This design comes from an exercise in tuning for small area on the open sky130 flow, not from production work. Function was checked by simulation only, so behaviour that the tests miss may differ from the original. The series may have gaps, and a smaller design here may also do less where the tests do not look.

Fig. 1: run 1, cell area per tile
20 x 20 tiles, from white (low) to dark blue (high), 0 to 100% covered.
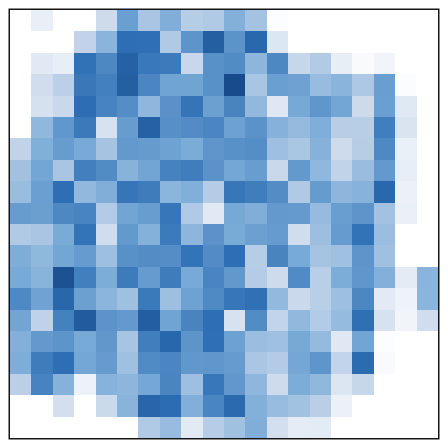
Fig. 2: run 1, signal wires by layer
Only two layers are drawn.
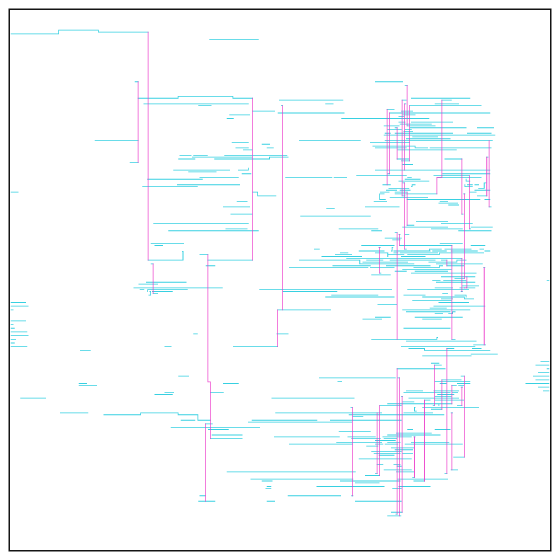
Fig. 3: run 1, cell outlines without signal wires
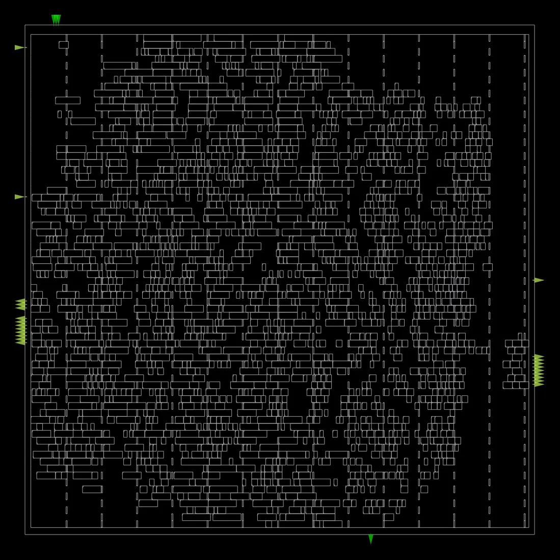
<file path="flow/config.mk">
export PLATFORM = sky130hd
export DESIGN_NAME = bossBattleTop
export DESIGN_NICKNAME = bossBattleTop
export VERILOG_FILES = /design/flow/design.v
export SDC_FILE = /design/flow/constraint.sdc
export NUM_CORES = 4
export LEC_CHECK = 0
export CAP_MARGIN = 20
export CORE_MARGIN = 2
export CORE_UTILIZATION = 40
export GPL_TIMING_DRIVEN = 0
export SLEW_MARGIN = 20
</file>
<file path="flow/constraint.sdc">
create_clock -name core_clock -period 10.0 [get_ports {clk}]
set_input_delay 2.0000 -clock core_clock [delete_from_list [all_inputs] [get_ports {clk}]]
set_output_delay 2.0000 -clock core_clock [all_outputs]
set_load 0.01 [all_outputs]
</file>
<file path="flow/design.v">
`timescale 1ns / 1ps
module vga640x480(
	input wire clk,
	input wire dclk_en,		 
	input wire [9:0] hc,		 
	input wire hend,		 
	input wire rst,			 
	input wire display_player,
	input wire indicate1,
	input wire indicate2,
	input wire [4:0] bossHPk,	 
	input wire [2:0] bossState,	 
	input wire [5:1] bossAlive,	 
	input wire [8:0] bossProjY,	 
	input wire [5:0] playerJ,	 
	input wire [5:0] pq1, pq2, pq3,	 
	input wire [8:0] py1, py2, py3,	 
	input wire [1:0] gameState,
	output wire hsync,
	output wire vsync,
	output reg [2:0] red,
	output reg [2:0] green,
	output reg [1:0] blue
	);
parameter hpixels = 800;
parameter vlines = 521;
parameter hpulse = 96;
parameter vpulse = 2;
parameter vbp = 31;
parameter vfp = 511;
parameter bossHP_Y = 56;
parameter bossHP_H = 40;
parameter bossHP_X = 144 + 50;
parameter PX_PER_BLOCK = 15;
parameter EYE_PX_PER_BLOCK = 10;
parameter VICTORY_Y = 233;
parameter VICTORY_X = 179;
parameter GAMEOVER_X = 314;
parameter GAMEOVER_Y = 189;
parameter LEFT_EYE_X = 334;
parameter LEFT_EYE_Y = 151;
parameter RIGHT_EYE_X = 264+230;
parameter RIGHT_EYE_Y = 151;
parameter INDIC_W = 10;
parameter INDIC_H = 15;
parameter INDIC_Y = 231;
parameter INDIC1_1X = 254;
parameter INDIC1_2X = 664;
parameter INDIC2_1X = 144 + 30;
parameter INDIC2_2X = 464;
parameter INDIC2_3X = 783 - 30;
parameter bossX = 264;
parameter bossY = 121;
parameter bossW = 400;
parameter bossH = 110;
reg [9:0] vc;
reg [5:0] gq;
reg [3:0] gr;
always @(posedge clk)
begin
	if (rst == 1)
	begin
		vc <= 0;
		gq <= 1;
		gr <= 9;
	end
	else if (hend)
	begin
		gq <= 1;
		gr <= 9;
		if (LEc(vc, vlines - 2))
			vc <= INCr(vc);
		else
			vc <= 0;
	end
	else if (dclk_en)
	begin
		if (gr == 14) begin
			gr <= 0;
			gq <= INCr(gq);
		end
		else
			gr <= INCr(gr);
	end
end
assign hsync = GEc(hc, hpulse);
assign vsync = GEc(vc, vpulse);
function [11:0] ADDr(input [11:0] a, input [11:0] b);
	integer i;
	reg c;
	begin
		c = 1'b0;
		for (i = 0; i < 12; i = i + 1) begin
			ADDr[i] = a[i] ^ b[i] ^ c;
			c = (a[i] & b[i]) | (c & (a[i] ^ b[i]));
		end
	end
endfunction
function [11:0] SUBr(input [11:0] a, input [11:0] b);
	integer i;
	reg c;
	begin
		c = 1'b1;
		for (i = 0; i < 12; i = i + 1) begin
			SUBr[i] = a[i] ^ ~b[i] ^ c;
			c = (a[i] & ~b[i]) | (c & (a[i] ^ ~b[i]));
		end
	end
endfunction
function [11:0] INCr(input [11:0] a);
	integer i;
	reg c;
	begin
		c = 1'b1;
		for (i = 0; i < 12; i = i + 1) begin
			INCr[i] = a[i] ^ c;
			c = c & a[i];
		end
	end
endfunction
function [11:0] DECr(input [11:0] a);
	integer i;
	reg c;
	begin
		c = 1'b1;
		for (i = 0; i < 12; i = i + 1) begin
			DECr[i] = a[i] ^ c;
			c = c & ~a[i];
		end
	end
endfunction
function GEc(input [11:0] x, input [11:0] c);
	integer i;
	reg r;
	begin
		r = 1'b1;
		for (i = 0; i < 12; i = i + 1)
			r = c[i] ? (x[i] & r) : (x[i] | r);
		GEc = r;
	end
endfunction
function LEc(input [11:0] x, input [11:0] c);
	integer i;
	reg r;
	begin
		r = 1'b1;
		for (i = 0; i < 12; i = i + 1)
			r = c[i] ? (~x[i] | r) : (~x[i] & r);
		LEc = r;
	end
endfunction
wire [10:0] dv = SUBr(vc, bossProjY);		 
wire [10:0] ds = SUBr(hc, bossProjY);		 
wire [10:0] dt = ADDr(hc, bossProjY);		 
reg bvy;
reg [5:1] bcol;
always @(*) begin
	bvy = LEc(dv, 25);
	bcol = 0;
	case (bossState)
		3'd2, 3'd4: bcol = {GEc(hc, 654) && LEc(hc, 674), GEc(hc, 554) && LEc(hc, 574), GEc(hc, 454) && LEc(hc, 474),
			GEc(hc, 354) && LEc(hc, 374), GEc(hc, 254) && LEc(hc, 274)};
		3'd3, 3'd5: bcol = {1'b0, GEc(hc, 604) && LEc(hc, 624), GEc(hc, 504) && LEc(hc, 524),
			GEc(hc, 404) && LEc(hc, 424), GEc(hc, 304) && LEc(hc, 324)};
		3'd6: begin
			bcol = {3'b0, GEc(hc, 614) && LEc(hc, 714), GEc(hc, 214) && LEc(hc, 314)};
			bvy = GEc(vc, 231) && LEc(vc, 511);	 
		end
		3'd7: begin
			bcol = {2'b0, GEc(hc, 683) && LEc(hc, 783), GEc(hc, 414) && LEc(hc, 514), GEc(hc, 144) && LEc(hc, 244)};
			bvy = GEc(vc, 231) && LEc(vc, 511);	 
		end
		3'd1: begin
			bcol = {1'b0, GEc(dt, 685) && LEc(dt, 705), GEc(ds, 223) && LEc(ds, 243), GEc(dt, 915) && LEc(dt, 935), GEc(ds, 13) && LEc(ds, 33)};
			bvy = LEc(dv, 20);
		end
		default: ;
	endcase
end
wire bossProjDraw = bvy && |(bcol & bossAlive);
wire [5:0] dq = SUBr(gq, playerJ);
wire playerDraw = display_player && GEc(vc, 450) && LEc(vc, 480) &&
	((dq == 0 && GEc(gr, 8)) || dq == 1 || (dq == 2 && LEc(gr, 8)));
wire [9:0] dv1 = SUBr(vc, py1);
wire [9:0] dv2 = SUBr(vc, py2);
wire [9:0] dv3 = SUBr(vc, py3);
wire pcol = LEc(gr, 10);
wire pd1 = pcol && gq == pq1 && GEc(py1, 31) && LEc(dv1, 10);
wire pd2 = pcol && gq == pq2 && GEc(py2, 31) && LEc(dv2, 10);
wire pd3 = pcol && gq == pq3 && GEc(py3, 31) && LEc(dv3, 10);
wire [9:0] bossHPend = ADDr(ADDr({bossHPk, 4'b0}, {bossHPk, 2'b0}), bossHP_X);
wire dc0 = GEc(vc, vbp) && LEc(vc, (vfp) - 1);
wire dc1 = GEc(vc, LEFT_EYE_Y + (2*EYE_PX_PER_BLOCK)) && LEc(vc, LEFT_EYE_Y + (4*EYE_PX_PER_BLOCK)) && GEc(hc, LEFT_EYE_X + (5*EYE_PX_PER_BLOCK)) && LEc(hc, LEFT_EYE_X + (7*EYE_PX_PER_BLOCK));
wire dc2 = GEc(vc, LEFT_EYE_Y + EYE_PX_PER_BLOCK) && LEc(vc, LEFT_EYE_Y + (2*EYE_PX_PER_BLOCK)) && GEc(hc, LEFT_EYE_X + (5*EYE_PX_PER_BLOCK)) && LEc(hc, LEFT_EYE_X + (6*EYE_PX_PER_BLOCK));
wire dc3 = GEc(vc, LEFT_EYE_Y) && LEc(vc, LEFT_EYE_Y + EYE_PX_PER_BLOCK) && GEc(hc, LEFT_EYE_X) && LEc(hc, LEFT_EYE_X + (3*EYE_PX_PER_BLOCK));
wire dc4 = GEc(vc, LEFT_EYE_Y + EYE_PX_PER_BLOCK) && LEc(vc, LEFT_EYE_Y + (2*EYE_PX_PER_BLOCK)) && GEc(hc, LEFT_EYE_X + EYE_PX_PER_BLOCK) && LEc(hc, LEFT_EYE_X + (6*EYE_PX_PER_BLOCK));
wire dc5 = GEc(vc, LEFT_EYE_Y + (2*EYE_PX_PER_BLOCK)) && LEc(vc, LEFT_EYE_Y + (3*EYE_PX_PER_BLOCK)) && GEc(hc, LEFT_EYE_X + EYE_PX_PER_BLOCK) && LEc(hc, LEFT_EYE_X + (9*EYE_PX_PER_BLOCK));
wire dc6 = GEc(vc, LEFT_EYE_Y + (3*EYE_PX_PER_BLOCK)) && LEc(vc, LEFT_EYE_Y + (4*EYE_PX_PER_BLOCK)) && GEc(hc, LEFT_EYE_X + (2*EYE_PX_PER_BLOCK)) && LEc(hc, LEFT_EYE_X + (9*EYE_PX_PER_BLOCK));
wire dc7 = GEc(vc, LEFT_EYE_Y + (4*EYE_PX_PER_BLOCK)) && LEc(vc, LEFT_EYE_Y + (5*EYE_PX_PER_BLOCK)) && GEc(hc, LEFT_EYE_X + (3*EYE_PX_PER_BLOCK)) && LEc(hc, LEFT_EYE_X + (9*EYE_PX_PER_BLOCK));
wire dc8 = GEc(vc, LEFT_EYE_Y + (5*EYE_PX_PER_BLOCK)) && LEc(vc, LEFT_EYE_Y + (6*EYE_PX_PER_BLOCK)) && GEc(hc, LEFT_EYE_X + (4*EYE_PX_PER_BLOCK)) && LEc(hc, LEFT_EYE_X + (8*EYE_PX_PER_BLOCK));
wire dc9 = GEc(vc, LEFT_EYE_Y - (2*EYE_PX_PER_BLOCK)) && LEc(vc, LEFT_EYE_Y - EYE_PX_PER_BLOCK) && GEc(hc, LEFT_EYE_X + (3*EYE_PX_PER_BLOCK)) && LEc(hc, LEFT_EYE_X + (6*EYE_PX_PER_BLOCK));
wire dc10 = GEc(vc, LEFT_EYE_Y - EYE_PX_PER_BLOCK) && LEc(vc, LEFT_EYE_Y) && GEc(hc, LEFT_EYE_X + (5*EYE_PX_PER_BLOCK)) && LEc(hc, LEFT_EYE_X + (8*EYE_PX_PER_BLOCK));
wire dc11 = GEc(vc, LEFT_EYE_Y) && LEc(vc, LEFT_EYE_Y + EYE_PX_PER_BLOCK) && GEc(hc, LEFT_EYE_X + (7*EYE_PX_PER_BLOCK)) && LEc(hc, LEFT_EYE_X + (10*EYE_PX_PER_BLOCK));
wire dc12 = GEc(vc, RIGHT_EYE_Y + (2*EYE_PX_PER_BLOCK)) && LEc(vc, RIGHT_EYE_Y + (4*EYE_PX_PER_BLOCK)) && GEc(hc, RIGHT_EYE_X + (2*EYE_PX_PER_BLOCK)) && LEc(hc, RIGHT_EYE_X + (4*EYE_PX_PER_BLOCK));
wire dc13 = GEc(vc, RIGHT_EYE_Y + EYE_PX_PER_BLOCK) && LEc(vc, RIGHT_EYE_Y + (2*EYE_PX_PER_BLOCK)) && GEc(hc, RIGHT_EYE_X + (3*EYE_PX_PER_BLOCK)) && LEc(hc, RIGHT_EYE_X + (4*EYE_PX_PER_BLOCK));
wire dc14 = GEc(vc, RIGHT_EYE_Y) && LEc(vc, RIGHT_EYE_Y + EYE_PX_PER_BLOCK) && GEc(hc, RIGHT_EYE_X + (6*EYE_PX_PER_BLOCK)) && LEc(hc, RIGHT_EYE_X + (9*EYE_PX_PER_BLOCK));
wire dc15 = GEc(vc, RIGHT_EYE_Y + EYE_PX_PER_BLOCK) && LEc(vc, RIGHT_EYE_Y + (2*EYE_PX_PER_BLOCK)) && GEc(hc, RIGHT_EYE_X + (3*EYE_PX_PER_BLOCK)) && LEc(hc, RIGHT_EYE_X + (8*EYE_PX_PER_BLOCK));
wire dc16 = GEc(vc, RIGHT_EYE_Y + (2*EYE_PX_PER_BLOCK)) && LEc(vc, RIGHT_EYE_Y + (3*EYE_PX_PER_BLOCK)) && GEc(hc, RIGHT_EYE_X) && LEc(hc, RIGHT_EYE_X + (8*EYE_PX_PER_BLOCK));
wire dc17 = GEc(vc, RIGHT_EYE_Y + (3*EYE_PX_PER_BLOCK)) && LEc(vc, RIGHT_EYE_Y + (4*EYE_PX_PER_BLOCK)) && GEc(hc, RIGHT_EYE_X) && LEc(hc, RIGHT_EYE_X + (7*EYE_PX_PER_BLOCK));
wire dc18 = GEc(vc, RIGHT_EYE_Y + (4*EYE_PX_PER_BLOCK)) && LEc(vc, RIGHT_EYE_Y + (5*EYE_PX_PER_BLOCK)) && GEc(hc, RIGHT_EYE_X) && LEc(hc, RIGHT_EYE_X + (6*EYE_PX_PER_BLOCK));
wire dc19 = GEc(vc, RIGHT_EYE_Y + (5*EYE_PX_PER_BLOCK)) && LEc(vc, RIGHT_EYE_Y + (6*EYE_PX_PER_BLOCK)) && GEc(hc, RIGHT_EYE_X + EYE_PX_PER_BLOCK) && LEc(hc, RIGHT_EYE_X + (5*EYE_PX_PER_BLOCK));
wire dc20 = GEc(vc, RIGHT_EYE_Y - (2*EYE_PX_PER_BLOCK)) && LEc(vc, RIGHT_EYE_Y - EYE_PX_PER_BLOCK) && GEc(hc, RIGHT_EYE_X + (3*EYE_PX_PER_BLOCK)) && LEc(hc, RIGHT_EYE_X + (6*EYE_PX_PER_BLOCK));
wire dc21 = GEc(vc, RIGHT_EYE_Y - EYE_PX_PER_BLOCK) && LEc(vc, RIGHT_EYE_Y) && GEc(hc, RIGHT_EYE_X + EYE_PX_PER_BLOCK) && LEc(hc, RIGHT_EYE_X + (4*EYE_PX_PER_BLOCK));
wire dc22 = GEc(vc, RIGHT_EYE_Y) && LEc(vc, RIGHT_EYE_Y + EYE_PX_PER_BLOCK) && GEc(hc, RIGHT_EYE_X - EYE_PX_PER_BLOCK) && LEc(hc, RIGHT_EYE_X + (2*EYE_PX_PER_BLOCK));
wire dc23 = GEc(vc, bossY) && LEc(vc, bossY + bossH) && GEc(hc, bossX) && LEc(hc, bossX + bossW);
wire dc24 = GEc(vc, bossHP_Y) && LEc(vc, (bossHP_Y + bossHP_H)) && GEc(hc, bossHP_X) && LEc(hc, bossHPend);
wire dc25 = GEc(bossHPk, (18) + 1);
wire dc26 = GEc(bossHPk, (9) + 1);
wire dc27 = indicate1 && GEc(vc, INDIC_Y) && LEc(vc, INDIC_Y + INDIC_H) && ((GEc(hc, INDIC1_1X) && LEc(hc, INDIC1_1X + INDIC_W)) || (GEc(hc, INDIC1_2X) && LEc(hc, INDIC1_2X + INDIC_W)));
wire dc28 = indicate2 && GEc(vc, INDIC_Y) && LEc(vc, INDIC_Y + INDIC_H) && ((GEc(hc, INDIC2_1X) && LEc(hc, INDIC2_1X + INDIC_W)) || (GEc(hc, INDIC2_2X) && LEc(hc, INDIC2_2X + INDIC_W)) || (GEc(hc, INDIC2_3X) && LEc(hc, INDIC2_3X + INDIC_W)));
wire dc29 = GEc(vc, VICTORY_Y) && LEc(vc, VICTORY_Y + (3*PX_PER_BLOCK)) && (GEc(gq, 14) || (gq == 13 && GEc(gr, 8))) && (LEc(gq, 13) || (gq == 14 && LEc(gr, 8)));
wire dc30 = GEc(vc, VICTORY_Y) && LEc(vc, VICTORY_Y + (3*PX_PER_BLOCK)) && (GEc(gq, 18) || (gq == 17 && GEc(gr, 8))) && (LEc(gq, 17) || (gq == 18 && LEc(gr, 8)));
wire dc31 = GEc(vc, VICTORY_Y + (3*PX_PER_BLOCK)) && LEc(vc, VICTORY_Y + (4*PX_PER_BLOCK)) && (((GEc(gq, 15) || (gq == 14 && GEc(gr, 8))) && (LEc(gq, 14) || (gq == 15 && LEc(gr, 8)))) || ((GEc(gq, 17) || (gq == 16 && GEc(gr, 8))) && (LEc(gq, 16) || (gq == 17 && LEc(gr, 8)))));
wire dc32 = GEc(vc, VICTORY_Y + (4*PX_PER_BLOCK)) && LEc(vc, VICTORY_Y + (5*PX_PER_BLOCK)) && (GEc(gq, 16) || (gq == 15 && GEc(gr, 8))) && (LEc(gq, 15) || (gq == 16 && LEc(gr, 8)));
wire dc33 = GEc(vc, VICTORY_Y) && LEc(vc, VICTORY_Y + (5*PX_PER_BLOCK)) && (GEc(gq, 20) || (gq == 19 && GEc(gr, 8))) && (LEc(gq, 19) || (gq == 20 && LEc(gr, 8)));
wire dc34 = GEc(vc, VICTORY_Y) && LEc(vc, VICTORY_Y + PX_PER_BLOCK) && (GEc(gq, 22) || (gq == 21 && GEc(gr, 8))) && (LEc(gq, 24) || (gq == 25 && LEc(gr, 8)));
wire dc35 = GEc(vc, VICTORY_Y) && LEc(vc, VICTORY_Y + (5*PX_PER_BLOCK)) && (GEc(gq, 22) || (gq == 21 && GEc(gr, 8))) && (LEc(gq, 21) || (gq == 22 && LEc(gr, 8)));
wire dc36 = GEc(vc, VICTORY_Y + (4*PX_PER_BLOCK)) && LEc(vc, VICTORY_Y + (5*PX_PER_BLOCK)) && (GEc(gq, 22) || (gq == 21 && GEc(gr, 8))) && (LEc(gq, 24) || (gq == 25 && LEc(gr, 8)));
wire dc37 = GEc(vc, VICTORY_Y) && LEc(vc, VICTORY_Y + PX_PER_BLOCK) && (GEc(gq, 27) || (gq == 26 && GEc(gr, 8))) && (LEc(gq, 30) || (gq == 31 && LEc(gr, 8)));
wire dc38 = GEc(vc, VICTORY_Y) && LEc(vc, VICTORY_Y + (5*PX_PER_BLOCK)) && (GEc(gq, 29) || (gq == 28 && GEc(gr, 8))) && (LEc(gq, 28) || (gq == 29 && LEc(gr, 8)));
wire dc39 = GEc(vc, VICTORY_Y) && LEc(vc, VICTORY_Y + PX_PER_BLOCK) && (GEc(gq, 34) || (gq == 33 && GEc(gr, 8))) && (LEc(gq, 34) || (gq == 35 && LEc(gr, 8)));
wire dc40 = GEc(vc, VICTORY_Y + PX_PER_BLOCK) && LEc(vc, VICTORY_Y + (4*PX_PER_BLOCK)) && (GEc(gq, 33) || (gq == 32 && GEc(gr, 8))) && (LEc(gq, 32) || (gq == 33 && LEc(gr, 8)));
wire dc41 = GEc(vc, VICTORY_Y + PX_PER_BLOCK) && LEc(vc, VICTORY_Y + (4*PX_PER_BLOCK)) && (GEc(gq, 36) || (gq == 35 && GEc(gr, 8))) && (LEc(gq, 35) || (gq == 36 && LEc(gr, 8)));
wire dc42 = GEc(vc, VICTORY_Y + (4*PX_PER_BLOCK)) && LEc(vc, VICTORY_Y + (5*PX_PER_BLOCK)) && (GEc(gq, 34) || (gq == 33 && GEc(gr, 8))) && (LEc(gq, 34) || (gq == 35 && LEc(gr, 8)));
wire dc43 = GEc(vc, VICTORY_Y) && LEc(vc, VICTORY_Y + PX_PER_BLOCK) && (GEc(gq, 38) || (gq == 37 && GEc(gr, 8))) && (LEc(gq, 39) || (gq == 40 && LEc(gr, 8)));
wire dc44 = GEc(vc, VICTORY_Y) && LEc(vc, VICTORY_Y + (5*PX_PER_BLOCK)) && (GEc(gq, 38) || (gq == 37 && GEc(gr, 8))) && (LEc(gq, 37) || (gq == 38 && LEc(gr, 8)));
wire dc45 = GEc(vc, VICTORY_Y + (2*PX_PER_BLOCK)) && LEc(vc, VICTORY_Y + (3*PX_PER_BLOCK)) && (GEc(gq, 38) || (gq == 37 && GEc(gr, 8))) && (LEc(gq, 40) || (gq == 41 && LEc(gr, 8)));
wire dc46 = GEc(vc, VICTORY_Y + PX_PER_BLOCK) && LEc(vc, VICTORY_Y + (2*PX_PER_BLOCK)) && (GEc(gq, 41) || (gq == 40 && GEc(gr, 8))) && (LEc(gq, 40) || (gq == 41 && LEc(gr, 8)));
wire dc47 = GEc(vc, VICTORY_Y + (3*PX_PER_BLOCK)) && LEc(vc, VICTORY_Y + (4*PX_PER_BLOCK)) && (GEc(gq, 40) || (gq == 39 && GEc(gr, 8))) && (LEc(gq, 39) || (gq == 40 && LEc(gr, 8)));
wire dc48 = GEc(vc, VICTORY_Y + (4*PX_PER_BLOCK)) && LEc(vc, VICTORY_Y + (5*PX_PER_BLOCK)) && (GEc(gq, 41) || (gq == 40 && GEc(gr, 8))) && (LEc(gq, 40) || (gq == 41 && LEc(gr, 8)));
wire dc49 = GEc(vc, VICTORY_Y) && LEc(vc, VICTORY_Y + PX_PER_BLOCK) && (((GEc(gq, 43) || (gq == 42 && GEc(gr, 8))) && (LEc(gq, 42) || (gq == 43 && LEc(gr, 8)))) || ((GEc(gq, 47) || (gq == 46 && GEc(gr, 8))) && (LEc(gq, 46) || (gq == 47 && LEc(gr, 8)))));
wire dc50 = GEc(vc, VICTORY_Y + PX_PER_BLOCK) && LEc(vc, VICTORY_Y + (2*PX_PER_BLOCK)) && (((GEc(gq, 44) || (gq == 43 && GEc(gr, 8))) && (LEc(gq, 43) || (gq == 44 && LEc(gr, 8)))) || ((GEc(gq, 46) || (gq == 45 && GEc(gr, 8))) && (LEc(gq, 45) || (gq == 46 && LEc(gr, 8)))));
wire dc51 = GEc(vc, VICTORY_Y + (2*PX_PER_BLOCK)) && LEc(vc, VICTORY_Y + (5*PX_PER_BLOCK)) && (GEc(gq, 45) || (gq == 44 && GEc(gr, 8))) && (LEc(gq, 44) || (gq == 45 && LEc(gr, 8)));
wire dc52 = GEc(vc, VICTORY_Y) && LEc(vc, VICTORY_Y + (3*PX_PER_BLOCK)) && (GEc(gq, 49) || (gq == 48 && GEc(gr, 8))) && (LEc(gq, 48) || (gq == 49 && LEc(gr, 8)));
wire dc53 = GEc(vc, VICTORY_Y + (4*PX_PER_BLOCK)) && LEc(vc, VICTORY_Y + (5*PX_PER_BLOCK)) && (GEc(gq, 49) || (gq == 48 && GEc(gr, 8))) && (LEc(gq, 48) || (gq == 49 && LEc(gr, 8)));
wire dc54 = GEc(vc, GAMEOVER_Y) && LEc(vc, GAMEOVER_Y + PX_PER_BLOCK) && (GEc(gq, 24) || (gq == 23 && GEc(gr, 8))) && (LEc(gq, 25) || (gq == 26 && LEc(gr, 8)));
wire dc55 = GEc(vc, GAMEOVER_Y + PX_PER_BLOCK) && LEc(vc, GAMEOVER_Y + (4*PX_PER_BLOCK)) && (GEc(gq, 23) || (gq == 22 && GEc(gr, 8))) && (LEc(gq, 22) || (gq == 23 && LEc(gr, 8)));
wire dc56 = GEc(vc, GAMEOVER_Y + (4*PX_PER_BLOCK)) && LEc(vc, GAMEOVER_Y + (5*PX_PER_BLOCK)) && (GEc(gq, 24) || (gq == 23 && GEc(gr, 8))) && (LEc(gq, 25) || (gq == 26 && LEc(gr, 8)));
wire dc57 = GEc(vc, GAMEOVER_Y + (2*PX_PER_BLOCK)) && LEc(vc, GAMEOVER_Y + (5*PX_PER_BLOCK)) && (GEc(gq, 26) || (gq == 25 && GEc(gr, 8))) && (LEc(gq, 25) || (gq == 26 && LEc(gr, 8)));
wire dc58 = GEc(vc, GAMEOVER_Y + (2*PX_PER_BLOCK)) && LEc(vc, GAMEOVER_Y + (3*PX_PER_BLOCK)) && (GEc(gq, 25) || (gq == 24 && GEc(gr, 8))) && (LEc(gq, 24) || (gq == 25 && LEc(gr, 8)));
wire dc59 = GEc(vc, GAMEOVER_Y) && LEc(vc, GAMEOVER_Y + PX_PER_BLOCK) && (GEc(gq, 29) || (gq == 28 && GEc(gr, 8))) && (LEc(gq, 29) || (gq == 30 && LEc(gr, 8)));
wire dc60 = GEc(vc, GAMEOVER_Y + PX_PER_BLOCK) && LEc(vc, GAMEOVER_Y + (5*PX_PER_BLOCK)) && (GEc(gq, 28) || (gq == 27 && GEc(gr, 8))) && (LEc(gq, 27) || (gq == 28 && LEc(gr, 8)));
wire dc61 = GEc(vc, GAMEOVER_Y + PX_PER_BLOCK) && LEc(vc, GAMEOVER_Y + (5*PX_PER_BLOCK)) && (GEc(gq, 31) || (gq == 30 && GEc(gr, 8))) && (LEc(gq, 30) || (gq == 31 && LEc(gr, 8)));
wire dc62 = GEc(vc, GAMEOVER_Y + (2*PX_PER_BLOCK)) && LEc(vc, GAMEOVER_Y + (3*PX_PER_BLOCK)) && (GEc(gq, 29) || (gq == 28 && GEc(gr, 8))) && (LEc(gq, 29) || (gq == 30 && LEc(gr, 8)));
wire dc63 = GEc(vc, GAMEOVER_Y) && LEc(vc, GAMEOVER_Y + (5*PX_PER_BLOCK)) && (GEc(gq, 33) || (gq == 32 && GEc(gr, 8))) && (LEc(gq, 32) || (gq == 33 && LEc(gr, 8)));
wire dc64 = GEc(vc, GAMEOVER_Y + PX_PER_BLOCK) && LEc(vc, GAMEOVER_Y + (2*PX_PER_BLOCK)) && (GEc(gq, 34) || (gq == 33 && GEc(gr, 8))) && (LEc(gq, 33) || (gq == 34 && LEc(gr, 8)));
wire dc65 = GEc(vc, GAMEOVER_Y + (2*PX_PER_BLOCK)) && LEc(vc, GAMEOVER_Y + (3*PX_PER_BLOCK)) && (GEc(gq, 35) || (gq == 34 && GEc(gr, 8))) && (LEc(gq, 34) || (gq == 35 && LEc(gr, 8)));
wire dc66 = GEc(vc, GAMEOVER_Y + PX_PER_BLOCK) && LEc(vc, GAMEOVER_Y + (2*PX_PER_BLOCK)) && (GEc(gq, 36) || (gq == 35 && GEc(gr, 8))) && (LEc(gq, 35) || (gq == 36 && LEc(gr, 8)));
wire dc67 = GEc(vc, GAMEOVER_Y) && LEc(vc, GAMEOVER_Y + (5*PX_PER_BLOCK)) && (GEc(gq, 37) || (gq == 36 && GEc(gr, 8))) && (LEc(gq, 36) || (gq == 37 && LEc(gr, 8)));
wire dc68 = GEc(vc, GAMEOVER_Y) && LEc(vc, GAMEOVER_Y + PX_PER_BLOCK) && (GEc(gq, 40) || (gq == 39 && GEc(gr, 8))) && (LEc(gq, 41) || (gq == 42 && LEc(gr, 8)));
wire dc69 = GEc(vc, GAMEOVER_Y + (2*PX_PER_BLOCK)) && LEc(vc, GAMEOVER_Y + (3*PX_PER_BLOCK)) && (GEc(gq, 40) || (gq == 39 && GEc(gr, 8))) && (LEc(gq, 40) || (gq == 41 && LEc(gr, 8)));
wire dc70 = GEc(vc, GAMEOVER_Y + (4*PX_PER_BLOCK)) && LEc(vc, GAMEOVER_Y + (5*PX_PER_BLOCK)) && (GEc(gq, 40) || (gq == 39 && GEc(gr, 8))) && (LEc(gq, 41) || (gq == 42 && LEc(gr, 8)));
wire dc71 = GEc(vc, GAMEOVER_Y) && LEc(vc, GAMEOVER_Y + (5*PX_PER_BLOCK)) && (GEc(gq, 39) || (gq == 38 && GEc(gr, 8))) && (LEc(gq, 38) || (gq == 39 && LEc(gr, 8)));
wire dc72 = GEc(vc, GAMEOVER_Y + (6*PX_PER_BLOCK)) && LEc(vc, GAMEOVER_Y + (7*PX_PER_BLOCK)) && (GEc(gq, 24) || (gq == 23 && GEc(gr, 8))) && (LEc(gq, 24) || (gq == 25 && LEc(gr, 8)));
wire dc73 = GEc(vc, GAMEOVER_Y + (7*PX_PER_BLOCK)) && LEc(vc, GAMEOVER_Y + (10*PX_PER_BLOCK)) && (GEc(gq, 23) || (gq == 22 && GEc(gr, 8))) && (LEc(gq, 22) || (gq == 23 && LEc(gr, 8)));
wire dc74 = GEc(vc, GAMEOVER_Y + (7*PX_PER_BLOCK)) && LEc(vc, GAMEOVER_Y + (10*PX_PER_BLOCK)) && (GEc(gq, 26) || (gq == 25 && GEc(gr, 8))) && (LEc(gq, 25) || (gq == 26 && LEc(gr, 8)));
wire dc75 = GEc(vc, GAMEOVER_Y + (10*PX_PER_BLOCK)) && LEc(vc, GAMEOVER_Y + (11*PX_PER_BLOCK)) && (GEc(gq, 24) || (gq == 23 && GEc(gr, 8))) && (LEc(gq, 24) || (gq == 25 && LEc(gr, 8)));
wire dc76 = GEc(vc, GAMEOVER_Y + (6*PX_PER_BLOCK)) && LEc(vc, GAMEOVER_Y + (9*PX_PER_BLOCK)) && (GEc(gq, 28) || (gq == 27 && GEc(gr, 8))) && (LEc(gq, 27) || (gq == 28 && LEc(gr, 8)));
wire dc77 = GEc(vc, GAMEOVER_Y + (6*PX_PER_BLOCK)) && LEc(vc, GAMEOVER_Y + (9*PX_PER_BLOCK)) && (GEc(gq, 32) || (gq == 31 && GEc(gr, 8))) && (LEc(gq, 31) || (gq == 32 && LEc(gr, 8)));
wire dc78 = GEc(vc, GAMEOVER_Y + (9*PX_PER_BLOCK)) && LEc(vc, GAMEOVER_Y + (10*PX_PER_BLOCK)) && (GEc(gq, 29) || (gq == 28 && GEc(gr, 8))) && (LEc(gq, 28) || (gq == 29 && LEc(gr, 8)));
wire dc79 = GEc(vc, GAMEOVER_Y + (10*PX_PER_BLOCK)) && LEc(vc, GAMEOVER_Y + (11*PX_PER_BLOCK)) && (GEc(gq, 30) || (gq == 29 && GEc(gr, 8))) && (LEc(gq, 29) || (gq == 30 && LEc(gr, 8)));
wire dc80 = GEc(vc, GAMEOVER_Y + (9*PX_PER_BLOCK)) && LEc(vc, GAMEOVER_Y + (10*PX_PER_BLOCK)) && (GEc(gq, 31) || (gq == 30 && GEc(gr, 8))) && (LEc(gq, 30) || (gq == 31 && LEc(gr, 8)));
wire dc81 = GEc(vc, GAMEOVER_Y + (6*PX_PER_BLOCK)) && LEc(vc, GAMEOVER_Y + (11*PX_PER_BLOCK)) && (GEc(gq, 34) || (gq == 33 && GEc(gr, 8))) && (LEc(gq, 33) || (gq == 34 && LEc(gr, 8)));
wire dc82 = GEc(vc, GAMEOVER_Y + (6*PX_PER_BLOCK)) && LEc(vc, GAMEOVER_Y + (7*PX_PER_BLOCK)) && (GEc(gq, 35) || (gq == 34 && GEc(gr, 8))) && (LEc(gq, 36) || (gq == 37 && LEc(gr, 8)));
wire dc83 = GEc(vc, GAMEOVER_Y + (8*PX_PER_BLOCK)) && LEc(vc, GAMEOVER_Y + (9*PX_PER_BLOCK)) && (GEc(gq, 35) || (gq == 34 && GEc(gr, 8))) && (LEc(gq, 35) || (gq == 36 && LEc(gr, 8)));
wire dc84 = GEc(vc, GAMEOVER_Y + (10*PX_PER_BLOCK)) && LEc(vc, GAMEOVER_Y + (11*PX_PER_BLOCK)) && (GEc(gq, 35) || (gq == 34 && GEc(gr, 8))) && (LEc(gq, 36) || (gq == 37 && LEc(gr, 8)));
wire dc85 = GEc(vc, GAMEOVER_Y + (6*PX_PER_BLOCK)) && LEc(vc, GAMEOVER_Y + (11*PX_PER_BLOCK)) && (GEc(gq, 39) || (gq == 38 && GEc(gr, 8))) && (LEc(gq, 38) || (gq == 39 && LEc(gr, 8)));
wire dc86 = GEc(vc, GAMEOVER_Y + (6*PX_PER_BLOCK)) && LEc(vc, GAMEOVER_Y + (7*PX_PER_BLOCK)) && (GEc(gq, 40) || (gq == 39 && GEc(gr, 8))) && (LEc(gq, 40) || (gq == 41 && LEc(gr, 8)));
wire dc87 = GEc(vc, GAMEOVER_Y + (8*PX_PER_BLOCK)) && LEc(vc, GAMEOVER_Y + (9*PX_PER_BLOCK)) && (GEc(gq, 40) || (gq == 39 && GEc(gr, 8))) && (LEc(gq, 41) || (gq == 42 && LEc(gr, 8)));
wire dc88 = GEc(vc, GAMEOVER_Y + (7*PX_PER_BLOCK)) && LEc(vc, GAMEOVER_Y + (8*PX_PER_BLOCK)) && (GEc(gq, 42) || (gq == 41 && GEc(gr, 8))) && (LEc(gq, 41) || (gq == 42 && LEc(gr, 8)));
wire dc89 = GEc(vc, GAMEOVER_Y + (9*PX_PER_BLOCK)) && LEc(vc, GAMEOVER_Y + (10*PX_PER_BLOCK)) && (GEc(gq, 41) || (gq == 40 && GEc(gr, 8))) && (LEc(gq, 40) || (gq == 41 && LEc(gr, 8)));
wire dc90 = GEc(vc, GAMEOVER_Y + (10*PX_PER_BLOCK)) && LEc(vc, GAMEOVER_Y + (11*PX_PER_BLOCK)) && (GEc(gq, 42) || (gq == 41 && GEc(gr, 8))) && (LEc(gq, 41) || (gq == 42 && LEc(gr, 8)));
always @(*)
begin
	red = 3'b000;
	green = 3'b000;
	blue = 2'b00;
	if (dc0)
	begin
		if (gameState == 2'b00) begin
			if (dc1)
			begin
				red = 3'b000;
				green = 3'b000;
				blue = 2'b00;
			end
			else if (dc2)
			begin
				red = 3'b000;
				green = 3'b000;
				blue = 2'b00;
			end
			else if (dc3)
			begin
				red = 3'b111;
				green = 3'b111;
				blue = 2'b11;
			end
			else if (dc4)
			begin
				red = 3'b111;
				green = 3'b111;
				blue = 2'b11;
			end
			else if (dc5)
			begin
				red = 3'b111;
				green = 3'b111;
				blue = 2'b11;
			end
			else if (dc6)
			begin
				red = 3'b111;
				green = 3'b111;
				blue = 2'b11;
			end
			else if (dc7)
			begin
				red = 3'b111;
				green = 3'b111;
				blue = 2'b11;
			end
			else if (dc8)
			begin
				red = 3'b111;
				green = 3'b111;
				blue = 2'b11;
			end
			else if (dc9)
			begin
				red = 3'b000;
				green = 3'b000;
				blue = 2'b00;
			end
			else if (dc10)
			begin
				red = 3'b000;
				green = 3'b000;
				blue = 2'b00;
			end
			else if (dc11)
			begin
				red = 3'b000;
				green = 3'b000;
				blue = 2'b00;
			end
			else if (dc12)
			begin
				red = 3'b000;
				green = 3'b000;
				blue = 2'b00;
			end
			else if (dc13)
			begin
				red = 3'b000;
				green = 3'b000;
				blue = 2'b00;
			end
			else if (dc14)
			begin
				red = 3'b111;
				green = 3'b111;
				blue = 2'b11;
			end
			else if (dc15)
			begin
				red = 3'b111;
				green = 3'b111;
				blue = 2'b11;
			end
			else if (dc16)
			begin
				red = 3'b111;
				green = 3'b111;
				blue = 2'b11;
			end
			else if (dc17)
			begin
				red = 3'b111;
				green = 3'b111;
				blue = 2'b11;
			end
			else if (dc18)
			begin
				red = 3'b111;
				green = 3'b111;
				blue = 2'b11;
			end
			else if (dc19)
			begin
				red = 3'b111;
				green = 3'b111;
				blue = 2'b11;
			end
			else if (dc20)
			begin
				red = 3'b000;
				green = 3'b000;
				blue = 2'b00;
			end
			else if (dc21)
			begin
				red = 3'b000;
				green = 3'b000;
				blue = 2'b00;
			end
			else if (dc22)
			begin
				red = 3'b000;
				green = 3'b000;
				blue = 2'b00;
			end
			else if (dc23)
			begin
				red = 3'b111;
				green = 3'b000;
				blue = 2'b00;
			end
			else if (dc24)
			begin
				if (dc25) begin
					red = 3'b000;
					green = 3'b111;
					blue = 2'b00;
				end
				else if (dc26) begin
					red = 3'b111;
					green = 3'b111;
					blue = 2'b00;
				end
				else begin
					red = 3'b111;
					green = 3'b000;
					blue = 2'b00;
				end
			end
			else if (dc27)
			begin
				red = 3'b111;
				green = 3'b111;
				blue = 2'b00;
			end
			else if (dc28)
			begin
				red = 3'b111;
				green = 3'b111;
				blue = 2'b00;
			end
			else if (bossProjDraw)
			begin
				red = 3'b111;
				green = 3'b000;
				blue = 2'b11;
			end
			else if (playerDraw)
			begin
				red = 3'b000;
				green = 3'b000;
				blue = 2'b11;
			end
			else if (pd1 || pd2 || pd3)
			begin
				red = 3'b000;
				green = 3'b111;
				blue = 2'b11;
			end
			else
			begin
				red = 0;
				green = 0;
				blue = 0;
			end
		end
		else if (gameState == 2'b01) begin
			if (dc29)
			begin
				red = 3'b000;
				green = 3'b111;
				blue = 2'b00;
			end
			else if (dc30)
			begin
				red = 3'b000;
				green = 3'b111;
				blue = 2'b00;
			end
			else if (dc31)
			begin
				red = 3'b000;
				green = 3'b111;
				blue = 2'b00;
			end
			else if (dc32)
			begin
				red = 3'b000;
				green = 3'b111;
				blue = 2'b00;
			end
			else if (dc33)
			begin
				red = 3'b000;
				green = 3'b111;
				blue = 2'b00;
			end
			else if (dc34)
			begin
				red = 3'b000;
				green = 3'b111;
				blue = 2'b00;
			end
			else if (dc35)
			begin
				red = 3'b000;
				green = 3'b111;
				blue = 2'b00;
			end
			else if (dc36)
			begin
				red = 3'b000;
				green = 3'b111;
				blue = 2'b00;
			end
			else if (dc37)
			begin
				red = 3'b000;
				green = 3'b111;
				blue = 2'b00;
			end
			else if (dc38)
			begin
				red = 3'b000;
				green = 3'b111;
				blue = 2'b00;
			end
			else if (dc39)
			begin
				red = 3'b000;
				green = 3'b111;
				blue = 2'b00;
			end
			else if (dc40)
			begin
				red = 3'b000;
				green = 3'b111;
				blue = 2'b00;
			end
			else if (dc41)
			begin
				red = 3'b000;
				green = 3'b111;
				blue = 2'b00;
			end
			else if (dc42)
			begin
				red = 3'b000;
				green = 3'b111;
				blue = 2'b00;
			end
			else if (dc43)
			begin
				red = 3'b000;
				green = 3'b111;
				blue = 2'b00;
			end
			else if (dc44)
			begin
				red = 3'b000;
				green = 3'b111;
				blue = 2'b00;
			end
			else if (dc45)
			begin
				red = 3'b000;
				green = 3'b111;
				blue = 2'b00;
			end
			else if (dc46)
			begin
				red = 3'b000;
				green = 3'b111;
				blue = 2'b00;
			end
			else if (dc47)
			begin
				red = 3'b000;
				green = 3'b111;
				blue = 2'b00;
			end
			else if (dc48)
			begin
				red = 3'b000;
				green = 3'b111;
				blue = 2'b00;
			end
			else if (dc49)
			begin
				red = 3'b000;
				green = 3'b111;
				blue = 2'b00;
			end
			else if (dc50)
			begin
				red = 3'b000;
				green = 3'b111;
				blue = 2'b00;
			end
			else if (dc51)
			begin
				red = 3'b000;
				green = 3'b111;
				blue = 2'b00;
			end
			else if (dc52)
			begin
				red = 3'b000;
				green = 3'b111;
				blue = 2'b00;
			end
            else if (dc53)
            begin
                red = 3'b000;
                green = 3'b111;
                blue = 2'b00;
            end
			else
			begin
				red = 0;
				green = 0;
				blue = 0;
			end
		end
		else if (gameState == 2'b10)
		begin
			if (dc54)
			begin
				red = 3'b111;
				green = 3'b111;
				blue = 2'b11;
			end
			else if (dc55)
			begin
				red = 3'b111;
				green = 3'b111;
				blue = 2'b11;
			end
			else if (dc56)
			begin
				red = 3'b111;
				green = 3'b111;
				blue = 2'b11;
			end
			else if (dc57)
			begin
				red = 3'b111;
				green = 3'b111;
				blue = 2'b11;
			end
			else if (dc58)
			begin
				red = 3'b111;
				green = 3'b111;
				blue = 2'b11;
			end
			else if (dc59)
			begin
				red = 3'b111;
				green = 3'b111;
				blue = 2'b11;
			end
			else if (dc60)
			begin
				red = 3'b111;
				green = 3'b111;
				blue = 2'b11;
			end
			else if (dc61)
			begin
				red = 3'b111;
				green = 3'b111;
				blue = 2'b11;
			end
			else if (dc62)
			begin
				red = 3'b111;
				green = 3'b111;
				blue = 2'b11;
			end
			else if (dc63)
			begin
				red = 3'b111;
				green = 3'b111;
				blue = 2'b11;
			end
			else if (dc64)
			begin
				red = 3'b111;
				green = 3'b111;
				blue = 2'b11;
			end
			else if (dc65)
			begin
				red = 3'b111;
				green = 3'b111;
				blue = 2'b11;
			end
			else if (dc66)
			begin
				red = 3'b111;
				green = 3'b111;
				blue = 2'b11;
			end
			else if (dc67)
			begin
				red = 3'b111;
				green = 3'b111;
				blue = 2'b11;
			end
			else if (dc68)
			begin
				red = 3'b111;
				green = 3'b111;
				blue = 2'b11;
			end
			else if (dc69)
			begin
				red = 3'b111;
				green = 3'b111;
				blue = 2'b11;
			end
			else if (dc70)
			begin
				red = 3'b111;
				green = 3'b111;
				blue = 2'b11;
			end
			else if (dc71)
			begin
				red = 3'b111;
				green = 3'b111;
				blue = 2'b11;
			end
			else if (dc72)
			begin
				red = 3'b111;
				green = 3'b111;
				blue = 2'b11;
			end
			else if (dc73)
			begin
				red = 3'b111;
				green = 3'b111;
				blue = 2'b11;
			end
			else if (dc74)
			begin
				red = 3'b111;
				green = 3'b111;
				blue = 2'b11;
			end
			else if (dc75)
			begin
				red = 3'b111;
				green = 3'b111;
				blue = 2'b11;
			end
			else if (dc76)
			begin
				red = 3'b111;
				green = 3'b111;
				blue = 2'b11;
			end
			else if (dc77)
			begin
				red = 3'b111;
				green = 3'b111;
				blue = 2'b11;
			end
			else if (dc78)
			begin
				red = 3'b111;
				green = 3'b111;
				blue = 2'b11;
			end
			else if (dc79)
			begin
				red = 3'b111;
				green = 3'b111;
				blue = 2'b11;
			end
			else if (dc80)
			begin
				red = 3'b111;
				green = 3'b111;
				blue = 2'b11;
			end
			else if (dc81)
			begin
				red = 3'b111;
				green = 3'b111;
				blue = 2'b11;
			end
			else if (dc82)
			begin
				red = 3'b111;
				green = 3'b111;
				blue = 2'b11;
			end
			else if (dc83)
			begin
				red = 3'b111;
				green = 3'b111;
				blue = 2'b11;
			end
			else if (dc84)
			begin
				red = 3'b111;
				green = 3'b111;
				blue = 2'b11;
			end
			else if (dc85)
			begin
				red = 3'b111;
				green = 3'b111;
				blue = 2'b11;
			end
			else if (dc86)
			begin
				red = 3'b111;
				green = 3'b111;
				blue = 2'b11;
			end
			else if (dc87)
			begin
				red = 3'b111;
				green = 3'b111;
				blue = 2'b11;
			end
			else if (dc88)
			begin
				red = 3'b111;
				green = 3'b111;
				blue = 2'b11;
			end
			else if (dc89)
			begin
				red = 3'b111;
				green = 3'b111;
				blue = 2'b11;
			end
			else if (dc90)
			begin
				red = 3'b111;
				green = 3'b111;
				blue = 2'b11;
			end
			else
			begin
				red = 0;
				green = 0;
				blue = 0;
			end
		end
	end
	else
	begin
		red = 0;
		green = 0;
		blue = 0;
	end
end
endmodule
`timescale 1ns / 1ps
module bossBattleTop(clk, btnRst, btnLeft, btnRight, btnShoot,
	seg, an, vgaRed, vgaGreen, vgaBlue, Hsync, Vsync
    );
	input clk, btnRst, btnLeft, btnRight, btnShoot;
	output reg [7:0] seg;
	output [3:0] an;
	output [2:0] vgaRed, vgaGreen;
	output [1:0] vgaBlue;
	output Hsync, Vsync;
	function [11:0] ADDr(input [11:0] a, input [11:0] b);
		integer i;
		reg c;
		begin
			c = 1'b0;
			for (i = 0; i < 12; i = i + 1) begin
				ADDr[i] = a[i] ^ b[i] ^ c;
				c = (a[i] & b[i]) | (c & (a[i] ^ b[i]));
			end
		end
	endfunction
	function [11:0] SUBr(input [11:0] a, input [11:0] b);
		integer i;
		reg c;
		begin
			c = 1'b1;
			for (i = 0; i < 12; i = i + 1) begin
				SUBr[i] = a[i] ^ ~b[i] ^ c;
				c = (a[i] & ~b[i]) | (c & (a[i] ^ ~b[i]));
			end
		end
	endfunction
	function [11:0] INCr(input [11:0] a);
		integer i;
		reg c;
		begin
			c = 1'b1;
			for (i = 0; i < 12; i = i + 1) begin
				INCr[i] = a[i] ^ c;
				c = c & a[i];
			end
		end
	endfunction
	function [11:0] DECr(input [11:0] a);
		integer i;
		reg c;
		begin
			c = 1'b1;
			for (i = 0; i < 12; i = i + 1) begin
				DECr[i] = a[i] ^ c;
				c = c & ~a[i];
			end
		end
	endfunction
	function GEc(input [11:0] x, input [11:0] c);
		integer i;
		reg r;
		begin
			r = 1'b1;
			for (i = 0; i < 12; i = i + 1)
				r = c[i] ? (x[i] & r) : (x[i] | r);
			GEc = r;
		end
	endfunction
	function LEc(input [11:0] x, input [11:0] c);
		integer i;
		reg r;
		begin
			r = 1'b1;
			for (i = 0; i < 12; i = i + 1)
				r = c[i] ? (~x[i] | r) : (~x[i] & r);
			LEc = r;
		end
	endfunction
	reg [1:0] arst_ff;
	wire rst = arst_ff[0];
	always @ (posedge clk or posedge btnRst)
		if (btnRst)
			arst_ff <= 2'b11;
		else
			arst_ff <= {1'b0, arst_ff[1]};
	reg first;
	always @(posedge clk)
		first <= rst;
	reg [11:0] u;
	reg [8:0] a;
	reg [1:0] b4;
	reg [4:0] b30;
	reg [4:0] d;
	reg [5:0] e;
	wire c0 = u[1:0] == 2'd2;				 
	wire c1 = u[1:0] == 2'd3;
	wire c2 = u[1:0] == 2'd0;
	wire c3 = u[1:0] == 2'd1;
	wire uend = u == 12'd3199;
	wire a0 = a == 9'b000000000;
	wire a2 = a == 9'b000000011;
	wire a100 = a == 9'b100100101;
	wire a200 = a == 9'b111010100;
	wire a300 = a == 9'b110100111;
	wire a400 = a == 9'b101010000;
	wire aend = a == 9'b000100001;				 
	wire b30_0 = b30 == 5'b00000;
	wire b30_20 = b30 == 5'b11011;
	wire b30_29 = b30 == 5'b11000;
	wire d0 = d == 5'b00000;
	wire d10 = d == 5'b10001;
	wire d16 = d == 5'b10111;
	wire d19 = d == 5'b11101;
	wire e0 = e == 6'b000000;
	wire b30end = aend && b30_29;
	always @(posedge clk) begin
		if (rst) begin
			u <= 12'd2; a <= 0; b4 <= 0; b30 <= 0; d <= 0; e <= 0;
		end
		else begin
			u <= uend ? 12'd0 : INCr(u);
			a <= aend ? 9'd0 : {a[7:0], ~(a[8] ^ a[4])};
			if (c3)
				e <= {e[4:0], e[5] ^ e[4] ^ (e[4:0] == 5'b00000)};
			if (aend) begin
				b4 <= {b4[0], ~b4[1]};
				b30 <= b30_29 ? 5'd0 : {b30[3:0], ~(b30[4] ^ b30[2])};
			end
			if (b30end)
				d <= d19 ? 5'd0 : {d[3:0], ~(d[4] ^ d[2])};
		end
	end
	wire t500 = a0;						 
	wire pulse_playerProj = t500 && !first;			 
	wire pulse_bossProj =					 
		(b4 == 2'b00 && (a0 || a400)) ||
		(b4 == 2'b01 && a300) ||
		(b4 == 2'b11 && a200) ||
		(b4 == 2'b10 && a100);
	wire pulse_immune = t500 && b30_0;			 
	wire phi0 = pulse_immune && d0;
	wire pulse_cycleStep = phi0 && !first;			 
	wire phi150000 = pulse_immune && d10;			 
	wire phi250002 = a2 && b30_20 && d16;			 
	wire en_vga = c1;					 
	wire en_display = aend && b4 == 2'b01;			 
	wire deb_en = c0 && e0 && !first;			 
	wire deb_out = c2 && e0;				 
	reg [2:0] stepL, stepR, stepS;
	always @(posedge clk)
		if (rst) begin
			stepL <= 0; stepR <= 0; stepS <= 0;
		end
		else if (deb_en) begin
			stepL <= {btnLeft, stepL[2:1]};
			stepR <= {btnRight, stepR[2:1]};
			stepS <= {btnShoot, stepS[2:1]};
		end
	wire mvLeft = deb_out && !stepL[0] && stepL[1];
	wire mvRight = deb_out && !stepR[0] && stepR[1];
	wire shoot = deb_out && !stepS[0] && stepS[1];
	reg [5:0] pJ;
	reg [1:0] playerHP;
	reg immune;
	reg [17:0] itimer;	 
	reg playerHit;
	always @(posedge clk)
		if (rst) begin
			pJ <= 6'd31;
			playerHP <= 2'd3;
			immune <= 0;
		end
		else begin
			if (immune) begin
				if (itimer == 18'h08d32)
					immune <= 0;
			end
			else if (playerHit && playerHP != 0) begin
				playerHP <= DECr(playerHP);
				immune <= 1;
			end
			if (mvLeft && pJ != 6'd11)
				pJ <= DECr(pJ);
			else if (mvRight && pJ != 6'd51)
				pJ <= INCr(pJ);
		end
	always @(posedge clk)
		if (!immune && playerHit && playerHP != 0)
			itimer <= 18'd1;
		else
			itimer <= {itimer[16:0], itimer[17] ^ itimer[10]};
	wire [9:0] pJ15 = SUBr({pJ, 4'b0}, pJ);	 
	reg display_player;
	always @(posedge clk)
		if (immune) begin
			if (pulse_immune)
				display_player <= ~display_player;
		end
		else
			display_player <= 1;
	reg [5:0] pq1, pq2, pq3;
	reg [8:0] py1, py2, py3;
	reg bossHit;
	reg [1:0] bossCollided;
	always @(posedge clk) begin
		if (rst) begin
			pq1 <= 0; pq2 <= 0; pq3 <= 0;
		end
		else if (shoot) begin
			if (pq1 == 0) begin
				pq1 <= INCr(pJ); py1 <= 9'd420;
			end
			else if (pq2 == 0) begin
				pq2 <= INCr(pJ); py2 <= 9'd420;
			end
			else if (pq3 == 0) begin
				pq3 <= INCr(pJ); py3 <= 9'd420;
			end
		end
		if (pulse_playerProj) begin
			pq1 <= (pq1 == 0 || LEc(py1, 9'd30)) ? 6'd0 : pq1;
			pq2 <= (pq2 == 0 || LEc(py2, 9'd30)) ? 6'd0 : pq2;
			pq3 <= (pq3 == 0 || LEc(py3, 9'd30)) ? 6'd0 : pq3;
			py1 <= DECr(py1);
			py2 <= DECr(py2);
			py3 <= DECr(py3);
		end
		if (bossHit) begin
			case (bossCollided)
				2'd1: pq1 <= 0;
				2'd2: pq2 <= 0;
				2'd3: pq3 <= 0;
				default: ;
			endcase
		end
	end
	wire bh1 = LEc(py1, (9'd231) - 1) && GEc(pq1, 6'd19) && LEc(pq1, 6'd45);
	wire bh2 = LEc(py2, (9'd231) - 1) && GEc(pq2, 6'd19) && LEc(pq2, 6'd45);
	wire bh3 = LEc(py3, (9'd231) - 1) && GEc(pq3, 6'd19) && LEc(pq3, 6'd45);
	always @(posedge clk) begin
		bossHit <= bh1 || bh2 || bh3;
		bossCollided <= bh1 ? 2'd1 : bh2 ? 2'd2 : 2'd3;
	end
	reg [4:0] bossHPk;
	reg [2:0] bst;
	reg bwait;
	reg bossShoot;
	always @(posedge clk)
		if (rst) begin
			bossHPk <= 5'd27;
			bst <= 0;
			bwait <= 0;
			bossShoot <= 0;
		end
		else begin
			if (bossHit)
				bossHPk <= GEc(bossHPk, 2) ? DECr(bossHPk) : 5'd0;
			bossShoot <= (pulse_cycleStep && (bst == 3'd1 || bst == 3'd2 || bst == 3'd3 || bst == 3'd4 || bst == 3'd7)) ||
				(bwait && phi150000);
			if (bwait && phi150000)
				bwait <= 0;
			else if (pulse_cycleStep && (bst == 3'd5 || bst == 3'd6))
				bwait <= 1;
			if (pulse_cycleStep)
				bst <= (bst == 3'd7) ? 3'd1 : INCr(bst);
		end
	wire indicate1 = bwait && bst == 3'd6;
	wire indicate2 = bwait && bst == 3'd7;
	wire beamState = bst == 3'd6 || bst == 3'd7;
	reg [5:1] bossAlive;
	reg [8:0] bossProjY;
	wire projHit = playerHit;
	reg [2:0] projCollided;
	always @(posedge clk)
		if (rst || (beamState && phi250002))
			bossAlive <= 0;
		else if (bossShoot) begin
			bossProjY <= 9'd231;
			case (bst)
				3'd2, 3'd4: bossAlive <= 5'b11111;
				3'd6: bossAlive <= 5'b00011;
				3'd7: bossAlive <= 5'b00111;
				default: bossAlive <= 5'b01111;
			endcase
		end
		else if (pulse_bossProj && !beamState) begin
			bossProjY <= INCr(bossProjY);
			if (bossProjY == 9'd511)
				bossAlive <= 0;
		end
		else if (projHit && !beamState) begin
			case (projCollided)
				3'd1: bossAlive[1] <= 0;
				3'd2: bossAlive[2] <= 0;
				3'd3: bossAlive[3] <= 0;
				3'd4: bossAlive[4] <= 0;
				3'd5: bossAlive[5] <= 0;
				default: ;
			endcase
		end
	wire [9:0] cm = SUBr(pJ15, bossProjY[6:0]);
	wire [9:0] cp = ADDr(pJ15, bossProjY[6:0]);
	reg [5:1] ccol;
	reg yhit;
	always @(*) begin
		ccol = 0;
		yhit = GEc(bossProjY, 9'd426) && LEc(bossProjY, 9'd486);
		case (bst)
			3'd2, 3'd4: ccol = {GEc(pJ, 43) && LEc(pJ, 45), GEc(pJ, 37) && LEc(pJ, 39), GEc(pJ, 30) && LEc(pJ, 32),
				GEc(pJ, 23) && LEc(pJ, 25), GEc(pJ, 17) && LEc(pJ, 19)};
			3'd3, 3'd5: ccol = {1'b0, GEc(pJ, 40) && LEc(pJ, 42), GEc(pJ, 33) && LEc(pJ, 35),
				GEc(pJ, 27) && LEc(pJ, 29), GEc(pJ, 20) && LEc(pJ, 22)};
			3'd6: begin
				ccol = {3'b0, GEc(pJ, 41) && LEc(pJ, 48), GEc(pJ, 14) && LEc(pJ, 21)};
				yhit = 1'b1;	 
			end
			3'd7: begin
				ccol = {2'b0, GEc(pJ, 45) && LEc(pJ, 51), GEc(pJ, 27) && LEc(pJ, 35), GEc(pJ, 11) && LEc(pJ, 17)};
				yhit = 1'b1;	 
			end
			3'd1: begin
				ccol = {1'b0, GEc(cp, 288) && LEc(cp, 336), GEc(cm, 594) && LEc(cm, 642),
					GEc(cp, 518) && LEc(cp, 566), GEc(cm, 384) && LEc(cm, 432)};
				yhit = GEc(bossProjY, 9'd431) && LEc(bossProjY, 9'd491);
			end
			default: ;
		endcase
	end
	wire [5:1] ph = (yhit ? ccol : 5'b0) & bossAlive;
	always @(posedge clk) begin
		playerHit <= |ph;
		projCollided <= ph[1] ? 3'd1 : ph[2] ? 3'd2 : ph[3] ? 3'd3 : ph[4] ? 3'd4 : 3'd5;
	end
	reg [1:0] gameState;
	always @(posedge clk)
		if (rst)
			gameState <= 2'b00;
		else if (bossHPk == 0)
			gameState <= 2'b01;
		else if (playerHP == 0)
			gameState <= 2'b10;
		else
			gameState <= 2'b00;
	reg [1:0] digit;
	always @(posedge clk)
		if (rst)
			digit <= 0;
		else if (en_display)
			digit <= {digit[0], ~digit[1]};
	assign an = {digit != 2'b00, digit != 2'b01, digit != 2'b11, digit != 2'b10};
	always @(*)
		if (digit != 2'b10)
			seg = 8'b11111111;
		else
			case (playerHP)
				2'd0: seg = 8'b11000000;
				2'd1: seg = 8'b11111001;
				2'd2: seg = 8'b10100100;
				default: seg = 8'b10110000;
			endcase
	vga640x480 vgaController(
		.clk(clk), .dclk_en(en_vga), .hc(u[11:2]), .hend(uend), .rst(rst), .display_player(display_player),
		.indicate1(indicate1), .indicate2(indicate2), .bossHPk(bossHPk),
		.bossState(bst), .bossAlive(bossAlive), .bossProjY(bossProjY),
		.playerJ(pJ), .pq1(pq1), .pq2(pq2), .pq3(pq3),
		.py1(py1), .py2(py2), .py3(py3), .gameState(gameState),
		.hsync(Hsync), .vsync(Vsync), .red(vgaRed), .green(vgaGreen), .blue(vgaBlue));
endmodule
</file>
<file path="flow/flow/run.sh">
#!/bin/bash
# Layout flow: the standard flow (standard.sh, unchanged synthesis and steps), with one
# change: clock tree synthesis adds no dummy loads to balance the tree.
set -euo pipefail
export CTS_ARGS="-sink_clustering_enable -repair_clock_nets -dont_use_dummy_load"
bash standard.sh 2>&1 | tee standard.log
</file>
<file path="flow/standard.sh">
#!/bin/bash
# synth_recipe.tcl (not shown) runs the flow's synth.tcl, then flattens the netlist and writes it again
# the make line also repeats each setting of config.mk as NAME=value (left out here)
make -C /OpenROAD-flow-scripts/flow DESIGN_CONFIG=/design/flow/config.mk WORK_HOME=/design/flow/orfs CLKGATE_MAP_FILE= SYNTH_SCRIPT=/design/flow/synth_recipe.tcl "${@:-finish}"
</file>
==> run notes, run 1 <==
Layout:
- By area, the class that comes first in the final layout consists of multi-input combinational cells.
- Of the total standard cell area in the layout, the multi-input combinational portion is 0.621.
- The library cells used most frequently in the layout, excluding fill and tap cells, are 174 x sky130_fd_sc_hd__nand2_1, 155 x sky130_fd_sc_hd__inv_1, 153 x sky130_fd_sc_hd__nor2_1.
- Of the cells placed in the final design, the portion with a size suffix greater than 1 is 0.0446.
- The plain and repair buffers instantiated in the layout total 127.
- The total number of multi-input combinational cells is 1425.
- In the finished layout, the clock tree contains a buffer count of 17.
- Measured on the final layout, the clock distribution area share stands at 0.0256.
- The sequential cells in the finished layout cover a total of 0.00396 sq mm.
- The final cell count without fillers is 2416.
- The combined area of the multi-input logic cells is 0.0103 sq mm.
- The layout has 157 inverters outside the clock class.
- The final layout contains 2108 nets.
- The number of filler instances in the final layout is 3805.
- The number of antenna diodes in the final layout is 0.
- Leaving out fill and tap cells, the most frequent cell in the layout is sky130_fd_sc_hd__nand2_1.
- Measured on the final layout, buffering overhead outside the clock network stands at 0.0411.

Global routing:
- The initial antenna violation count is 0.
- For met1 alone, demand over resource in global routing was 0.353.
- The routing usage on met2 is 0.423.
- The number of global-route vias before repair is 14.0k.
- For this run, global-route usage on met3 was measured as 0.0358.
- Entering global routing, the biggest net connects 18 pins.

Placement:
- Detailed placement finished with a half-perimeter wire length of 39100 um.
- Routability-driven placement finished with a final weighted congestion of 0.977.
- Port buffering added 25 buffers.
- After detailed placement, the design holds a cell count of 2399.

Route:
- After detailed routing, the number of remaining DRC violations is 0.
- In the final routed layout, each cell accounts on average for 20.9 um.
- For this block, wires on met1 add up to 22000 um.
- The number of vias after detailed routing is 14.5k.
- The number of iterations in the first detailed-routing pass is 8.
- Wire segments on met3 add up to 3960 um in the final route.
- The DRC marker count from the first detailed-route iteration is 1539.
- The detail route stage leaves a number of antenna-violating nets equal to 0.
- The uppermost metal layer occupied by signal nets is met4.

Logic synthesis:
- For this run, the register share of the synthesized area comes to 0.259.
- The synthesized area per cell is 8.21 sq um.
- Counting flops with an async set or reset pin after synthesis yields a share of 0.0112.
- The gate count of the mapped netlist is 1863.
- The number of flops mapped to enable cells by yosys is 36.
- Summing every instance area after synthesis gives 0.0153 sq mm.
- Counting distinct cell types in the post-synthesis netlist gives 91.
- The flip-flop and latch count after synthesis is 179.
- The number of synthesis warnings is 2.
- The leading register cell type out of synthesis is sky130_fd_sc_hd__dfxtp_1.

CTS:
- The number of buffers inserted by hold repair at cts is 0.
- The H-tree was split into 4 levels.
- TritonCTS created 17 clock buffers.
- The post-cts sizing count is 0.
- The clock-pin slew of the registers on the worst-case setup and hold paths is 0.06 ns.
- The TritonCTS clock tree is built.
- The root buffer cell chosen for the clock tree is sky130_fd_sc_hd__clkbuf_16.
- The clock passes through at most 2 buffers.
- For the worst-skew pair, the clock arrives at the later sink with an insertion delay of 0.44 ns.
- The clock drives 179 sinks.

Timing:
- Across the routed clock network, the largest skew measured is 0.0221 ns.
- Setup repair after global routing left no endpoint under its margin.
- The transition time at the pin with the least slew margin is 1.11 ns.
- Setup violations remaining at the end of the flow were counted as 0.
- The setup TNS after final layout is 0 ns.
- The upper clock frequency limit is 0.106 GHz.
- The post-layout minimum cycle time is 9.44 ns.
- The final number of max-transition violations is 0.
- The worst slew slack as a fraction of its limit is 0.252.
- The count of endpoints failing hold in the final timing report is 0.
- In the finished design, the share of the clock period the worst path needs comes to 0.944.

Flow run:
- The tool flagged a number of max-cap violations equal to 0.

Setup path:
- The startpoint type of the worst setup path is a register.
- The endpoint type of the worst setup path is an output pin.
- The biggest cell delay along the critical path is 0.52 ns.
- The required time at the endpoint of the critical path is 8.00 ns.
- The maximum fanout along the worst path is 10.
- The combined buffer and inverter count along the critical path is 7.
- For the worst setup path, the data arrival time is 7.44 ns.
- The critical path start-end classification is register to output pin.
- The cell repeated most along the worst path is sky130_fd_sc_hd__fa_1.
- The slowest stage cell on the critical path is sky130_fd_sc_hd__dfxtp_1.
- Walking the worst path, the cells encountered are buf_2, inv_1, fa_1, fa_1, fa_1, fa_1, inv_1, fa_1, inv_1, fa_1, fa_1, inv_1, fa_1, and4b_1, a311o_1, o211ai_1, o41ai_1, o31ai_1, a41oi_1, nor4bb_1, nor3b_1, o21ai_0, buf_4, clkdlybuf4s50_1.
- The family with the most delay on the worst path is adder cells.

Floorplanning:
- The core region is 0.0377 sq mm.
- Row generation in the floorplan step produced 71 rows.
- The width of the die is 200 um.
- The I/O pin count is 27.
- The starting density of the core is 0.406.
- The die outline area is 0.0398 sq mm.

Worst hold path:
- The path type of the worst min-delay path is register to register.

Outcome:
- The flow ran to the end and the layout has no timing, DRC or antenna violations.
-- Fig. 1 (at the start) --
fullest tile	89%
mean over tiles	40%
tiles over 75% full	4.8%
nearly empty tiles	16%

-- Fig. 2 (at the start) --
colour	layer	wire length
cyan	M3	3960 um
magenta	M4	1260 um
global-route usage over all layers: 0.259
aggregate routed wire length: 50500 um

-- Fig. 3 (at the start) --
sequential portion of the cell area: 0.238
core occupancy in the finished layout: 0.441
number of well-tap cells placed: 511

==> run 1: worst paths after layout <==
| kind | from | endpoint | slack, ns | cells past startpoint |
|---|---|---|---|---|
| max | u[3] | vgaGreen[1] | 0.56 | 24 |
| min | arst_ff[1] | arst_ff[0] | 0.36 | 0 |
| max reg2reg | pJ[0] | playerHit | 4.12 | 20 |
| min reg2reg | arst_ff[1] | arst_ff[0] | 0.36 | 0 |
| max in group asynchronous | btnRst | arst_ff[0] | 8.05 | 2 |
| min in group asynchronous | btnRst | arst_ff[1] | 1.93 | 2 |
==> run 1: cell usage after synthesis, drive strengths merged, types with 29 or more instances <==
cell type	instances	area (sq um)
dfxtp	141	2820
nand4	36	225
ha	127	1590
a21oi	95	479
nor4	31	236
nand3	62	310
nor2b	48	300
inv	155	582
o21ai	90	450
nor3	48	240
nand2b	35	219
clkbuf	62	233
buf	40	200
nor2	153	574
xnor2	29	254
fa	69	1380
edfxtp	36	1080
nand2	175	659
==> run 1: cells by family after synthesis <==
group | after synthesis | share of synthesized area
compound gates | 441 | 0.195
simple gates | 716 | 0.243
flops | 179 | 0.259
buf+inv | 259 | 0.0668
fa+ha+maj | 196 | 0.194
other cells | 2 | 0.000491
xor+xnor | 44 | 0.0252
mux | 26 | 0.0173
==> run 1: through the flow <==
step	hold WS, ns	util	instance area [sq um]	worst slack, ns
after floorplan	0.345	-	15300	2.25
after global placement	0.347	0.430	16200	1.12
after detailed placement	0.352	0.430	16200	1.07
after CTS	0.359	0.441	16600	0.585
after global routing	0.365	0.441	16600	0.183
final	0.356	0.441	16600	0.558
==> run 1: state kept, by name, summed over array words and instances, names as in the netlist, 4 cells and up <==
name	count
itimer	18
u	12
vgaController.vc	10
a	9
bossProjY	9
py1	9
py2	9
py3	9
e	6
pJ	6
pq1	6
pq2	6
pq3	6
vgaController.gq	6
b30	5
bossAlive	5
bossHPk	5
d	5
vgaController.gr	4
Fig. 4: run 1, where the registers sit
Other sequential cells in the stronger grey, the rest of the logic in the fainter grey.
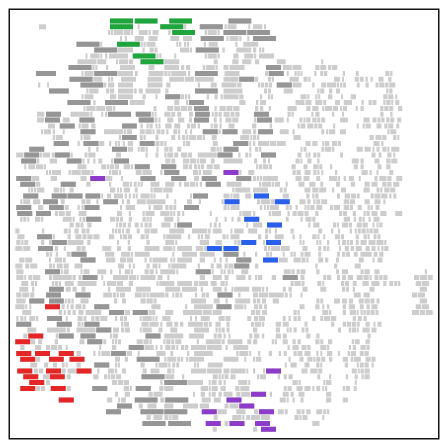

--- run 2 (diff from run 1) ---
--- a/flow/config.mk
+++ b/flow/config.mk
@@ -9,4 +9,3 @@
 export CORE_MARGIN = 2
 export CORE_UTILIZATION = 40
-export GPL_TIMING_DRIVEN = 0
 export SLEW_MARGIN = 20
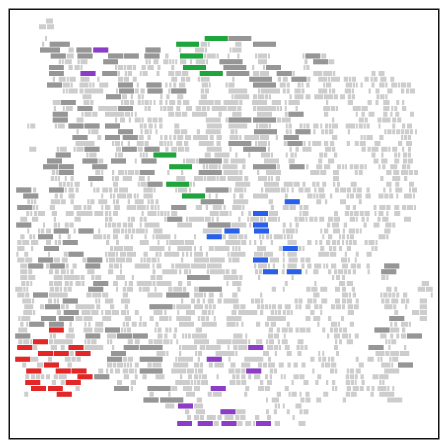
Fig. 5. Where the registers sit (run 2).
Other sequential cells in the stronger grey, the rest of the logic in the fainter grey.
colour	signal	sequential cells
red	itimer	18
green	py1	9
blue	vgaController.vc	10
purple	u	12
not coloured	130

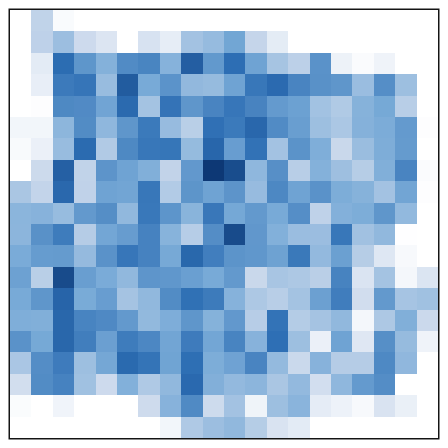
Fig. 6. Cell area per tile (run 2).
20 x 20 tiles, from white (low) to dark blue (high), 0 to 100% covered.
tiles over 75% full	5.0%
fullest tile	97%
nearly empty tiles	16%
mean over tiles	39%
core footprint: 0.0377 sq mm
initial standard-cell utilization of the core: 0.406
core occupancy in the finished layout: 0.434

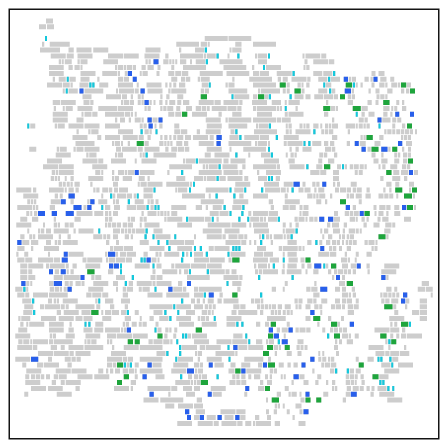
Fig. 7. Gate-type map (run 2).
colour	family	cells	most used
cyan	inv cells	157	inv_1
blue	and/or cells	91	and3_1
green	non-inverting ao/oa cells	62	o21a_1
final std cells w/o fill: 2335
multi-input gate share of the layout cell area: 0.632
most common library cell in the layout ignoring fill and taps: sky130_fd_sc_hd__nand2_1

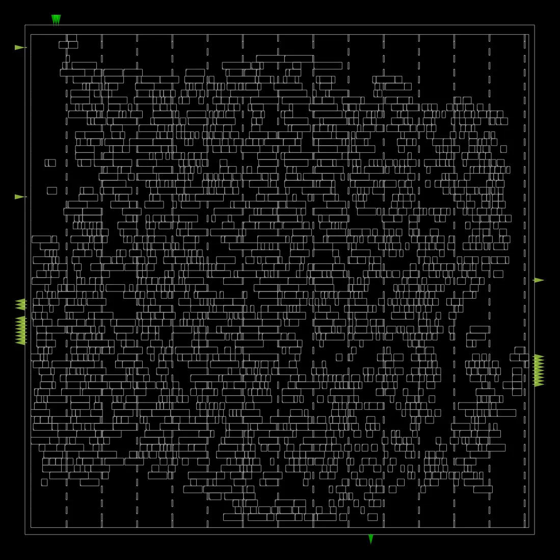
Fig. 8. Cell outlines without signal wires (run 2).
sequential portion of the cell area: 0.242
layout sequential cell count: 179

==> run 2 against run 1 <==
Critical path depth down 2. Clock-buffer cell count unchanged. Setup slack better by 0.24 ns. Register-to-register slack worse by 0.05 ns. Maximum frequency up 2.6%. Critical endpoint unchanged. Largest cell class unchanged.
==> run notes, run 2 <==
Layout:
- The total area of sequential cells came to 0.00396 sq mm (unchanged).
- The number of filler instances in the final layout is 3834 (+0.76%).
- The combined area of the multi-input logic cells is 0.0103 sq mm (about the same).
- The number of flip-flops in the largest register is 18 (unchanged).
- More flip-flops sit in one register than any other, and that register is itimer.
- The number of nets in the layout came to 2027 (-3.8%).
- The number of antenna cells inserted is 0 (unchanged).
- The proportion of layout cells with a drive suffix above 1 is 0.0455 (+0.000885).
- The largest registers in the layout are itimer: 18 flops, u: 12 flops, vgaController.vc: 10 flops.
- The area growth from synthesis to layout is 6.83%.
- Leaving out fill and tap cells, the most frequent cells in the layout are 174 x sky130_fd_sc_hd__nand2_1, 155 x sky130_fd_sc_hd__inv_1, 153 x sky130_fd_sc_hd__nor2_1.

Timing:
- The final clock period utilization by the worst path is 0.920 (-0.0238).
- The upper clock frequency limit is 0.109 GHz (+2.6%).
- Setup repair after global routing left no endpoint under its margin.
- The transition time at the pin with the least slew margin is 1.03 ns (-0.0753 ns).
- The setup TNS after final layout is 0 ns (unchanged).
- The setup-violating endpoint count in the final report is 0 (unchanged).
- The worst slew slack as a fraction of its limit is 0.312 (+0.0597).
- The count of endpoints failing hold in the final timing report was 0 (unchanged).
- The post-route clock skew is 0.0171 ns (-0.00504 ns).
- The post-layout minimum cycle time came to 9.20 ns (-0.238 ns).
- The final number of max-transition violations is 0 (unchanged).

Route:
- The uppermost metal layer occupied by signal nets is met4.
- The detailed route wirelength on metal3 is 3020 um (-24%).
- The detailed-route DRC error count is 0 (unchanged).
- The wire length reported by the detailed router is 47500 um (-6.0%).
- The final routed wire length divided by cell count is 20.3 um (-2.7%).
- The number of iterations in the first detailed-routing pass was 6 (-2).
- The met1 routed wirelength after detailed routing was 20900 um (-5.1%).
- The remaining antenna violation count was 0 (unchanged).
- The DRC marker count from the first detailed-route iteration is 1275 (-17%).
- The number of vias after detailed routing is 13.9k (-3.8%).

Floorplanning:
- The die outline area came to 0.0398 sq mm (unchanged).
- The I/O pin count was 27 (unchanged).
- The number of rows in the core area is 71 (unchanged).
- The width of the die is 200 um (unchanged).

CTS:
- The deepest clock path buffer count is 2 (unchanged).
- The TritonCTS clock tree is built.
- The clock root buffer is sky130_fd_sc_hd__clkbuf_16.
- The clock net sink count came to 179 (unchanged).
- The post-cts sizing count came to 0 (unchanged).
- The number of buffers created by CTS is 17 (unchanged).
- The clock insertion delay at the later pin of the skew report is 0.45 ns (about the same).
- The clock-pin slew of the registers on the worst-case setup and hold paths is 0.07 ns (about the same).
- The maximum level of the CTS H-tree came to 4 (unchanged).
- The number of buffers inserted by hold repair at cts is 0 (unchanged).

Setup path:
- The slowest stage cell on the critical path is sky130_fd_sc_hd__dfxtp_1.
- The startpoint type of the worst setup path is a register.
- The combined buffer and inverter count along the critical path was 5 (-2).
- The required time at the endpoint of the critical path is 8.00 ns (about the same).
- The cell repeated most along the worst path is sky130_fd_sc_hd__fa_1.
- The signal arrival time at the worst endpoint is 7.20 ns (-0.24 ns).
- The worst setup path is of the register to output pin kind.
- The biggest cell delay along the critical path is 0.68 ns (+0.16 ns).
- The family with the most delay on the worst path is adder cells.
- The endpoint type of the worst setup path is an output pin.
- The maximum fanout along the worst path was 16 (+6).
- Walking the worst path, the cells encountered are inv_1, fa_1, fa_1, fa_1, fa_1, inv_1, fa_1, inv_1, fa_1, fa_1, inv_1, fa_1, and4b_1, a311o_1, o211ai_1, o41ai_1, o31ai_1, a41oi_1, nor4bb_1, nor3b_1, o21ai_0, clkdlybuf4s50_1.

Placement:
- The count of buffers from port buffering is 25 (unchanged).
- The placed wire-length estimate after detailed placement came to 35700 um (-8.7%).
- The routability congestion estimate from global placement is 1.00 (+2.6%).

Logic synthesis:
- Sorting the synthesized cells by how often they occur yields 174 x sky130_fd_sc_hd__nand2_1, 155 x sky130_fd_sc_hd__inv_1, 153 x sky130_fd_sc_hd__nor2_1, 141 x sky130_fd_sc_hd__dfxtp_1, 127 x sky130_fd_sc_hd__ha_1.
- In the post-synthesis netlist, the biggest area contributors are sky130_fd_sc_hd__dfxtp_1 18%, sky130_fd_sc_hd__ha_1 10%, sky130_fd_sc_hd__fa_1 9.0%, sky130_fd_sc_hd__edfxtp_1 7.1%, sky130_fd_sc_hd__nand2_1 4.3%.
- Among all flip-flop cells after synthesis, the most frequent one is sky130_fd_sc_hd__dfxtp_1.
- The gate count of the mapped netlist is 1863 (unchanged).
- The top-area cell type share of the netlist area is 0.185 (unchanged).
- The post-synthesis instance area came to 0.0153 sq mm (unchanged).
- The unique cell type count in the Yosys netlist is 91 (unchanged).
- The async set-or-reset flop fraction in the synthesized netlist is 0.0112 (unchanged).
- The biggest area contributor in the post-synthesis netlist is sky130_fd_sc_hd__dfxtp_1.
- The flip-flop and latch count after synthesis came to 179 (unchanged).
- The synthesized area per cell is 8.21 sq um (unchanged).
- The number of synthesis warnings is 2 (unchanged).
- The number of flops mapped to enable cells by yosys was 36 (unchanged).
- Yosys instantiated no cell more often than sky130_fd_sc_hd__nand2_1.
- The proportion of synthesized chip area in sequential cells came to 0.259 (unchanged).

Global routing:
- The largest net degree at the start of global routing is 62 (+44).
- The number of global-route vias before repair is 13.5k (-3.2%).
- The initial antenna violation count was 0 (unchanged).
- The overall track demand over capacity in global routing is 0.244 (-0.0145).
- The final global-route overflow total is 0.

Outcome:
- The flow ran to the end and the layout has no timing, DRC or antenna violations.

Flow run:
- The max-capacitance violation count is 0 (unchanged).

Worst hold path:
- The path type of the worst min-delay path is register to register.
run 2: cell counts after synthesis:
No cell type changed its count.
run 2: cell families (layout without fill, tap and decap cells):
family                     after synthesis  count (layout)  share of synthesized area
and+or+nand+nor                        716             716                      0.243
AOI/OAI and AO/OA                      441             441                      0.195
buffers and inverters                  259             220                     0.0668
adders and majority gates              196             196                      0.194
DFF                                    179             179                      0.259
xor gates and xnor gates                44              44                     0.0252
muxes                                   26              26                     0.0173
other                                    2               2                   0.000491
run 2: path summary, 6_finish.rpt:
kind	startpoint	endpoint	slack (ns)	cells after the start
min in group asynchronous	btnRst	arst_ff[1]	1.89	2
worst min-delay path	arst_ff[1]	arst_ff[0]	0.36	0
worst max-delay path	u[3]	vgaGreen[1]	0.80	22
max in group asynchronous	btnRst	arst_ff[0]	8.09	2
worst max register to register	pJ[0]	playerHit	4.07	20
worst min register to register	arst_ff[1]	arst_ff[0]	0.36	0
run 2: final cells by class:
cell class	instances	share of cell area
inverter	157	0.0361
timing repair buffer	46	0.0250
sequential	179	0.242
clock buffer	17	0.0260
multi-input combinational	1425	0.632
tap	511	0.0391
run 2: stage by stage:
step                      hold slack [ns]  std cells  instance area (sq um)  setup slack [ns]
after floorplan                     0.345       1863                  15300              2.25
after global placement              0.347       2318                  15900              1.45
after detailed placement            0.348       2318                  15900              1.31
after CTS                           0.357       2335                  16300             0.843
after global routing                0.363       2335                  16300             0.347
final                               0.357       2335                  16300             0.795
run 2: layer usage:
layer  up-vias  global-route usage
met5         -                   0
met4         0              0.0872
met3        94              0.0402
met2       505               0.401
met1      6730               0.323
li1       6585                   -
--- run 3 (diff from run 2) ---
==> flow/flow/run.sh (replaced) <==
#!/bin/bash
# Layout flow: the standard flow (standard.sh, unchanged synthesis and steps), with two
# changes: the port buffers are the smallest buffer cell, and clock tree synthesis adds no
# dummy loads to balance the tree.
set -euo pipefail
export BUFFER_PORTS_ARGS="-buffer_cell sky130_fd_sc_hd__buf_1"
export CTS_ARGS="-sink_clustering_enable -repair_clock_nets -dont_use_dummy_load"
bash standard.sh 2>&1 | tee standard.log
--- a/flow/config.mk
+++ b/flow/config.mk
@@ -9,3 +9,4 @@
 export CORE_MARGIN = 2
 export CORE_UTILIZATION = 40
+export GPL_TIMING_DRIVEN = 0
 export SLEW_MARGIN = 20
==> run 3 against run 2 <==
Still clean. Critical path depth grew 2. Via count grew 3.9%. Setup slack gained 0.11 ns. Area after synthesis is the same. Clock skew grew 0.0024 ns. Sequential share of layout area shrank 0.17 points. Clock-buffer cell count is the same. First-iteration DRC count grew 33%.
==> run notes, run 3 <==
Outcome:
- The flow ran to the end and the layout has no timing, DRC or antenna violations.

Setup path:
- The maximum fanout along the worst path was 10 (-6).
- The signal arrival time at the worst endpoint was 7.10 ns (-0.10 ns).
- The biggest cell delay along the critical path is 0.55 ns (-0.13 ns).
- STA classifies the critical path endpoint as an output pin.
- The largest individual stage delay along the critical path comes from the cell sky130_fd_sc_hd__dfxtp_1.
- The startpoint type of the worst setup path is a register.
- The family with the most delay on the worst path is adder cells.
- The required time at the endpoint of the critical path was 8.00 ns (about the same).
- The combined buffer and inverter count along the critical path came to 7 (+2).
- Walking the worst path, the cells encountered are buf_2, inv_1, fa_1, fa_1, fa_1, fa_1, inv_1, fa_1, inv_1, fa_1, fa_1, inv_1, fa_1, and4b_1, a311o_1, o211ai_1, o41ai_1, o31ai_1, a41oi_1, nor4bb_1, nor3b_1, o21ai_0, buf_4, buf_1.
- The critical path start-end classification is register to output pin.
- The flop-to-flop setup slack is 4.05 ns (-0.02 ns).
- The cell that appears most often on the critical path is sky130_fd_sc_hd__fa_1.

Global routing:
- The final global-route overflow total is 0 (unchanged).
- The initial antenna violation count was 0 (unchanged).
- The number of global-route vias before repair is 13.7k (+1.7%).
- The largest net degree at the start of global routing is 17 (-73%).

CTS:
- The clock-pin slew of the registers on the worst-case setup and hold paths is 0.06 ns (about the same).
- The post-cts sizing count is 0 (unchanged).
- The clock insertion delay at the later pin of the skew report is 0.44 ns (about the same).
- The TritonCTS clock tree is built.
- The deepest clock path buffer count came to 2 (unchanged).
- The clock net sink count is 179 (unchanged).

Layout:
- In the layout the commonest cells are 174 x sky130_fd_sc_hd__nand2_1, 155 x sky130_fd_sc_hd__inv_1, 153 x sky130_fd_sc_hd__nor2_1.
- The largest registers in the layout are itimer: 18 flops, u: 12 flops, vgaController.vc: 10 flops.
- The proportion of layout cells with a drive suffix above 1 is 0.0446 (-0.000885).
- The number of flip-flops in the largest register came to 18 (unchanged).
- The number of antenna cells inserted is 0 (unchanged).
- More flip-flops sit in one register than any other, and that register is itimer.
- The number of nets in the layout is 2108 (+4.0%).

Placement:
- The placed wire-length estimate after detailed placement was 39100 um (+9.4%).
- The placed instance area is 0.0160 sq mm (+0.71%).
- The routability congestion estimate from global placement is 0.967 (-3.5%).
- The count of buffers from port buffering is 25 (unchanged).

Logic synthesis:
- The unique cell type count in the Yosys netlist is 91 (unchanged).
- The number of synthesis warnings is 2 (unchanged).
- The leading area contributor after synthesis is sky130_fd_sc_hd__dfxtp_1.
- The top-area cell type share of the netlist area is 0.185 (unchanged).
- The most repeated cell in the gate-level netlist after synthesis is sky130_fd_sc_hd__nand2_1.
- The number of flops mapped to enable cells by yosys is 36 (unchanged).
- The async set-or-reset flop fraction in the synthesized netlist was 0.0112 (unchanged).
- The synthesized area per cell came to 8.21 sq um (unchanged).
- Sorting the synthesized cells by area gives the leading types as sky130_fd_sc_hd__dfxtp_1 18%, sky130_fd_sc_hd__ha_1 10%, sky130_fd_sc_hd__fa_1 9.0%, sky130_fd_sc_hd__edfxtp_1 7.1%, sky130_fd_sc_hd__nand2_1 4.3%.
- The proportion of synthesized chip area in sequential cells is 0.259 (unchanged).
- The flip-flop and latch count after synthesis came to 179 (unchanged).
- Among all flip-flop cells after synthesis, the most frequent one is sky130_fd_sc_hd__dfxtp_1.
- The post-synthesis instance area is 0.0153 sq mm (unchanged).

Route:
- The final routed wire length divided by cell count is 20.9 um (+2.6%).
- The number of iterations in the first detailed-routing pass is 6 (unchanged).
- The detailed-route DRC error count is 0 (unchanged).
- The number of vias after detailed routing is 14.5k (+3.9%).

Flow run:
- The max-capacitance violation count is 0 (unchanged).

Timing:
- The post-layout minimum cycle time is 9.10 ns (-0.105 ns).
- The final clock period utilization by the worst path is 0.910 (-0.0105).
- The transition time at the pin with the least slew margin is 1.07 ns (+0.0369 ns).
- Setup repair after global routing left no endpoint under its margin.
- The setup TNS after final layout came to 0 ns (unchanged).
- The count of endpoints failing hold in the final timing report came to 0 (unchanged).
- The final number of max-transition violations is 0 (unchanged).
- The upper clock frequency limit is 0.110 GHz (+1.2%).
- The worst slew slack as a fraction of its limit is 0.278 (-0.0337).
- The post-route clock skew came to 0.0194 ns (+0.00236 ns).

Floorplanning:
- The placeable core region is 0.0377 sq mm (unchanged).
- The starting density of the core is 0.406 (unchanged).
- The die outline area is 0.0398 sq mm (unchanged).

Worst hold path:
- The path type of the worst min-delay path is register to register.
## run 3: cell types whose count changed in the layout (fill, tap and decap cells not counted), sizes merged
cell,previous run,this run
buf,21,65
clkbuf,17,79
clkdlybuf4s50,25,0
## run 3: cell families after synthesis
family	Yosys count	synth area share
AND/OR/NAND/NOR	716	0.243
XOR/XNOR	44	0.0252
AO/OA/AOI/OAI	441	0.195
multiplexers	26	0.0173
other	2	0.000491
buffers and inverters	259	0.0668
adder cells (fa/ha/maj)	196	0.194
flip-flops	179	0.259
## run 3: path summary, 6_finish.rpt
path                       startpoint          end  cells past startpoint
max in group asynchronous      btnRst   arst_ff[0]                      2
max reg2reg                     pJ[0]    playerHit                     20
min reg2reg                arst_ff[1]   arst_ff[0]                      0
min in group asynchronous      btnRst   arst_ff[1]                      2
max                              u[3]  vgaGreen[1]                     24
min                        arst_ff[1]   arst_ff[0]                      0
## run 3: layer usage
layer,global-route usage,part of all wire
met5,0,0
met4,0.0889,0.028
met3,0.0265,0.070
met2,0.405,0.45
met1,0.365,0.45
## run 3: area by class of cell
class	instances	area (sq um)	share of cell area
inverters	157	589	0.0358
well taps	511	639	0.0389
clock buffers	17	425	0.0258
multi-input cells	1425	10300	0.627
repair buffers	25	93.8	0.00570
plain buffers	102	433	0.0263
flip-flops and latches	179	3960	0.240
## run 3: stage by stage
stage / hold slack [ns] / setup slack [ns] / std cells
after floorplan: 0.345 / 2.25 / 1863
after global placement: 0.346 / 1.46 / 2399
after detailed placement: 0.347 / 1.38 / 2399
after CTS: 0.355 / 0.901 / 2416
after global routing: 0.358 / 0.440 / 2416
final: 0.353 / 0.901 / 2416
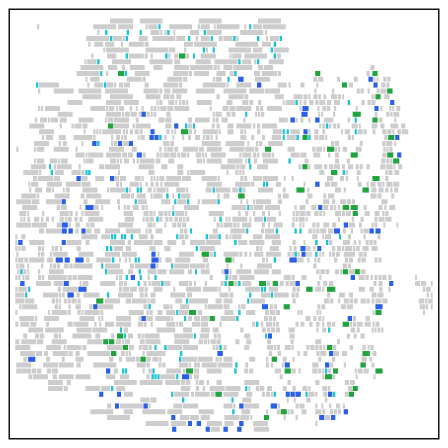
Fig. 9. Gate-type map (run 3).
final std cells w/o fill: 2416
multi-input gate share of the layout cell area: 0.627

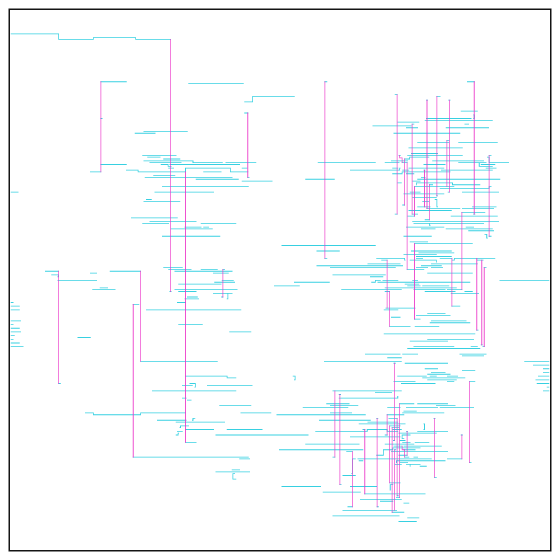
Fig. 10. Signal wires by layer (run 3).
Only two layers are drawn.
aggregate routed wire length: 50400 um
global-route usage over all layers: 0.257

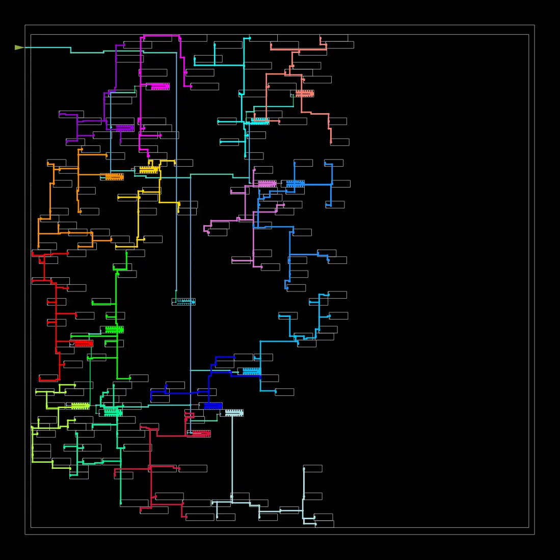
Fig. 11. CTS result over the die (run 3).
H-Tree Level Count: 4
total CTS buffers: 17
CTS root buffer: sky130_fd_sc_hd__clkbuf_16

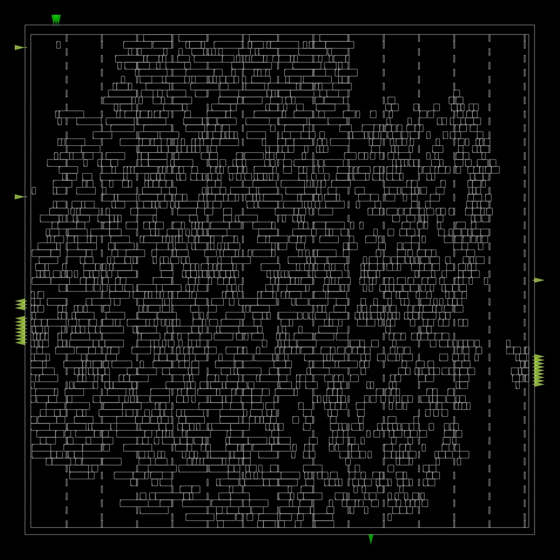
Fig. 12. Cell outlines without signal wires (run 3).
sequential portion of the cell area: 0.240
number of cell rows: 71
core occupancy in the finished layout: 0.437
total of fill cells in the finished design: 3798

--- run 4 (diff from run 3) ---
--- a/flow/config.mk
+++ b/flow/config.mk
@@ -9,4 +9,3 @@
 export CORE_MARGIN = 2
 export CORE_UTILIZATION = 40
-export GPL_TIMING_DRIVEN = 0
 export SLEW_MARGIN = 20
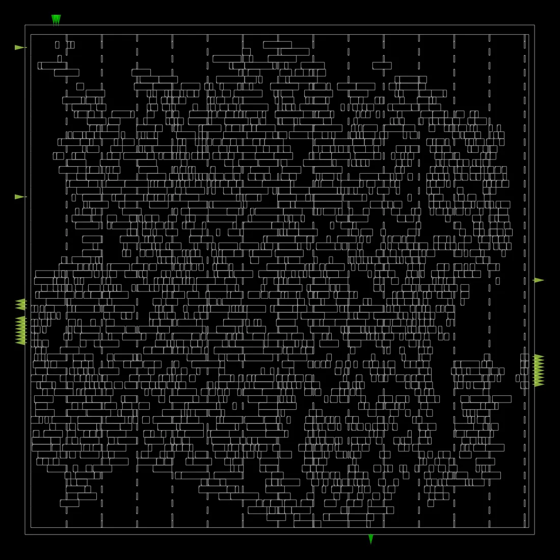
Fig. 13. Cell outlines without signal wires (run 4).
total of fill cells in the finished design: 3837
sequential portion of the cell area: 0.244
core occupancy in the finished layout: 0.430
final std cells w/o fill: 2338

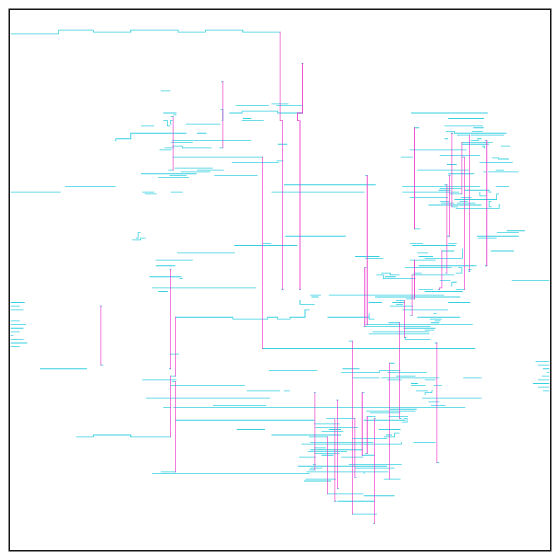
Fig. 14. Signal wires by layer (run 4).
Only two layers are drawn.
colour	layer	wire length
cyan	M3	2980 um
magenta	M4	1250 um

==> run 4 against run 3 <==
Critical path depth down 2. Core utilization fell by 0.67 points. Hold slack better by 0.0027 ns. Critical endpoint is now vgaGreen[0].
==> run notes, run 4 <==
Outcome:
- The run finished with no timing, DRC or antenna violations.

Logic synthesis:
- The post-synthesis instance area is 0.0153 sq mm (unchanged).
- For this run, the leading register cell type out of synthesis is sky130_fd_sc_hd__dfxtp_1.
- The share of synthesized cell area in full adder, half adder and majority cells came to 0.194 (unchanged).
- The async set-or-reset flop fraction in the synthesized netlist was 0.0112 (unchanged).
- The complex-gate fraction of the synthesized area is 0.195 (unchanged).
- The share of synthesized cell area in and, or, nand and nor gates is 0.243 (unchanged).
- The synthesized area per cell is 8.21 sq um (unchanged).
- By count the netlist is led by 174 x sky130_fd_sc_hd__nand2_1, 155 x sky130_fd_sc_hd__inv_1, 153 x sky130_fd_sc_hd__nor2_1, 141 x sky130_fd_sc_hd__dfxtp_1, 127 x sky130_fd_sc_hd__ha_1.
- The proportion of synthesized chip area in sequential cells is 0.259 (unchanged).
- The unique cell type count in the Yosys netlist is 91 (unchanged).
- The fraction of synthesized cell area in xor and xnor cells came to 0.0252 (unchanged).
- The leading area contributor after synthesis is sky130_fd_sc_hd__dfxtp_1.
- The flip-flop and latch count after synthesis is 179 (unchanged).
- Ranked by total cell area, the synthesized netlist is headed by sky130_fd_sc_hd__dfxtp_1 18%, sky130_fd_sc_hd__ha_1 10%, sky130_fd_sc_hd__fa_1 9.0%, sky130_fd_sc_hd__edfxtp_1 7.1%, sky130_fd_sc_hd__nand2_1 4.3%.
- The top-area cell type share of the netlist area is 0.185 (unchanged).
- The number of flops mapped to enable cells by yosys is 36 (unchanged).
- The number of synthesis warnings is 2 (unchanged).
- In the post-synthesis netlist, the cell with the most instances is sky130_fd_sc_hd__nand2_1.
- The largest family of logic cells by synthesized area is simple AND/OR/NAND/NOR gates.
- The mux cell area share after synthesis was 0.0173 (unchanged).

Placement:
- The placed wire-length estimate after detailed placement is 34700 um (-11%).
- The count of buffers from port buffering is 25 (unchanged).
- The number of placed cells counting well taps is 2320 (-3.3%).
- The placed instance area was 0.0158 sq mm (-1.6%).
- The routability congestion estimate from global placement came to 0.956 (-1.2%).
- The worst slack at placement is 1.79 ns (+0.406 ns).

Layout:
- The number of flip-flops in the largest register came to 18 (unchanged).
- The number of nets in the layout was 2029 (-3.7%).
- In the layout the commonest cells are 174 x sky130_fd_sc_hd__nand2_1, 155 x sky130_fd_sc_hd__inv_1, 153 x sky130_fd_sc_hd__nor2_1.
- Ranked by flip-flop count, first place goes to itimer.
- The proportion of layout cells with a drive suffix above 1 is 0.0465 (+0.00193).
- The largest registers in the layout are itimer: 18 flops, u: 12 flops, vgaController.vc: 10 flops.

CTS:
- The maximum level of the CTS H-tree is 4 (unchanged).
- The number of buffers created by CTS is 17 (unchanged).
- The clock-pin slew of the registers on the worst-case setup and hold paths came to 0.07 ns (about the same).
- The post-cts sizing count is 0 (unchanged).
- The clock insertion delay at the later pin of the skew report came to 0.45 ns (about the same).
- Clock tree synthesis selected as its root buffer the cell sky130_fd_sc_hd__clkbuf_16.
- The deepest clock path buffer count is 2 (unchanged).
- The TritonCTS clock tree is built.
- The clock net sink count is 179 (unchanged).

Timing:
- The final worst slack is 1.23 ns (+0.334 ns).
- The setup TNS after final layout came to 0 ns (unchanged).
- The post-route clock skew is 0.0202 ns (+0.000769 ns).
- The upper clock frequency limit is 0.114 GHz (+3.8%).
- The minimum hold slack came to 0.356 ns (+0.00266 ns).
- The post-layout minimum cycle time is 8.77 ns (-0.334 ns).
- The worst slew slack as a fraction of its limit came to 0.343 (+0.0651).
- The final number of max-transition violations is 0 (unchanged).
- The final clock period utilization by the worst path is 0.877 (-0.0334).
- Setup repair after global routing left no endpoint under its margin.
- The count of endpoints failing hold in the final timing report came to 0 (unchanged).

Worst hold path:
- The worst-case hold path end point is arst_ff[0].
- The path class of the tightest hold or removal check is register to register.
- The worst hold path stage count is 0 (unchanged).
- The launch point of the worst hold path is arst_ff[1].

Route:
- The wire length reported by the detailed router is 46400 um (-8.0%).
- The DRC marker count from the first detailed-route iteration is 1322.
- The final routed wire length divided by cell count is 19.8 um (-4.9%).
- The detailed-route DRC error count is 0 (unchanged).
- The number of vias after detailed routing is 13.8k (-4.4%).
- The number of iterations in the first detailed-routing pass came to 6 (unchanged).

Setup path:
- The flop-to-flop setup slack is 4.13 ns (+0.08 ns).
- The signal arrival time at the worst endpoint is 6.77 ns (-0.33 ns).
- The maximum fanout along the worst path is 16 (+6).
- The startpoint of the most critical setup path is u[3].
- The required time at the endpoint of the critical path is 8.00 ns (about the same).
- The worst flop-to-flop path startpoint is pJ[0].
- The worst setup path is launched from a register.
- The endpoint type of the worst setup path is an output pin.
- The critical path in this run is classified as register to output pin.
- The endpoint of the most critical register-to-register path is playerHit.
- Following the worst setup path forward leads to its endpoint at vgaGreen[0].
- The path depth of the worst reg2reg path was 20 (unchanged).

Global routing:
- The initial antenna violation count is 1 (+1).
- The final global-route overflow total was 0 (unchanged).
- The largest net degree at the start of global routing is 62 (+45).
- The overall track demand over capacity in global routing came to 0.239 (-0.0174).
- The number of global-route vias before repair came to 13.3k (-3.4%).

Flow run:
- The max-capacitance violation count is 0 (unchanged).

Floorplanning:
- In this run the count of I/O pins placed on the die edge is 27.
- The die outline area was 0.0398 sq mm (unchanged).
- The starting density of the core was 0.406 (unchanged).
- The number of rows in the core area came to 71 (unchanged).
- The placeable core region is 0.0377 sq mm (unchanged).
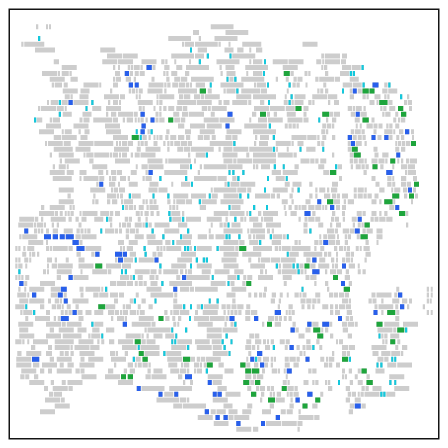
Fig. 15. Gate-type map (run 4).
colour	family	cells	most used
cyan	inv cells	157	inv_1
green	non-inverting ao/oa cells	62	o21a_1
blue	and/or cells	91	and3_1
multi-input gate share of the layout cell area: 0.637

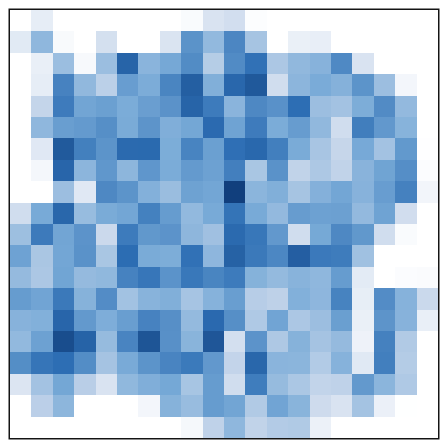
Fig. 16. Cell area per tile (run 4).
20 x 20 tiles, from white (low) to dark blue (high), 0 to 100% covered.
mean over tiles	39%
densest ninth of the die	centre
tiles over 75% full	6.2%
fullest tile	94%
nearly empty tiles	18%

## run 4: cell counts after synthesis
No cell type changed its count.
## run 4: kinds of logic (layout without fill, tap and decap cells)
| family | count (synthesis) | after routing |
|---|---|---|
| buffers and inverters | 259 | 222 |
| other | 2 | 3 |
| AO/OA/AOI/OAI | 441 | 441 |
| adder cells (fa/ha/maj) | 196 | 196 |
| XOR/XNOR | 44 | 44 |
| multiplexers | 26 | 26 |
| flip-flops | 179 | 179 |
| AND/OR/NAND/NOR | 716 | 716 |
## run 4: final cells by class
cell class / instances / area [sq um]
antenna: 1 / 2.50
clock buffer: 17 / 425
fill: 3837 / 21500
inverter: 157 / 589
multi-input combinational: 1425 / 10300
sequential: 179 / 3960
tap: 511 / 639
timing repair buffer: 48 / 267
## run 4: per-layer routing
metal	up-vias	wire length, um	track usage
met5	-	0	0
met4	0	1250	0.0793
met3	77	2980	0.0397
met2	539	21500	0.392
met1	6628	20700	0.321
li1	6580	-	-
## run 4: worst max-delay path: stages, from the launching register on
cell and delay [ns]:
sky130_fd_sc_hd__dfxtp_1 0.68, sky130_fd_sc_hd__inv_1 0.13, sky130_fd_sc_hd__fa_1 0.45, sky130_fd_sc_hd__fa_1 0.39, sky130_fd_sc_hd__fa_1 0.39, sky130_fd_sc_hd__fa_1 0.37
sky130_fd_sc_hd__inv_1 0.08, sky130_fd_sc_hd__fa_1 0.15, sky130_fd_sc_hd__inv_1 0.05, sky130_fd_sc_hd__fa_1 0.37, sky130_fd_sc_hd__fa_1 0.36, sky130_fd_sc_hd__inv_1 0.08
sky130_fd_sc_hd__fa_1 0.45, sky130_fd_sc_hd__and4b_1 0.22, sky130_fd_sc_hd__a311o_1 0.32, sky130_fd_sc_hd__o211ai_1 0.15, sky130_fd_sc_hd__o41ai_1 0.13, sky130_fd_sc_hd__o31ai_1 0.29
sky130_fd_sc_hd__a41oi_1 0.32, sky130_fd_sc_hd__nor4bb_1 0.36, sky130_fd_sc_hd__nor3b_1 0.08, sky130_fd_sc_hd__o21ai_0 0.30, sky130_fd_sc_hd__buf_1 0.19
--- run 5 (diff from run 4) ---
--- a/flow/config.mk
+++ b/flow/config.mk
@@ -8,4 +8,4 @@
 export CAP_MARGIN = 20
 export CORE_MARGIN = 2
-export CORE_UTILIZATION = 40
+export CORE_UTILIZATION = 60
 export SLEW_MARGIN = 20
==> run 5 against run 4 <==
Maximum frequency rose by 1.3%. Still clean. Via count rose by 0.86%. Wire length shrank 3.4%. First-iteration DRC count increased by 5.9%. Cell count is 8.0% lower. Critical path depth unchanged. Sequential share of layout area up 0.39 points. Synthesized cell count unchanged.
==> run notes, run 5 <==
Placement:
- The placed wire-length estimate after detailed placement was 33400 um (-3.8%).
- The placed instance area is 0.0155 sq mm (-1.7%).
- The routability congestion estimate from global placement is 0.955 (about the same).
- The count of buffers from port buffering came to 25 (unchanged).
- The worst slack at placement is 1.83 ns (+0.0459 ns).

Worst hold path:
- The worst hold path stage count is 0 (unchanged).
- The path type of the worst min-delay path is register to register.

Logic synthesis:
- The number of synthesis warnings is 2 (unchanged).
- The async set-or-reset flop fraction in the synthesized netlist is 0.0112 (unchanged).
- The proportion of synthesized chip area in sequential cells was 0.259 (unchanged).
- The share of synthesized cell area in full adder, half adder and majority cells is 0.194 (unchanged).
- The fraction of synthesized cell area in xor and xnor cells is 0.0252 (unchanged).
- The complex-gate fraction of the synthesized area is 0.195 (unchanged).
- The flip-flop and latch count after synthesis is 179 (unchanged).
- The synthesized area per cell came to 8.21 sq um (unchanged).
- The post-synthesis instance area is 0.0153 sq mm (unchanged).
- Counting every net in the synthesized netlist gives 2064.
- By area, the combinational part of the netlist is dominated by simple AND/OR/NAND/NOR gates.
- The unique cell type count in the Yosys netlist was 91 (unchanged).
- The top-area cell type share of the netlist area is 0.185 (unchanged).
- The share of synthesized cell area in and, or, nand and nor gates is 0.243 (unchanged).
- The mux cell area share after synthesis is 0.0173 (unchanged).
- Counting every instance in the synthesized netlist gives 1863.
- Ranked by total cell area, the synthesized netlist is headed by sky130_fd_sc_hd__dfxtp_1 18%, sky130_fd_sc_hd__ha_1 10%, sky130_fd_sc_hd__fa_1 9.0%, sky130_fd_sc_hd__edfxtp_1 7.1%, sky130_fd_sc_hd__nand2_1 4.3%.
- The leading register cell type out of synthesis is sky130_fd_sc_hd__dfxtp_1.
- Among all cell types in the netlist, the one instantiated most often is sky130_fd_sc_hd__nand2_1.
- The number of flops mapped to enable cells by yosys is 36 (unchanged).
- Ranked by instance count, the synthesized netlist is headed by 174 x sky130_fd_sc_hd__nand2_1, 155 x sky130_fd_sc_hd__inv_1, 153 x sky130_fd_sc_hd__nor2_1, 141 x sky130_fd_sc_hd__dfxtp_1, 127 x sky130_fd_sc_hd__ha_1.
- The leading area contributor after synthesis is sky130_fd_sc_hd__dfxtp_1.

Outcome:
- The flow ran to the end and the layout has no timing, DRC or antenna violations.

CTS:
- TritonCTS built the clock tree.
- The clock-pin slew of the registers on the worst-case setup and hold paths came to 0.07 ns (about the same).
- The number of buffers inserted by hold repair at cts is 0.
- The clock net sink count is 179 (unchanged).
- The cell sitting at the root of the clock tree is a sky130_fd_sc_hd__clkbuf_16.
- The maximum level of the CTS H-tree is 4 (unchanged).
- The number of buffers created by CTS is 17 (unchanged).
- The clock insertion delay at the later pin of the skew report is 0.44 ns (about the same).
- The number of setup buffers added after CTS is 0.
- The deepest clock path buffer count is 2 (unchanged).
- The post-cts sizing count is 0 (unchanged).

Setup path:
- The signal arrival time at the worst endpoint is 6.65 ns (-0.12 ns).
- The required time at the endpoint of the critical path is 8.00 ns (about the same).
- STA classifies the critical path startpoint as a register.
- Walking the worst path, the cells encountered are inv_1, fa_1, fa_1, fa_1, fa_1, inv_1, fa_1, inv_1, fa_1, fa_1, inv_1, fa_1, and4b_1, a311o_1, o211ai_1, o41ai_1, o31ai_1, a41oi_1, nor4bb_1, nor3b_1, o21ai_0, buf_1.
- The biggest cell delay along the critical path was 0.65 ns (-0.03 ns).
- The cell repeated most along the worst path is sky130_fd_sc_hd__fa_1.
- The maximum fanout along the worst path is 16 (unchanged).
- The path depth of the worst reg2reg path was 20 (unchanged).
- STA classifies the critical path endpoint as an output pin.
- Among all stages on the critical path, the largest delay is contributed by sky130_fd_sc_hd__dfxtp_1.
- The critical path is of the register to output pin type.

Flow run:
- The max-capacitance violation count was 0 (unchanged).

Global routing:
- The final global-route overflow total was 0 (unchanged).
- The initial antenna violation count came to 1 (unchanged).
- The largest net degree at the start of global routing came to 61 (-1.6%).
- The overall track demand over capacity in global routing is 0.338 (+0.0988).
- The number of global-route vias before repair is 13.1k (-1.3%).
- The first global-routing pass estimated 71400 um of wire.

Floorplanning:
- The die outline area came to 0.0268 sq mm (-33%).
- The die is 164 um wide.
- From bottom edge to top edge, the die measures 164 um.
- The I/O pin count is 27 (unchanged).

Layout:
- The number of flip-flops in the largest register was 18 (unchanged).
- The library cells used most frequently in the layout, excluding fill and tap cells, are 174 x sky130_fd_sc_hd__nand2_1, 155 x sky130_fd_sc_hd__inv_1, 153 x sky130_fd_sc_hd__nor2_1.
- Ranked by flip-flop count, first place goes to itimer.
- Leaving out fill and tap cells, the most frequent cell in the layout is sky130_fd_sc_hd__nand2_1.
- Relative to the synthesized area, the layout overhead comes to 4.24%.
- The proportion of layout cells with a drive suffix above 1 was 0.0440 (-0.00257).
- In the final layout, the registers with the most flip-flops are itimer: 18 flops, u: 12 flops, vgaController.vc: 10 flops.
- The design area is 0.0159 sq mm.
- The number of nets in the layout is 2022 (-0.34%).

Timing:
- The final clock period utilization by the worst path is 0.865 (-0.0111).
- The post-route clock skew is 0.0367 ns (+0.0165 ns).
- The worst slew slack as a fraction of its limit is 0.389 (+0.0458).
- The minimum hold slack is 0.368 ns (+0.0118 ns).
- The final worst slack is 1.35 ns (+0.111 ns).
- The upper clock frequency limit is 0.116 GHz (+1.3%).
- The transition time at the pin with the least slew margin is 0.893 ns.
- Setup repair after global routing left no endpoint under its margin.
- The setup TNS after final layout was 0 ns (unchanged).
- The final number of max-transition violations was 0 (unchanged).
- The post-layout minimum cycle time is 8.65 ns (-0.111 ns).
- Setup violations remaining at the end of the flow were counted as 0.
- The count of endpoints failing hold in the final timing report is 0 (unchanged).

Route:
- The number of iterations in the first detailed-routing pass came to 8 (+2).
- The remaining antenna violation count is 0.
- The number of vias after detailed routing is 13.9k (+0.86%).
- The average vias per placed instance is 6.49.
- The DRC marker count from the first detailed-route iteration came to 1400 (+5.9%).
- The detailed-route DRC error count is 0 (unchanged).
-- run 5: cell counts after synthesis --
No cell type changed its count.
-- run 5: per-stage QoR --
step	util	cells
6_report	0.635	2150
5_1_grt	0.635	2149
4_1_cts	0.634	2149
3_5_place_dp	0.617	2132
3_3_place_gp	0.617	2132
2_1_floorplan	-	1863
-- run 5: routing by layer --
metal,vias up,wire length (um),track usage
met5,-,0,0
met4,0,1340,0.124
met3,105,3430,0.0515
met2,606,20700,0.544
met1,6665,19400,0.462
li1,6567,-,-
-- run 5: path summary, 6_finish.rpt --
kind | startpoint | endpoint | slack, ns
setup / recovery | u[3] | vgaGreen[2] | 1.35
hold / removal | arst_ff[1] | arst_ff[0] | 0.37
setup reg to reg | pJ[0] | playerHit | 4.08
hold reg to reg | arst_ff[1] | arst_ff[0] | 0.37
max in group asynchronous | btnRst | arst_ff[0] | 8.43
min in group asynchronous | btnRst | arst_ff[1] | 1.55
-- run 5: cell families after synthesis --
group,count (synthesis)
compound gates,441
xor+xnor,44
fa+ha+maj,196
buf+inv,259
flops,179
mux,26
other cells,2
simple gates,716
-- run 5: worst max-delay path, delay by kind of cell (launching register included) --
family	cells	cell delay (ns)
AOI/OAI and AO/OA	6	1.44
adders and majority gates	8	2.96
buffers and inverters	5	0.51
DFF	1	0.65
and+or+nand+nor	3	0.68
-- run 5: area by class of cell --
cell class              instances  area, sq um
inverters                     157          589
repair buffers                 41          214
clock buffers                  17          425
fillers                      2246         9160
diodes                          1         2.50
well taps                     330          413
multi-input cells            1425        10300
flip-flops and latches        179         3960
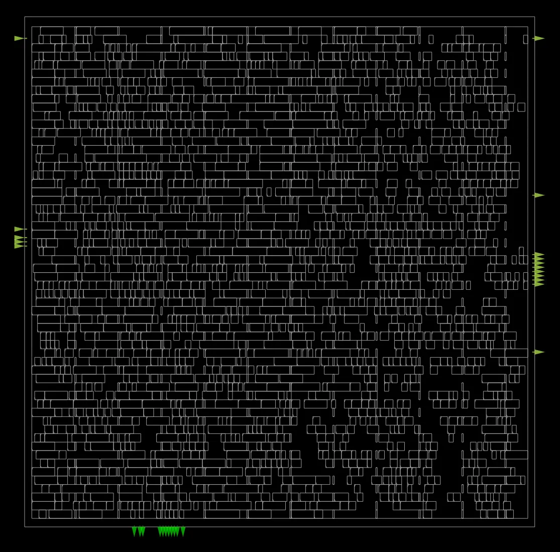
Fig. 17. Cell outlines without signal wires (run 5).
total of fill cells in the finished design: 2246
number of cell rows: 58

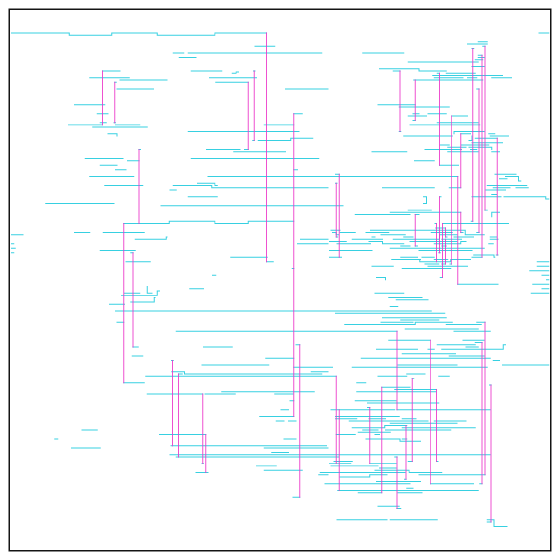
Fig. 18. Signal wires by layer (run 5).
Only two layers are drawn.
aggregate routed wire length: 44800 um
average wire per cell in the routed design: 20.8 um

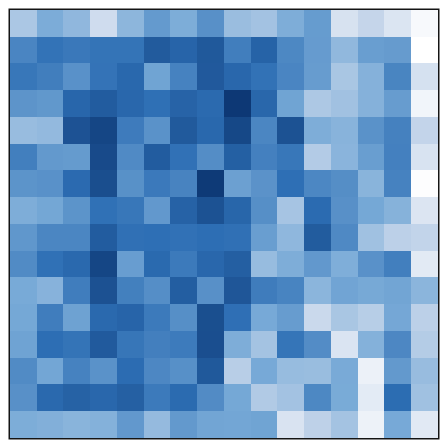
Fig. 19. Cell area per tile (run 5).
16 x 16 tiles, from white (low) to dark blue (high), 0 to 100% covered.
core occupancy in the finished layout: 0.635
initial standard-cell utilization of the core: 0.609
core footprint: 0.0251 sq mm

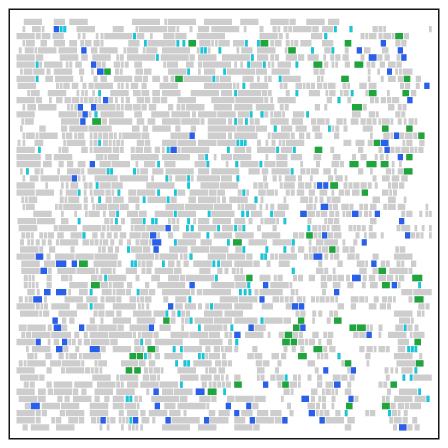
Fig. 20. Gate-type map (run 5).
colour	family	cells	most used
blue	and/or cells	91	and3_1
green	non-inverting ao/oa cells	62	o21a_1
cyan	inv cells	157	inv_1

==> run 6: too many edits to list; what changed since run 5 <==
flow/design.v: 1245 -> 922 lines; modules unchanged: 1
  vga640x480: edited, 880 -> 557 lines
--- a/flow/config.mk
+++ b/flow/config.mk
@@ -8,4 +8,4 @@
 export CAP_MARGIN = 20
 export CORE_MARGIN = 2
-export CORE_UTILIZATION = 60
+export CORE_UTILIZATION = 40
 export SLEW_MARGIN = 20
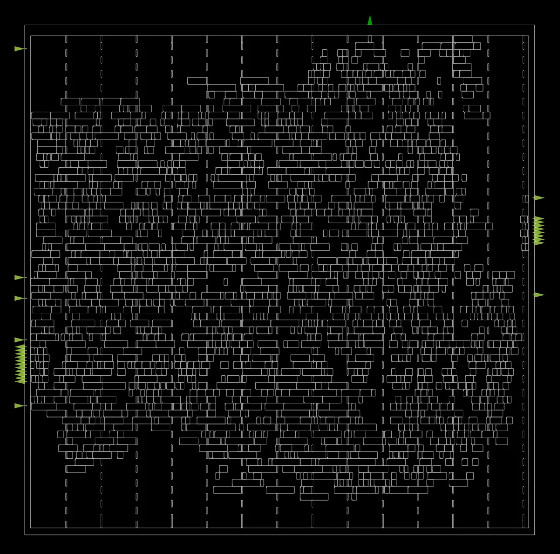
Fig. 21. Cell outlines without signal wires (run 6).
number of cell rows: 71
final std cells w/o fill: 2322
total of fill cells in the finished design: 3802
sequential portion of the cell area: 0.243
core occupancy in the finished layout: 0.431

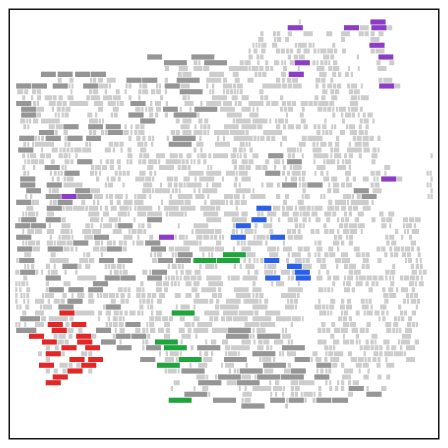
Fig. 22. Where the registers sit (run 6).
Other sequential cells in the stronger grey, the rest of the logic in the fainter grey.
colour	signal	sequential cells
purple	u	12
blue	vgaController.vc	10
green	py1	9
red	itimer	18
not coloured	130

==> run 6 against run 5 <==
Largest cell class unchanged. Still clean. Global-route usage shrank 11 points. Setup slack gained 0.0030 ns. Sequential cell count is the same. Core utilization shrank 20 points. Non-clock buffer count grew 3. Via count shrank 1.1%. Synthesized cell count shrank 0.38%. Cell count grew 8.0%.
==> run notes, run 6 <==
Layout:
- The combined area of the multi-input logic cells is 0.0105 sq mm (+1.0%).
- Compared with the post-synthesis result, the final layout area differs by 5.74%.
- In the layout the commonest cells are 172 x sky130_fd_sc_hd__nor2_1, 143 x sky130_fd_sc_hd__inv_1, 141 x sky130_fd_sc_hd__nand2_1.
- The total area of sequential cells is 0.00396 sq mm (about the same).
- The register name with the most flops is itimer.
- The number of nets in the layout is 2014 (-0.40%).
- The number of flip-flops in the largest register is 18 (unchanged).

Setup path:
- The endpoint type of the worst setup path is an output pin.
- The flop-to-flop setup slack is 4.41 ns (+0.33 ns).
- The signal arrival time at the worst endpoint is 6.65 ns (about the same).
- The maximum fanout along the worst path came to 21 (+5).
- The path depth of the worst reg2reg path is 20 (unchanged).
- The endpoint of the most critical register-to-register path is playerHit.

Timing:
- The final worst slack came to 1.35 ns (+0.00304 ns).
- Setup repair after global routing left no endpoint under its margin.
- The transition time at the pin with the least slew margin is 1.10 ns (+0.207 ns).
- The post-layout minimum cycle time is 8.65 ns (-0.00304 ns).
- The final clock period utilization by the worst path is 0.865 (about the same).

Logic synthesis:
- The unique cell type count in the Yosys netlist was 94 (+3.3%).
- The complex-gate fraction of the synthesized area is 0.188 (-0.00716).
- By area the synthesized netlist is led by sky130_fd_sc_hd__dfxtp_1 18%, sky130_fd_sc_hd__ha_1 10%, sky130_fd_sc_hd__fa_1 9.0%, sky130_fd_sc_hd__edfxtp_1 7.0%, sky130_fd_sc_hd__nor2_1 4.2%.
- Ranked by instance count, the synthesized netlist is headed by 172 x sky130_fd_sc_hd__nor2_1, 143 x sky130_fd_sc_hd__inv_1, 141 x sky130_fd_sc_hd__dfxtp_1, 141 x sky130_fd_sc_hd__nand2_1, 127 x sky130_fd_sc_hd__ha_1.
- The net count of the mapped netlist was 2057 (-0.34%).
- Of all cell types, the one taking the most synthesized area is sky130_fd_sc_hd__dfxtp_1.
- The flip-flop and latch count after synthesis came to 179 (unchanged).
- The most repeated cell in the gate-level netlist after synthesis is sky130_fd_sc_hd__nor2_1.
- The mux cell area share after synthesis is 0.0228 (+0.00544).
- The post-synthesis instance area was 0.0154 sq mm (+0.55%).

Route:
- The amount of wire on met2 after detailed routing is 20500 um (-0.68%).
- The remaining antenna violation count is 0 (unchanged).
- The final routed wire length divided by cell count came to 19.4 um (-6.8%).
- The DRC marker count from the first detailed-route iteration came to 1566 (+12%).
- The met1 routed wirelength after detailed routing came to 20600 um (+6.4%).
- The average vias per placed instance is 5.94 (-8.5%).
- The detailed route wirelength on metal3 came to 2690 um (-22%).
- The number of iterations in the first detailed-routing pass is 6 (-2).
- The wire length reported by the detailed router is 45100 um (+0.67%).

Global routing:
- The highest-utilization routing layer at the global route stage is met2.
- The global routing met3 resource utilization is 0.0325 (-0.0190).
- The global-route wire length before repair is 72500 um (+1.5%).
- The final global-route overflow total was 0 (unchanged).
- The routing usage on met2 is 0.357 (-0.187).

CTS:
- The tree is rooted in a sky130_fd_sc_hd__clkbuf_16.
- The number of setup buffers added after CTS is 0 (unchanged).
- The clock-pin slew of the registers on the worst-case setup and hold paths is 0.06 ns (about the same).
- The maximum level of the CTS H-tree is 4 (unchanged).

Outcome:
- The run finished with no timing, DRC or antenna violations.

Floorplanning:
- The width of the die is 200 um (+22%).
- The I/O pin count was 27 (unchanged).
- The placeable core region is 0.0378 sq mm (+50%).
- The starting density of the core was 0.407 (-0.202).

Worst hold path:
- The worst hold path stage count is 0 (unchanged).

Flow run:
- The max-capacitance violation count is 0 (unchanged).
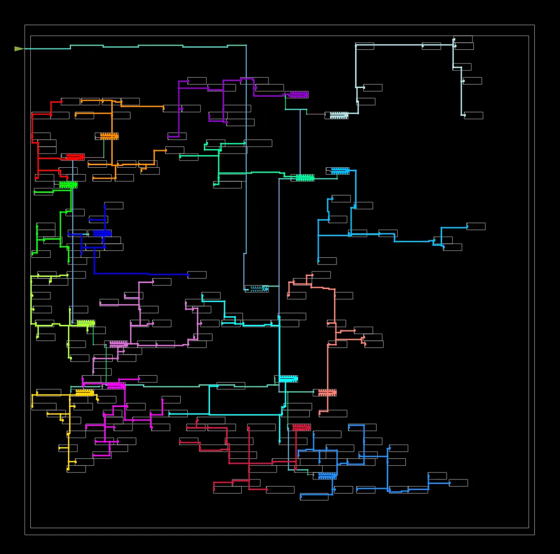
Fig. 23. CTS result over the die (run 6).
count of clock tree sinks: 179

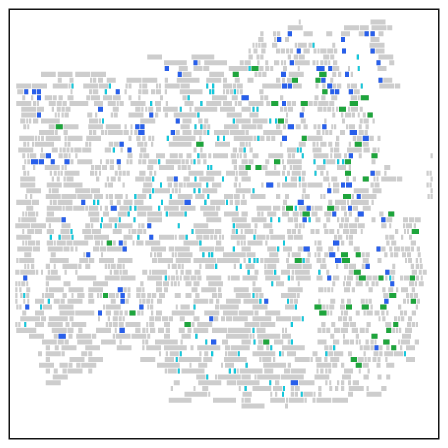
Fig. 24. Gate-type map (run 6).
multi-input gate share of the layout cell area: 0.643
most common library cell in the layout ignoring fill and taps: sky130_fd_sc_hd__nor2_1

==> run 6: changes by cell type after synthesis, sizes merged, moves of 12 or more <==
cell / change
nand2: -34
nor2: +19
and2: +14
nand3: -12
nand4: -12
nor2b: +12
==> run 6: worst max-delay path, cell delays in order, from the launching register on <==
cell and delay [ns]:
sky130_fd_sc_hd__dfxtp_1 0.83, sky130_fd_sc_hd__inv_1 0.21, sky130_fd_sc_hd__fa_1 0.47, sky130_fd_sc_hd__fa_1 0.38, sky130_fd_sc_hd__fa_1 0.39, sky130_fd_sc_hd__fa_1 0.37, sky130_fd_sc_hd__inv_1 0.07, sky130_fd_sc_hd__fa_1 0.16
sky130_fd_sc_hd__inv_1 0.05, sky130_fd_sc_hd__fa_1 0.39, sky130_fd_sc_hd__fa_1 0.37, sky130_fd_sc_hd__inv_1 0.07, sky130_fd_sc_hd__fa_1 0.20, sky130_fd_sc_hd__ha_1 0.26, sky130_fd_sc_hd__nand3b_1 0.12, sky130_fd_sc_hd__nor2_1 0.06
sky130_fd_sc_hd__o2111ai_1 0.20, sky130_fd_sc_hd__nand4_1 0.15, sky130_fd_sc_hd__o31a_1 0.33, sky130_fd_sc_hd__or4b_1 0.61, sky130_fd_sc_hd__a211oi_2 0.33, sky130_fd_sc_hd__buf_1 0.18
==> run 6: cell families after synthesis <==
group           after synthesis
fa+ha+maj                   198
buf+inv                     254
simple gates                714
other cells                   2
mux                          34
flops                       179
xor+xnor                     47
compound gates              428
==> run 6: how the worst max path moves through the flow <==
stage / from / to / slack (ns) / cells after the start
floorplan: u[3] / vgaGreen[1] / 2.28 / 22
global route: u[3] / vgaGreen[1] / 1.01 / 21
CTS: u[3] / vgaGreen[1] / 1.37 / 21
detailed placement: u[3] / vgaGreen[1] / 1.86 / 21
global placement: u[3] / vgaGreen[0] / 2.05 / 21
finish: u[3] / vgaGreen[1] / 1.35 / 21
==> run 6: cell type report <==
class / count / share of cell area
Clock buffer: 17 / 0.0262
Inverter: 148 / 0.0342
Multi-Input combinational cell: 1423 / 0.643
Sequential cell: 179 / 0.243
Tap cell: 511 / 0.0393
Timing Repair Buffer: 44 / 0.0145
==> run 6: through the flow <==
stage	std cells	hold WS, ns	util	cell area [sq um]
finish	2322	0.358	0.431	16300
global placement	2305	0.348	0.419	15800
floorplan	1856	0.345	-	15400
global route	2322	0.367	0.431	16300
detailed placement	2305	0.352	0.419	15800
CTS	2322	0.361	0.430	16300

==> screenshots <==
Where the registers sit.
Other sequential cells in the stronger grey, the rest of the logic in the fainter grey.
(a)
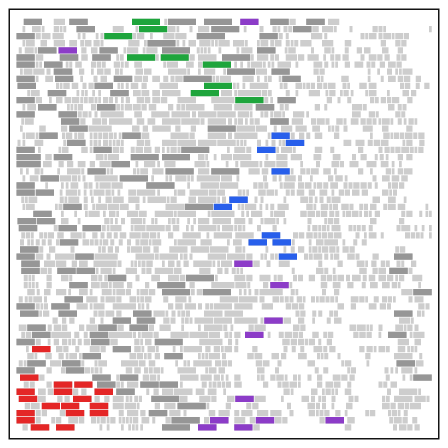
(b)
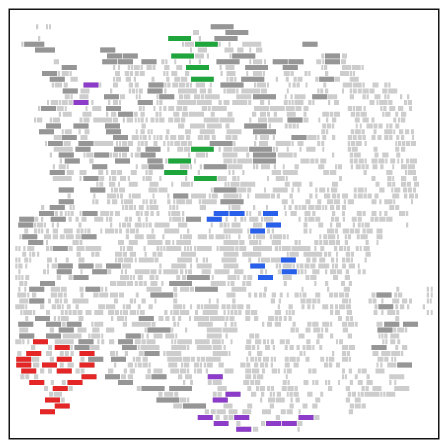
(c)
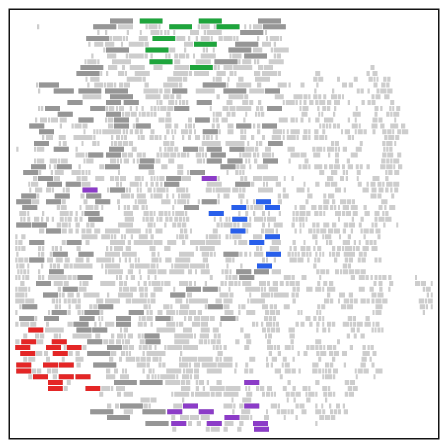
| picture | from |
|---|---|
| (c) | run 3 |
| (a) | run 5 |
| (b) | run 4 |


==> screenshots <==
CTS result over the die.
picture 1
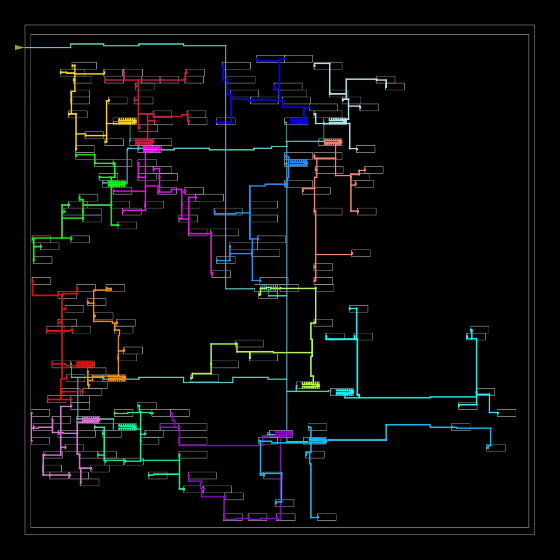
picture 2
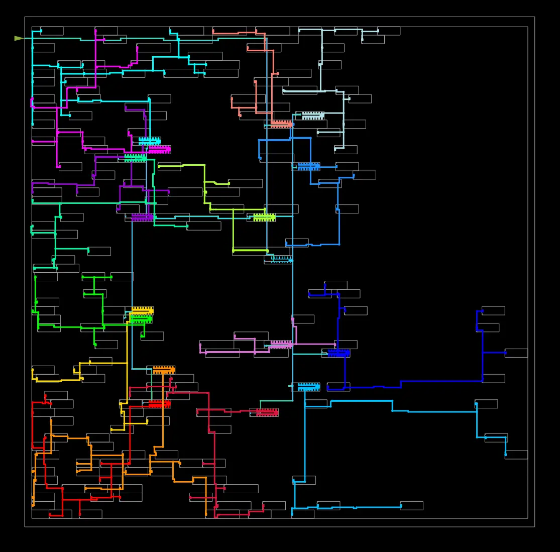
picture 3
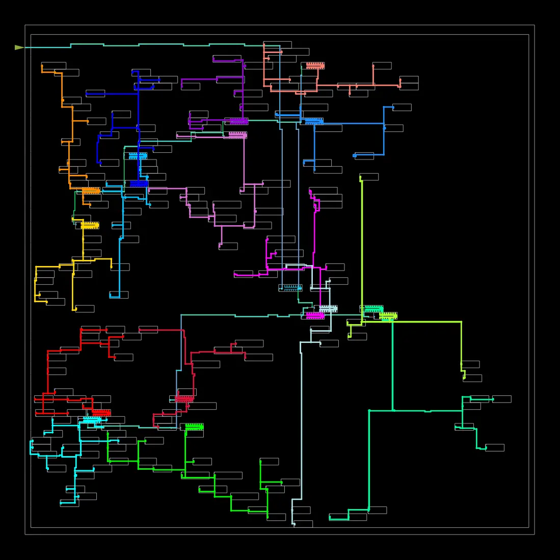
picture 1 -> run 2
picture 2 -> run 5
picture 3 -> run 4

re-timing with driven ports:
In the flow no input, the clock included, has a driving cell. The finished layouts below were timed again as built, in two steps.
Step 1 (the two cells are an assumption about what drives the block):
set clk [get_ports {clk}]
set_driving_cell -lib_cell sky130_fd_sc_hd__clkbuf_16 $clk
set_driving_cell -lib_cell sky130_fd_sc_hd__buf_2 [delete_from_list [all_inputs] $clk]
Step 2 adds t to the input delays and takes it off the output delays; t is the mean of the earliest and latest rising clock arrival at the registers after step 1. Input paths then give back, and output paths get back, about the clock's delay inside the block.
Slacks: ideal ports / drivers / drivers and shift; pairs: ideal ports / drivers.
run	t, ns	slack for setup (ns)	clock arrival spread, ns	worst slew at a driven data input, ns	cell pins on the clock port's net
run 1	0.481	0.558 / 0.511 / 0.992	0.022 / 0.022	0.05	1
run 2	0.491	0.795 / 0.743 / 1.234	0.017 / 0.017	0.03	1
run 3	0.485	0.901 / 0.851 / 1.336	0.022 / 0.021	0.04	1
run 4	0.491	1.235 / 1.179 / 1.670	0.021 / 0.021	0.03	1
run 5	0.476	1.346 / 1.295 / 1.771	0.039 / 0.038	0.04	1
run 6	0.491	1.349 / 1.297 / 1.788	0.026 / 0.026	0.03	1
After both steps setup and hold are still met in every run listed.
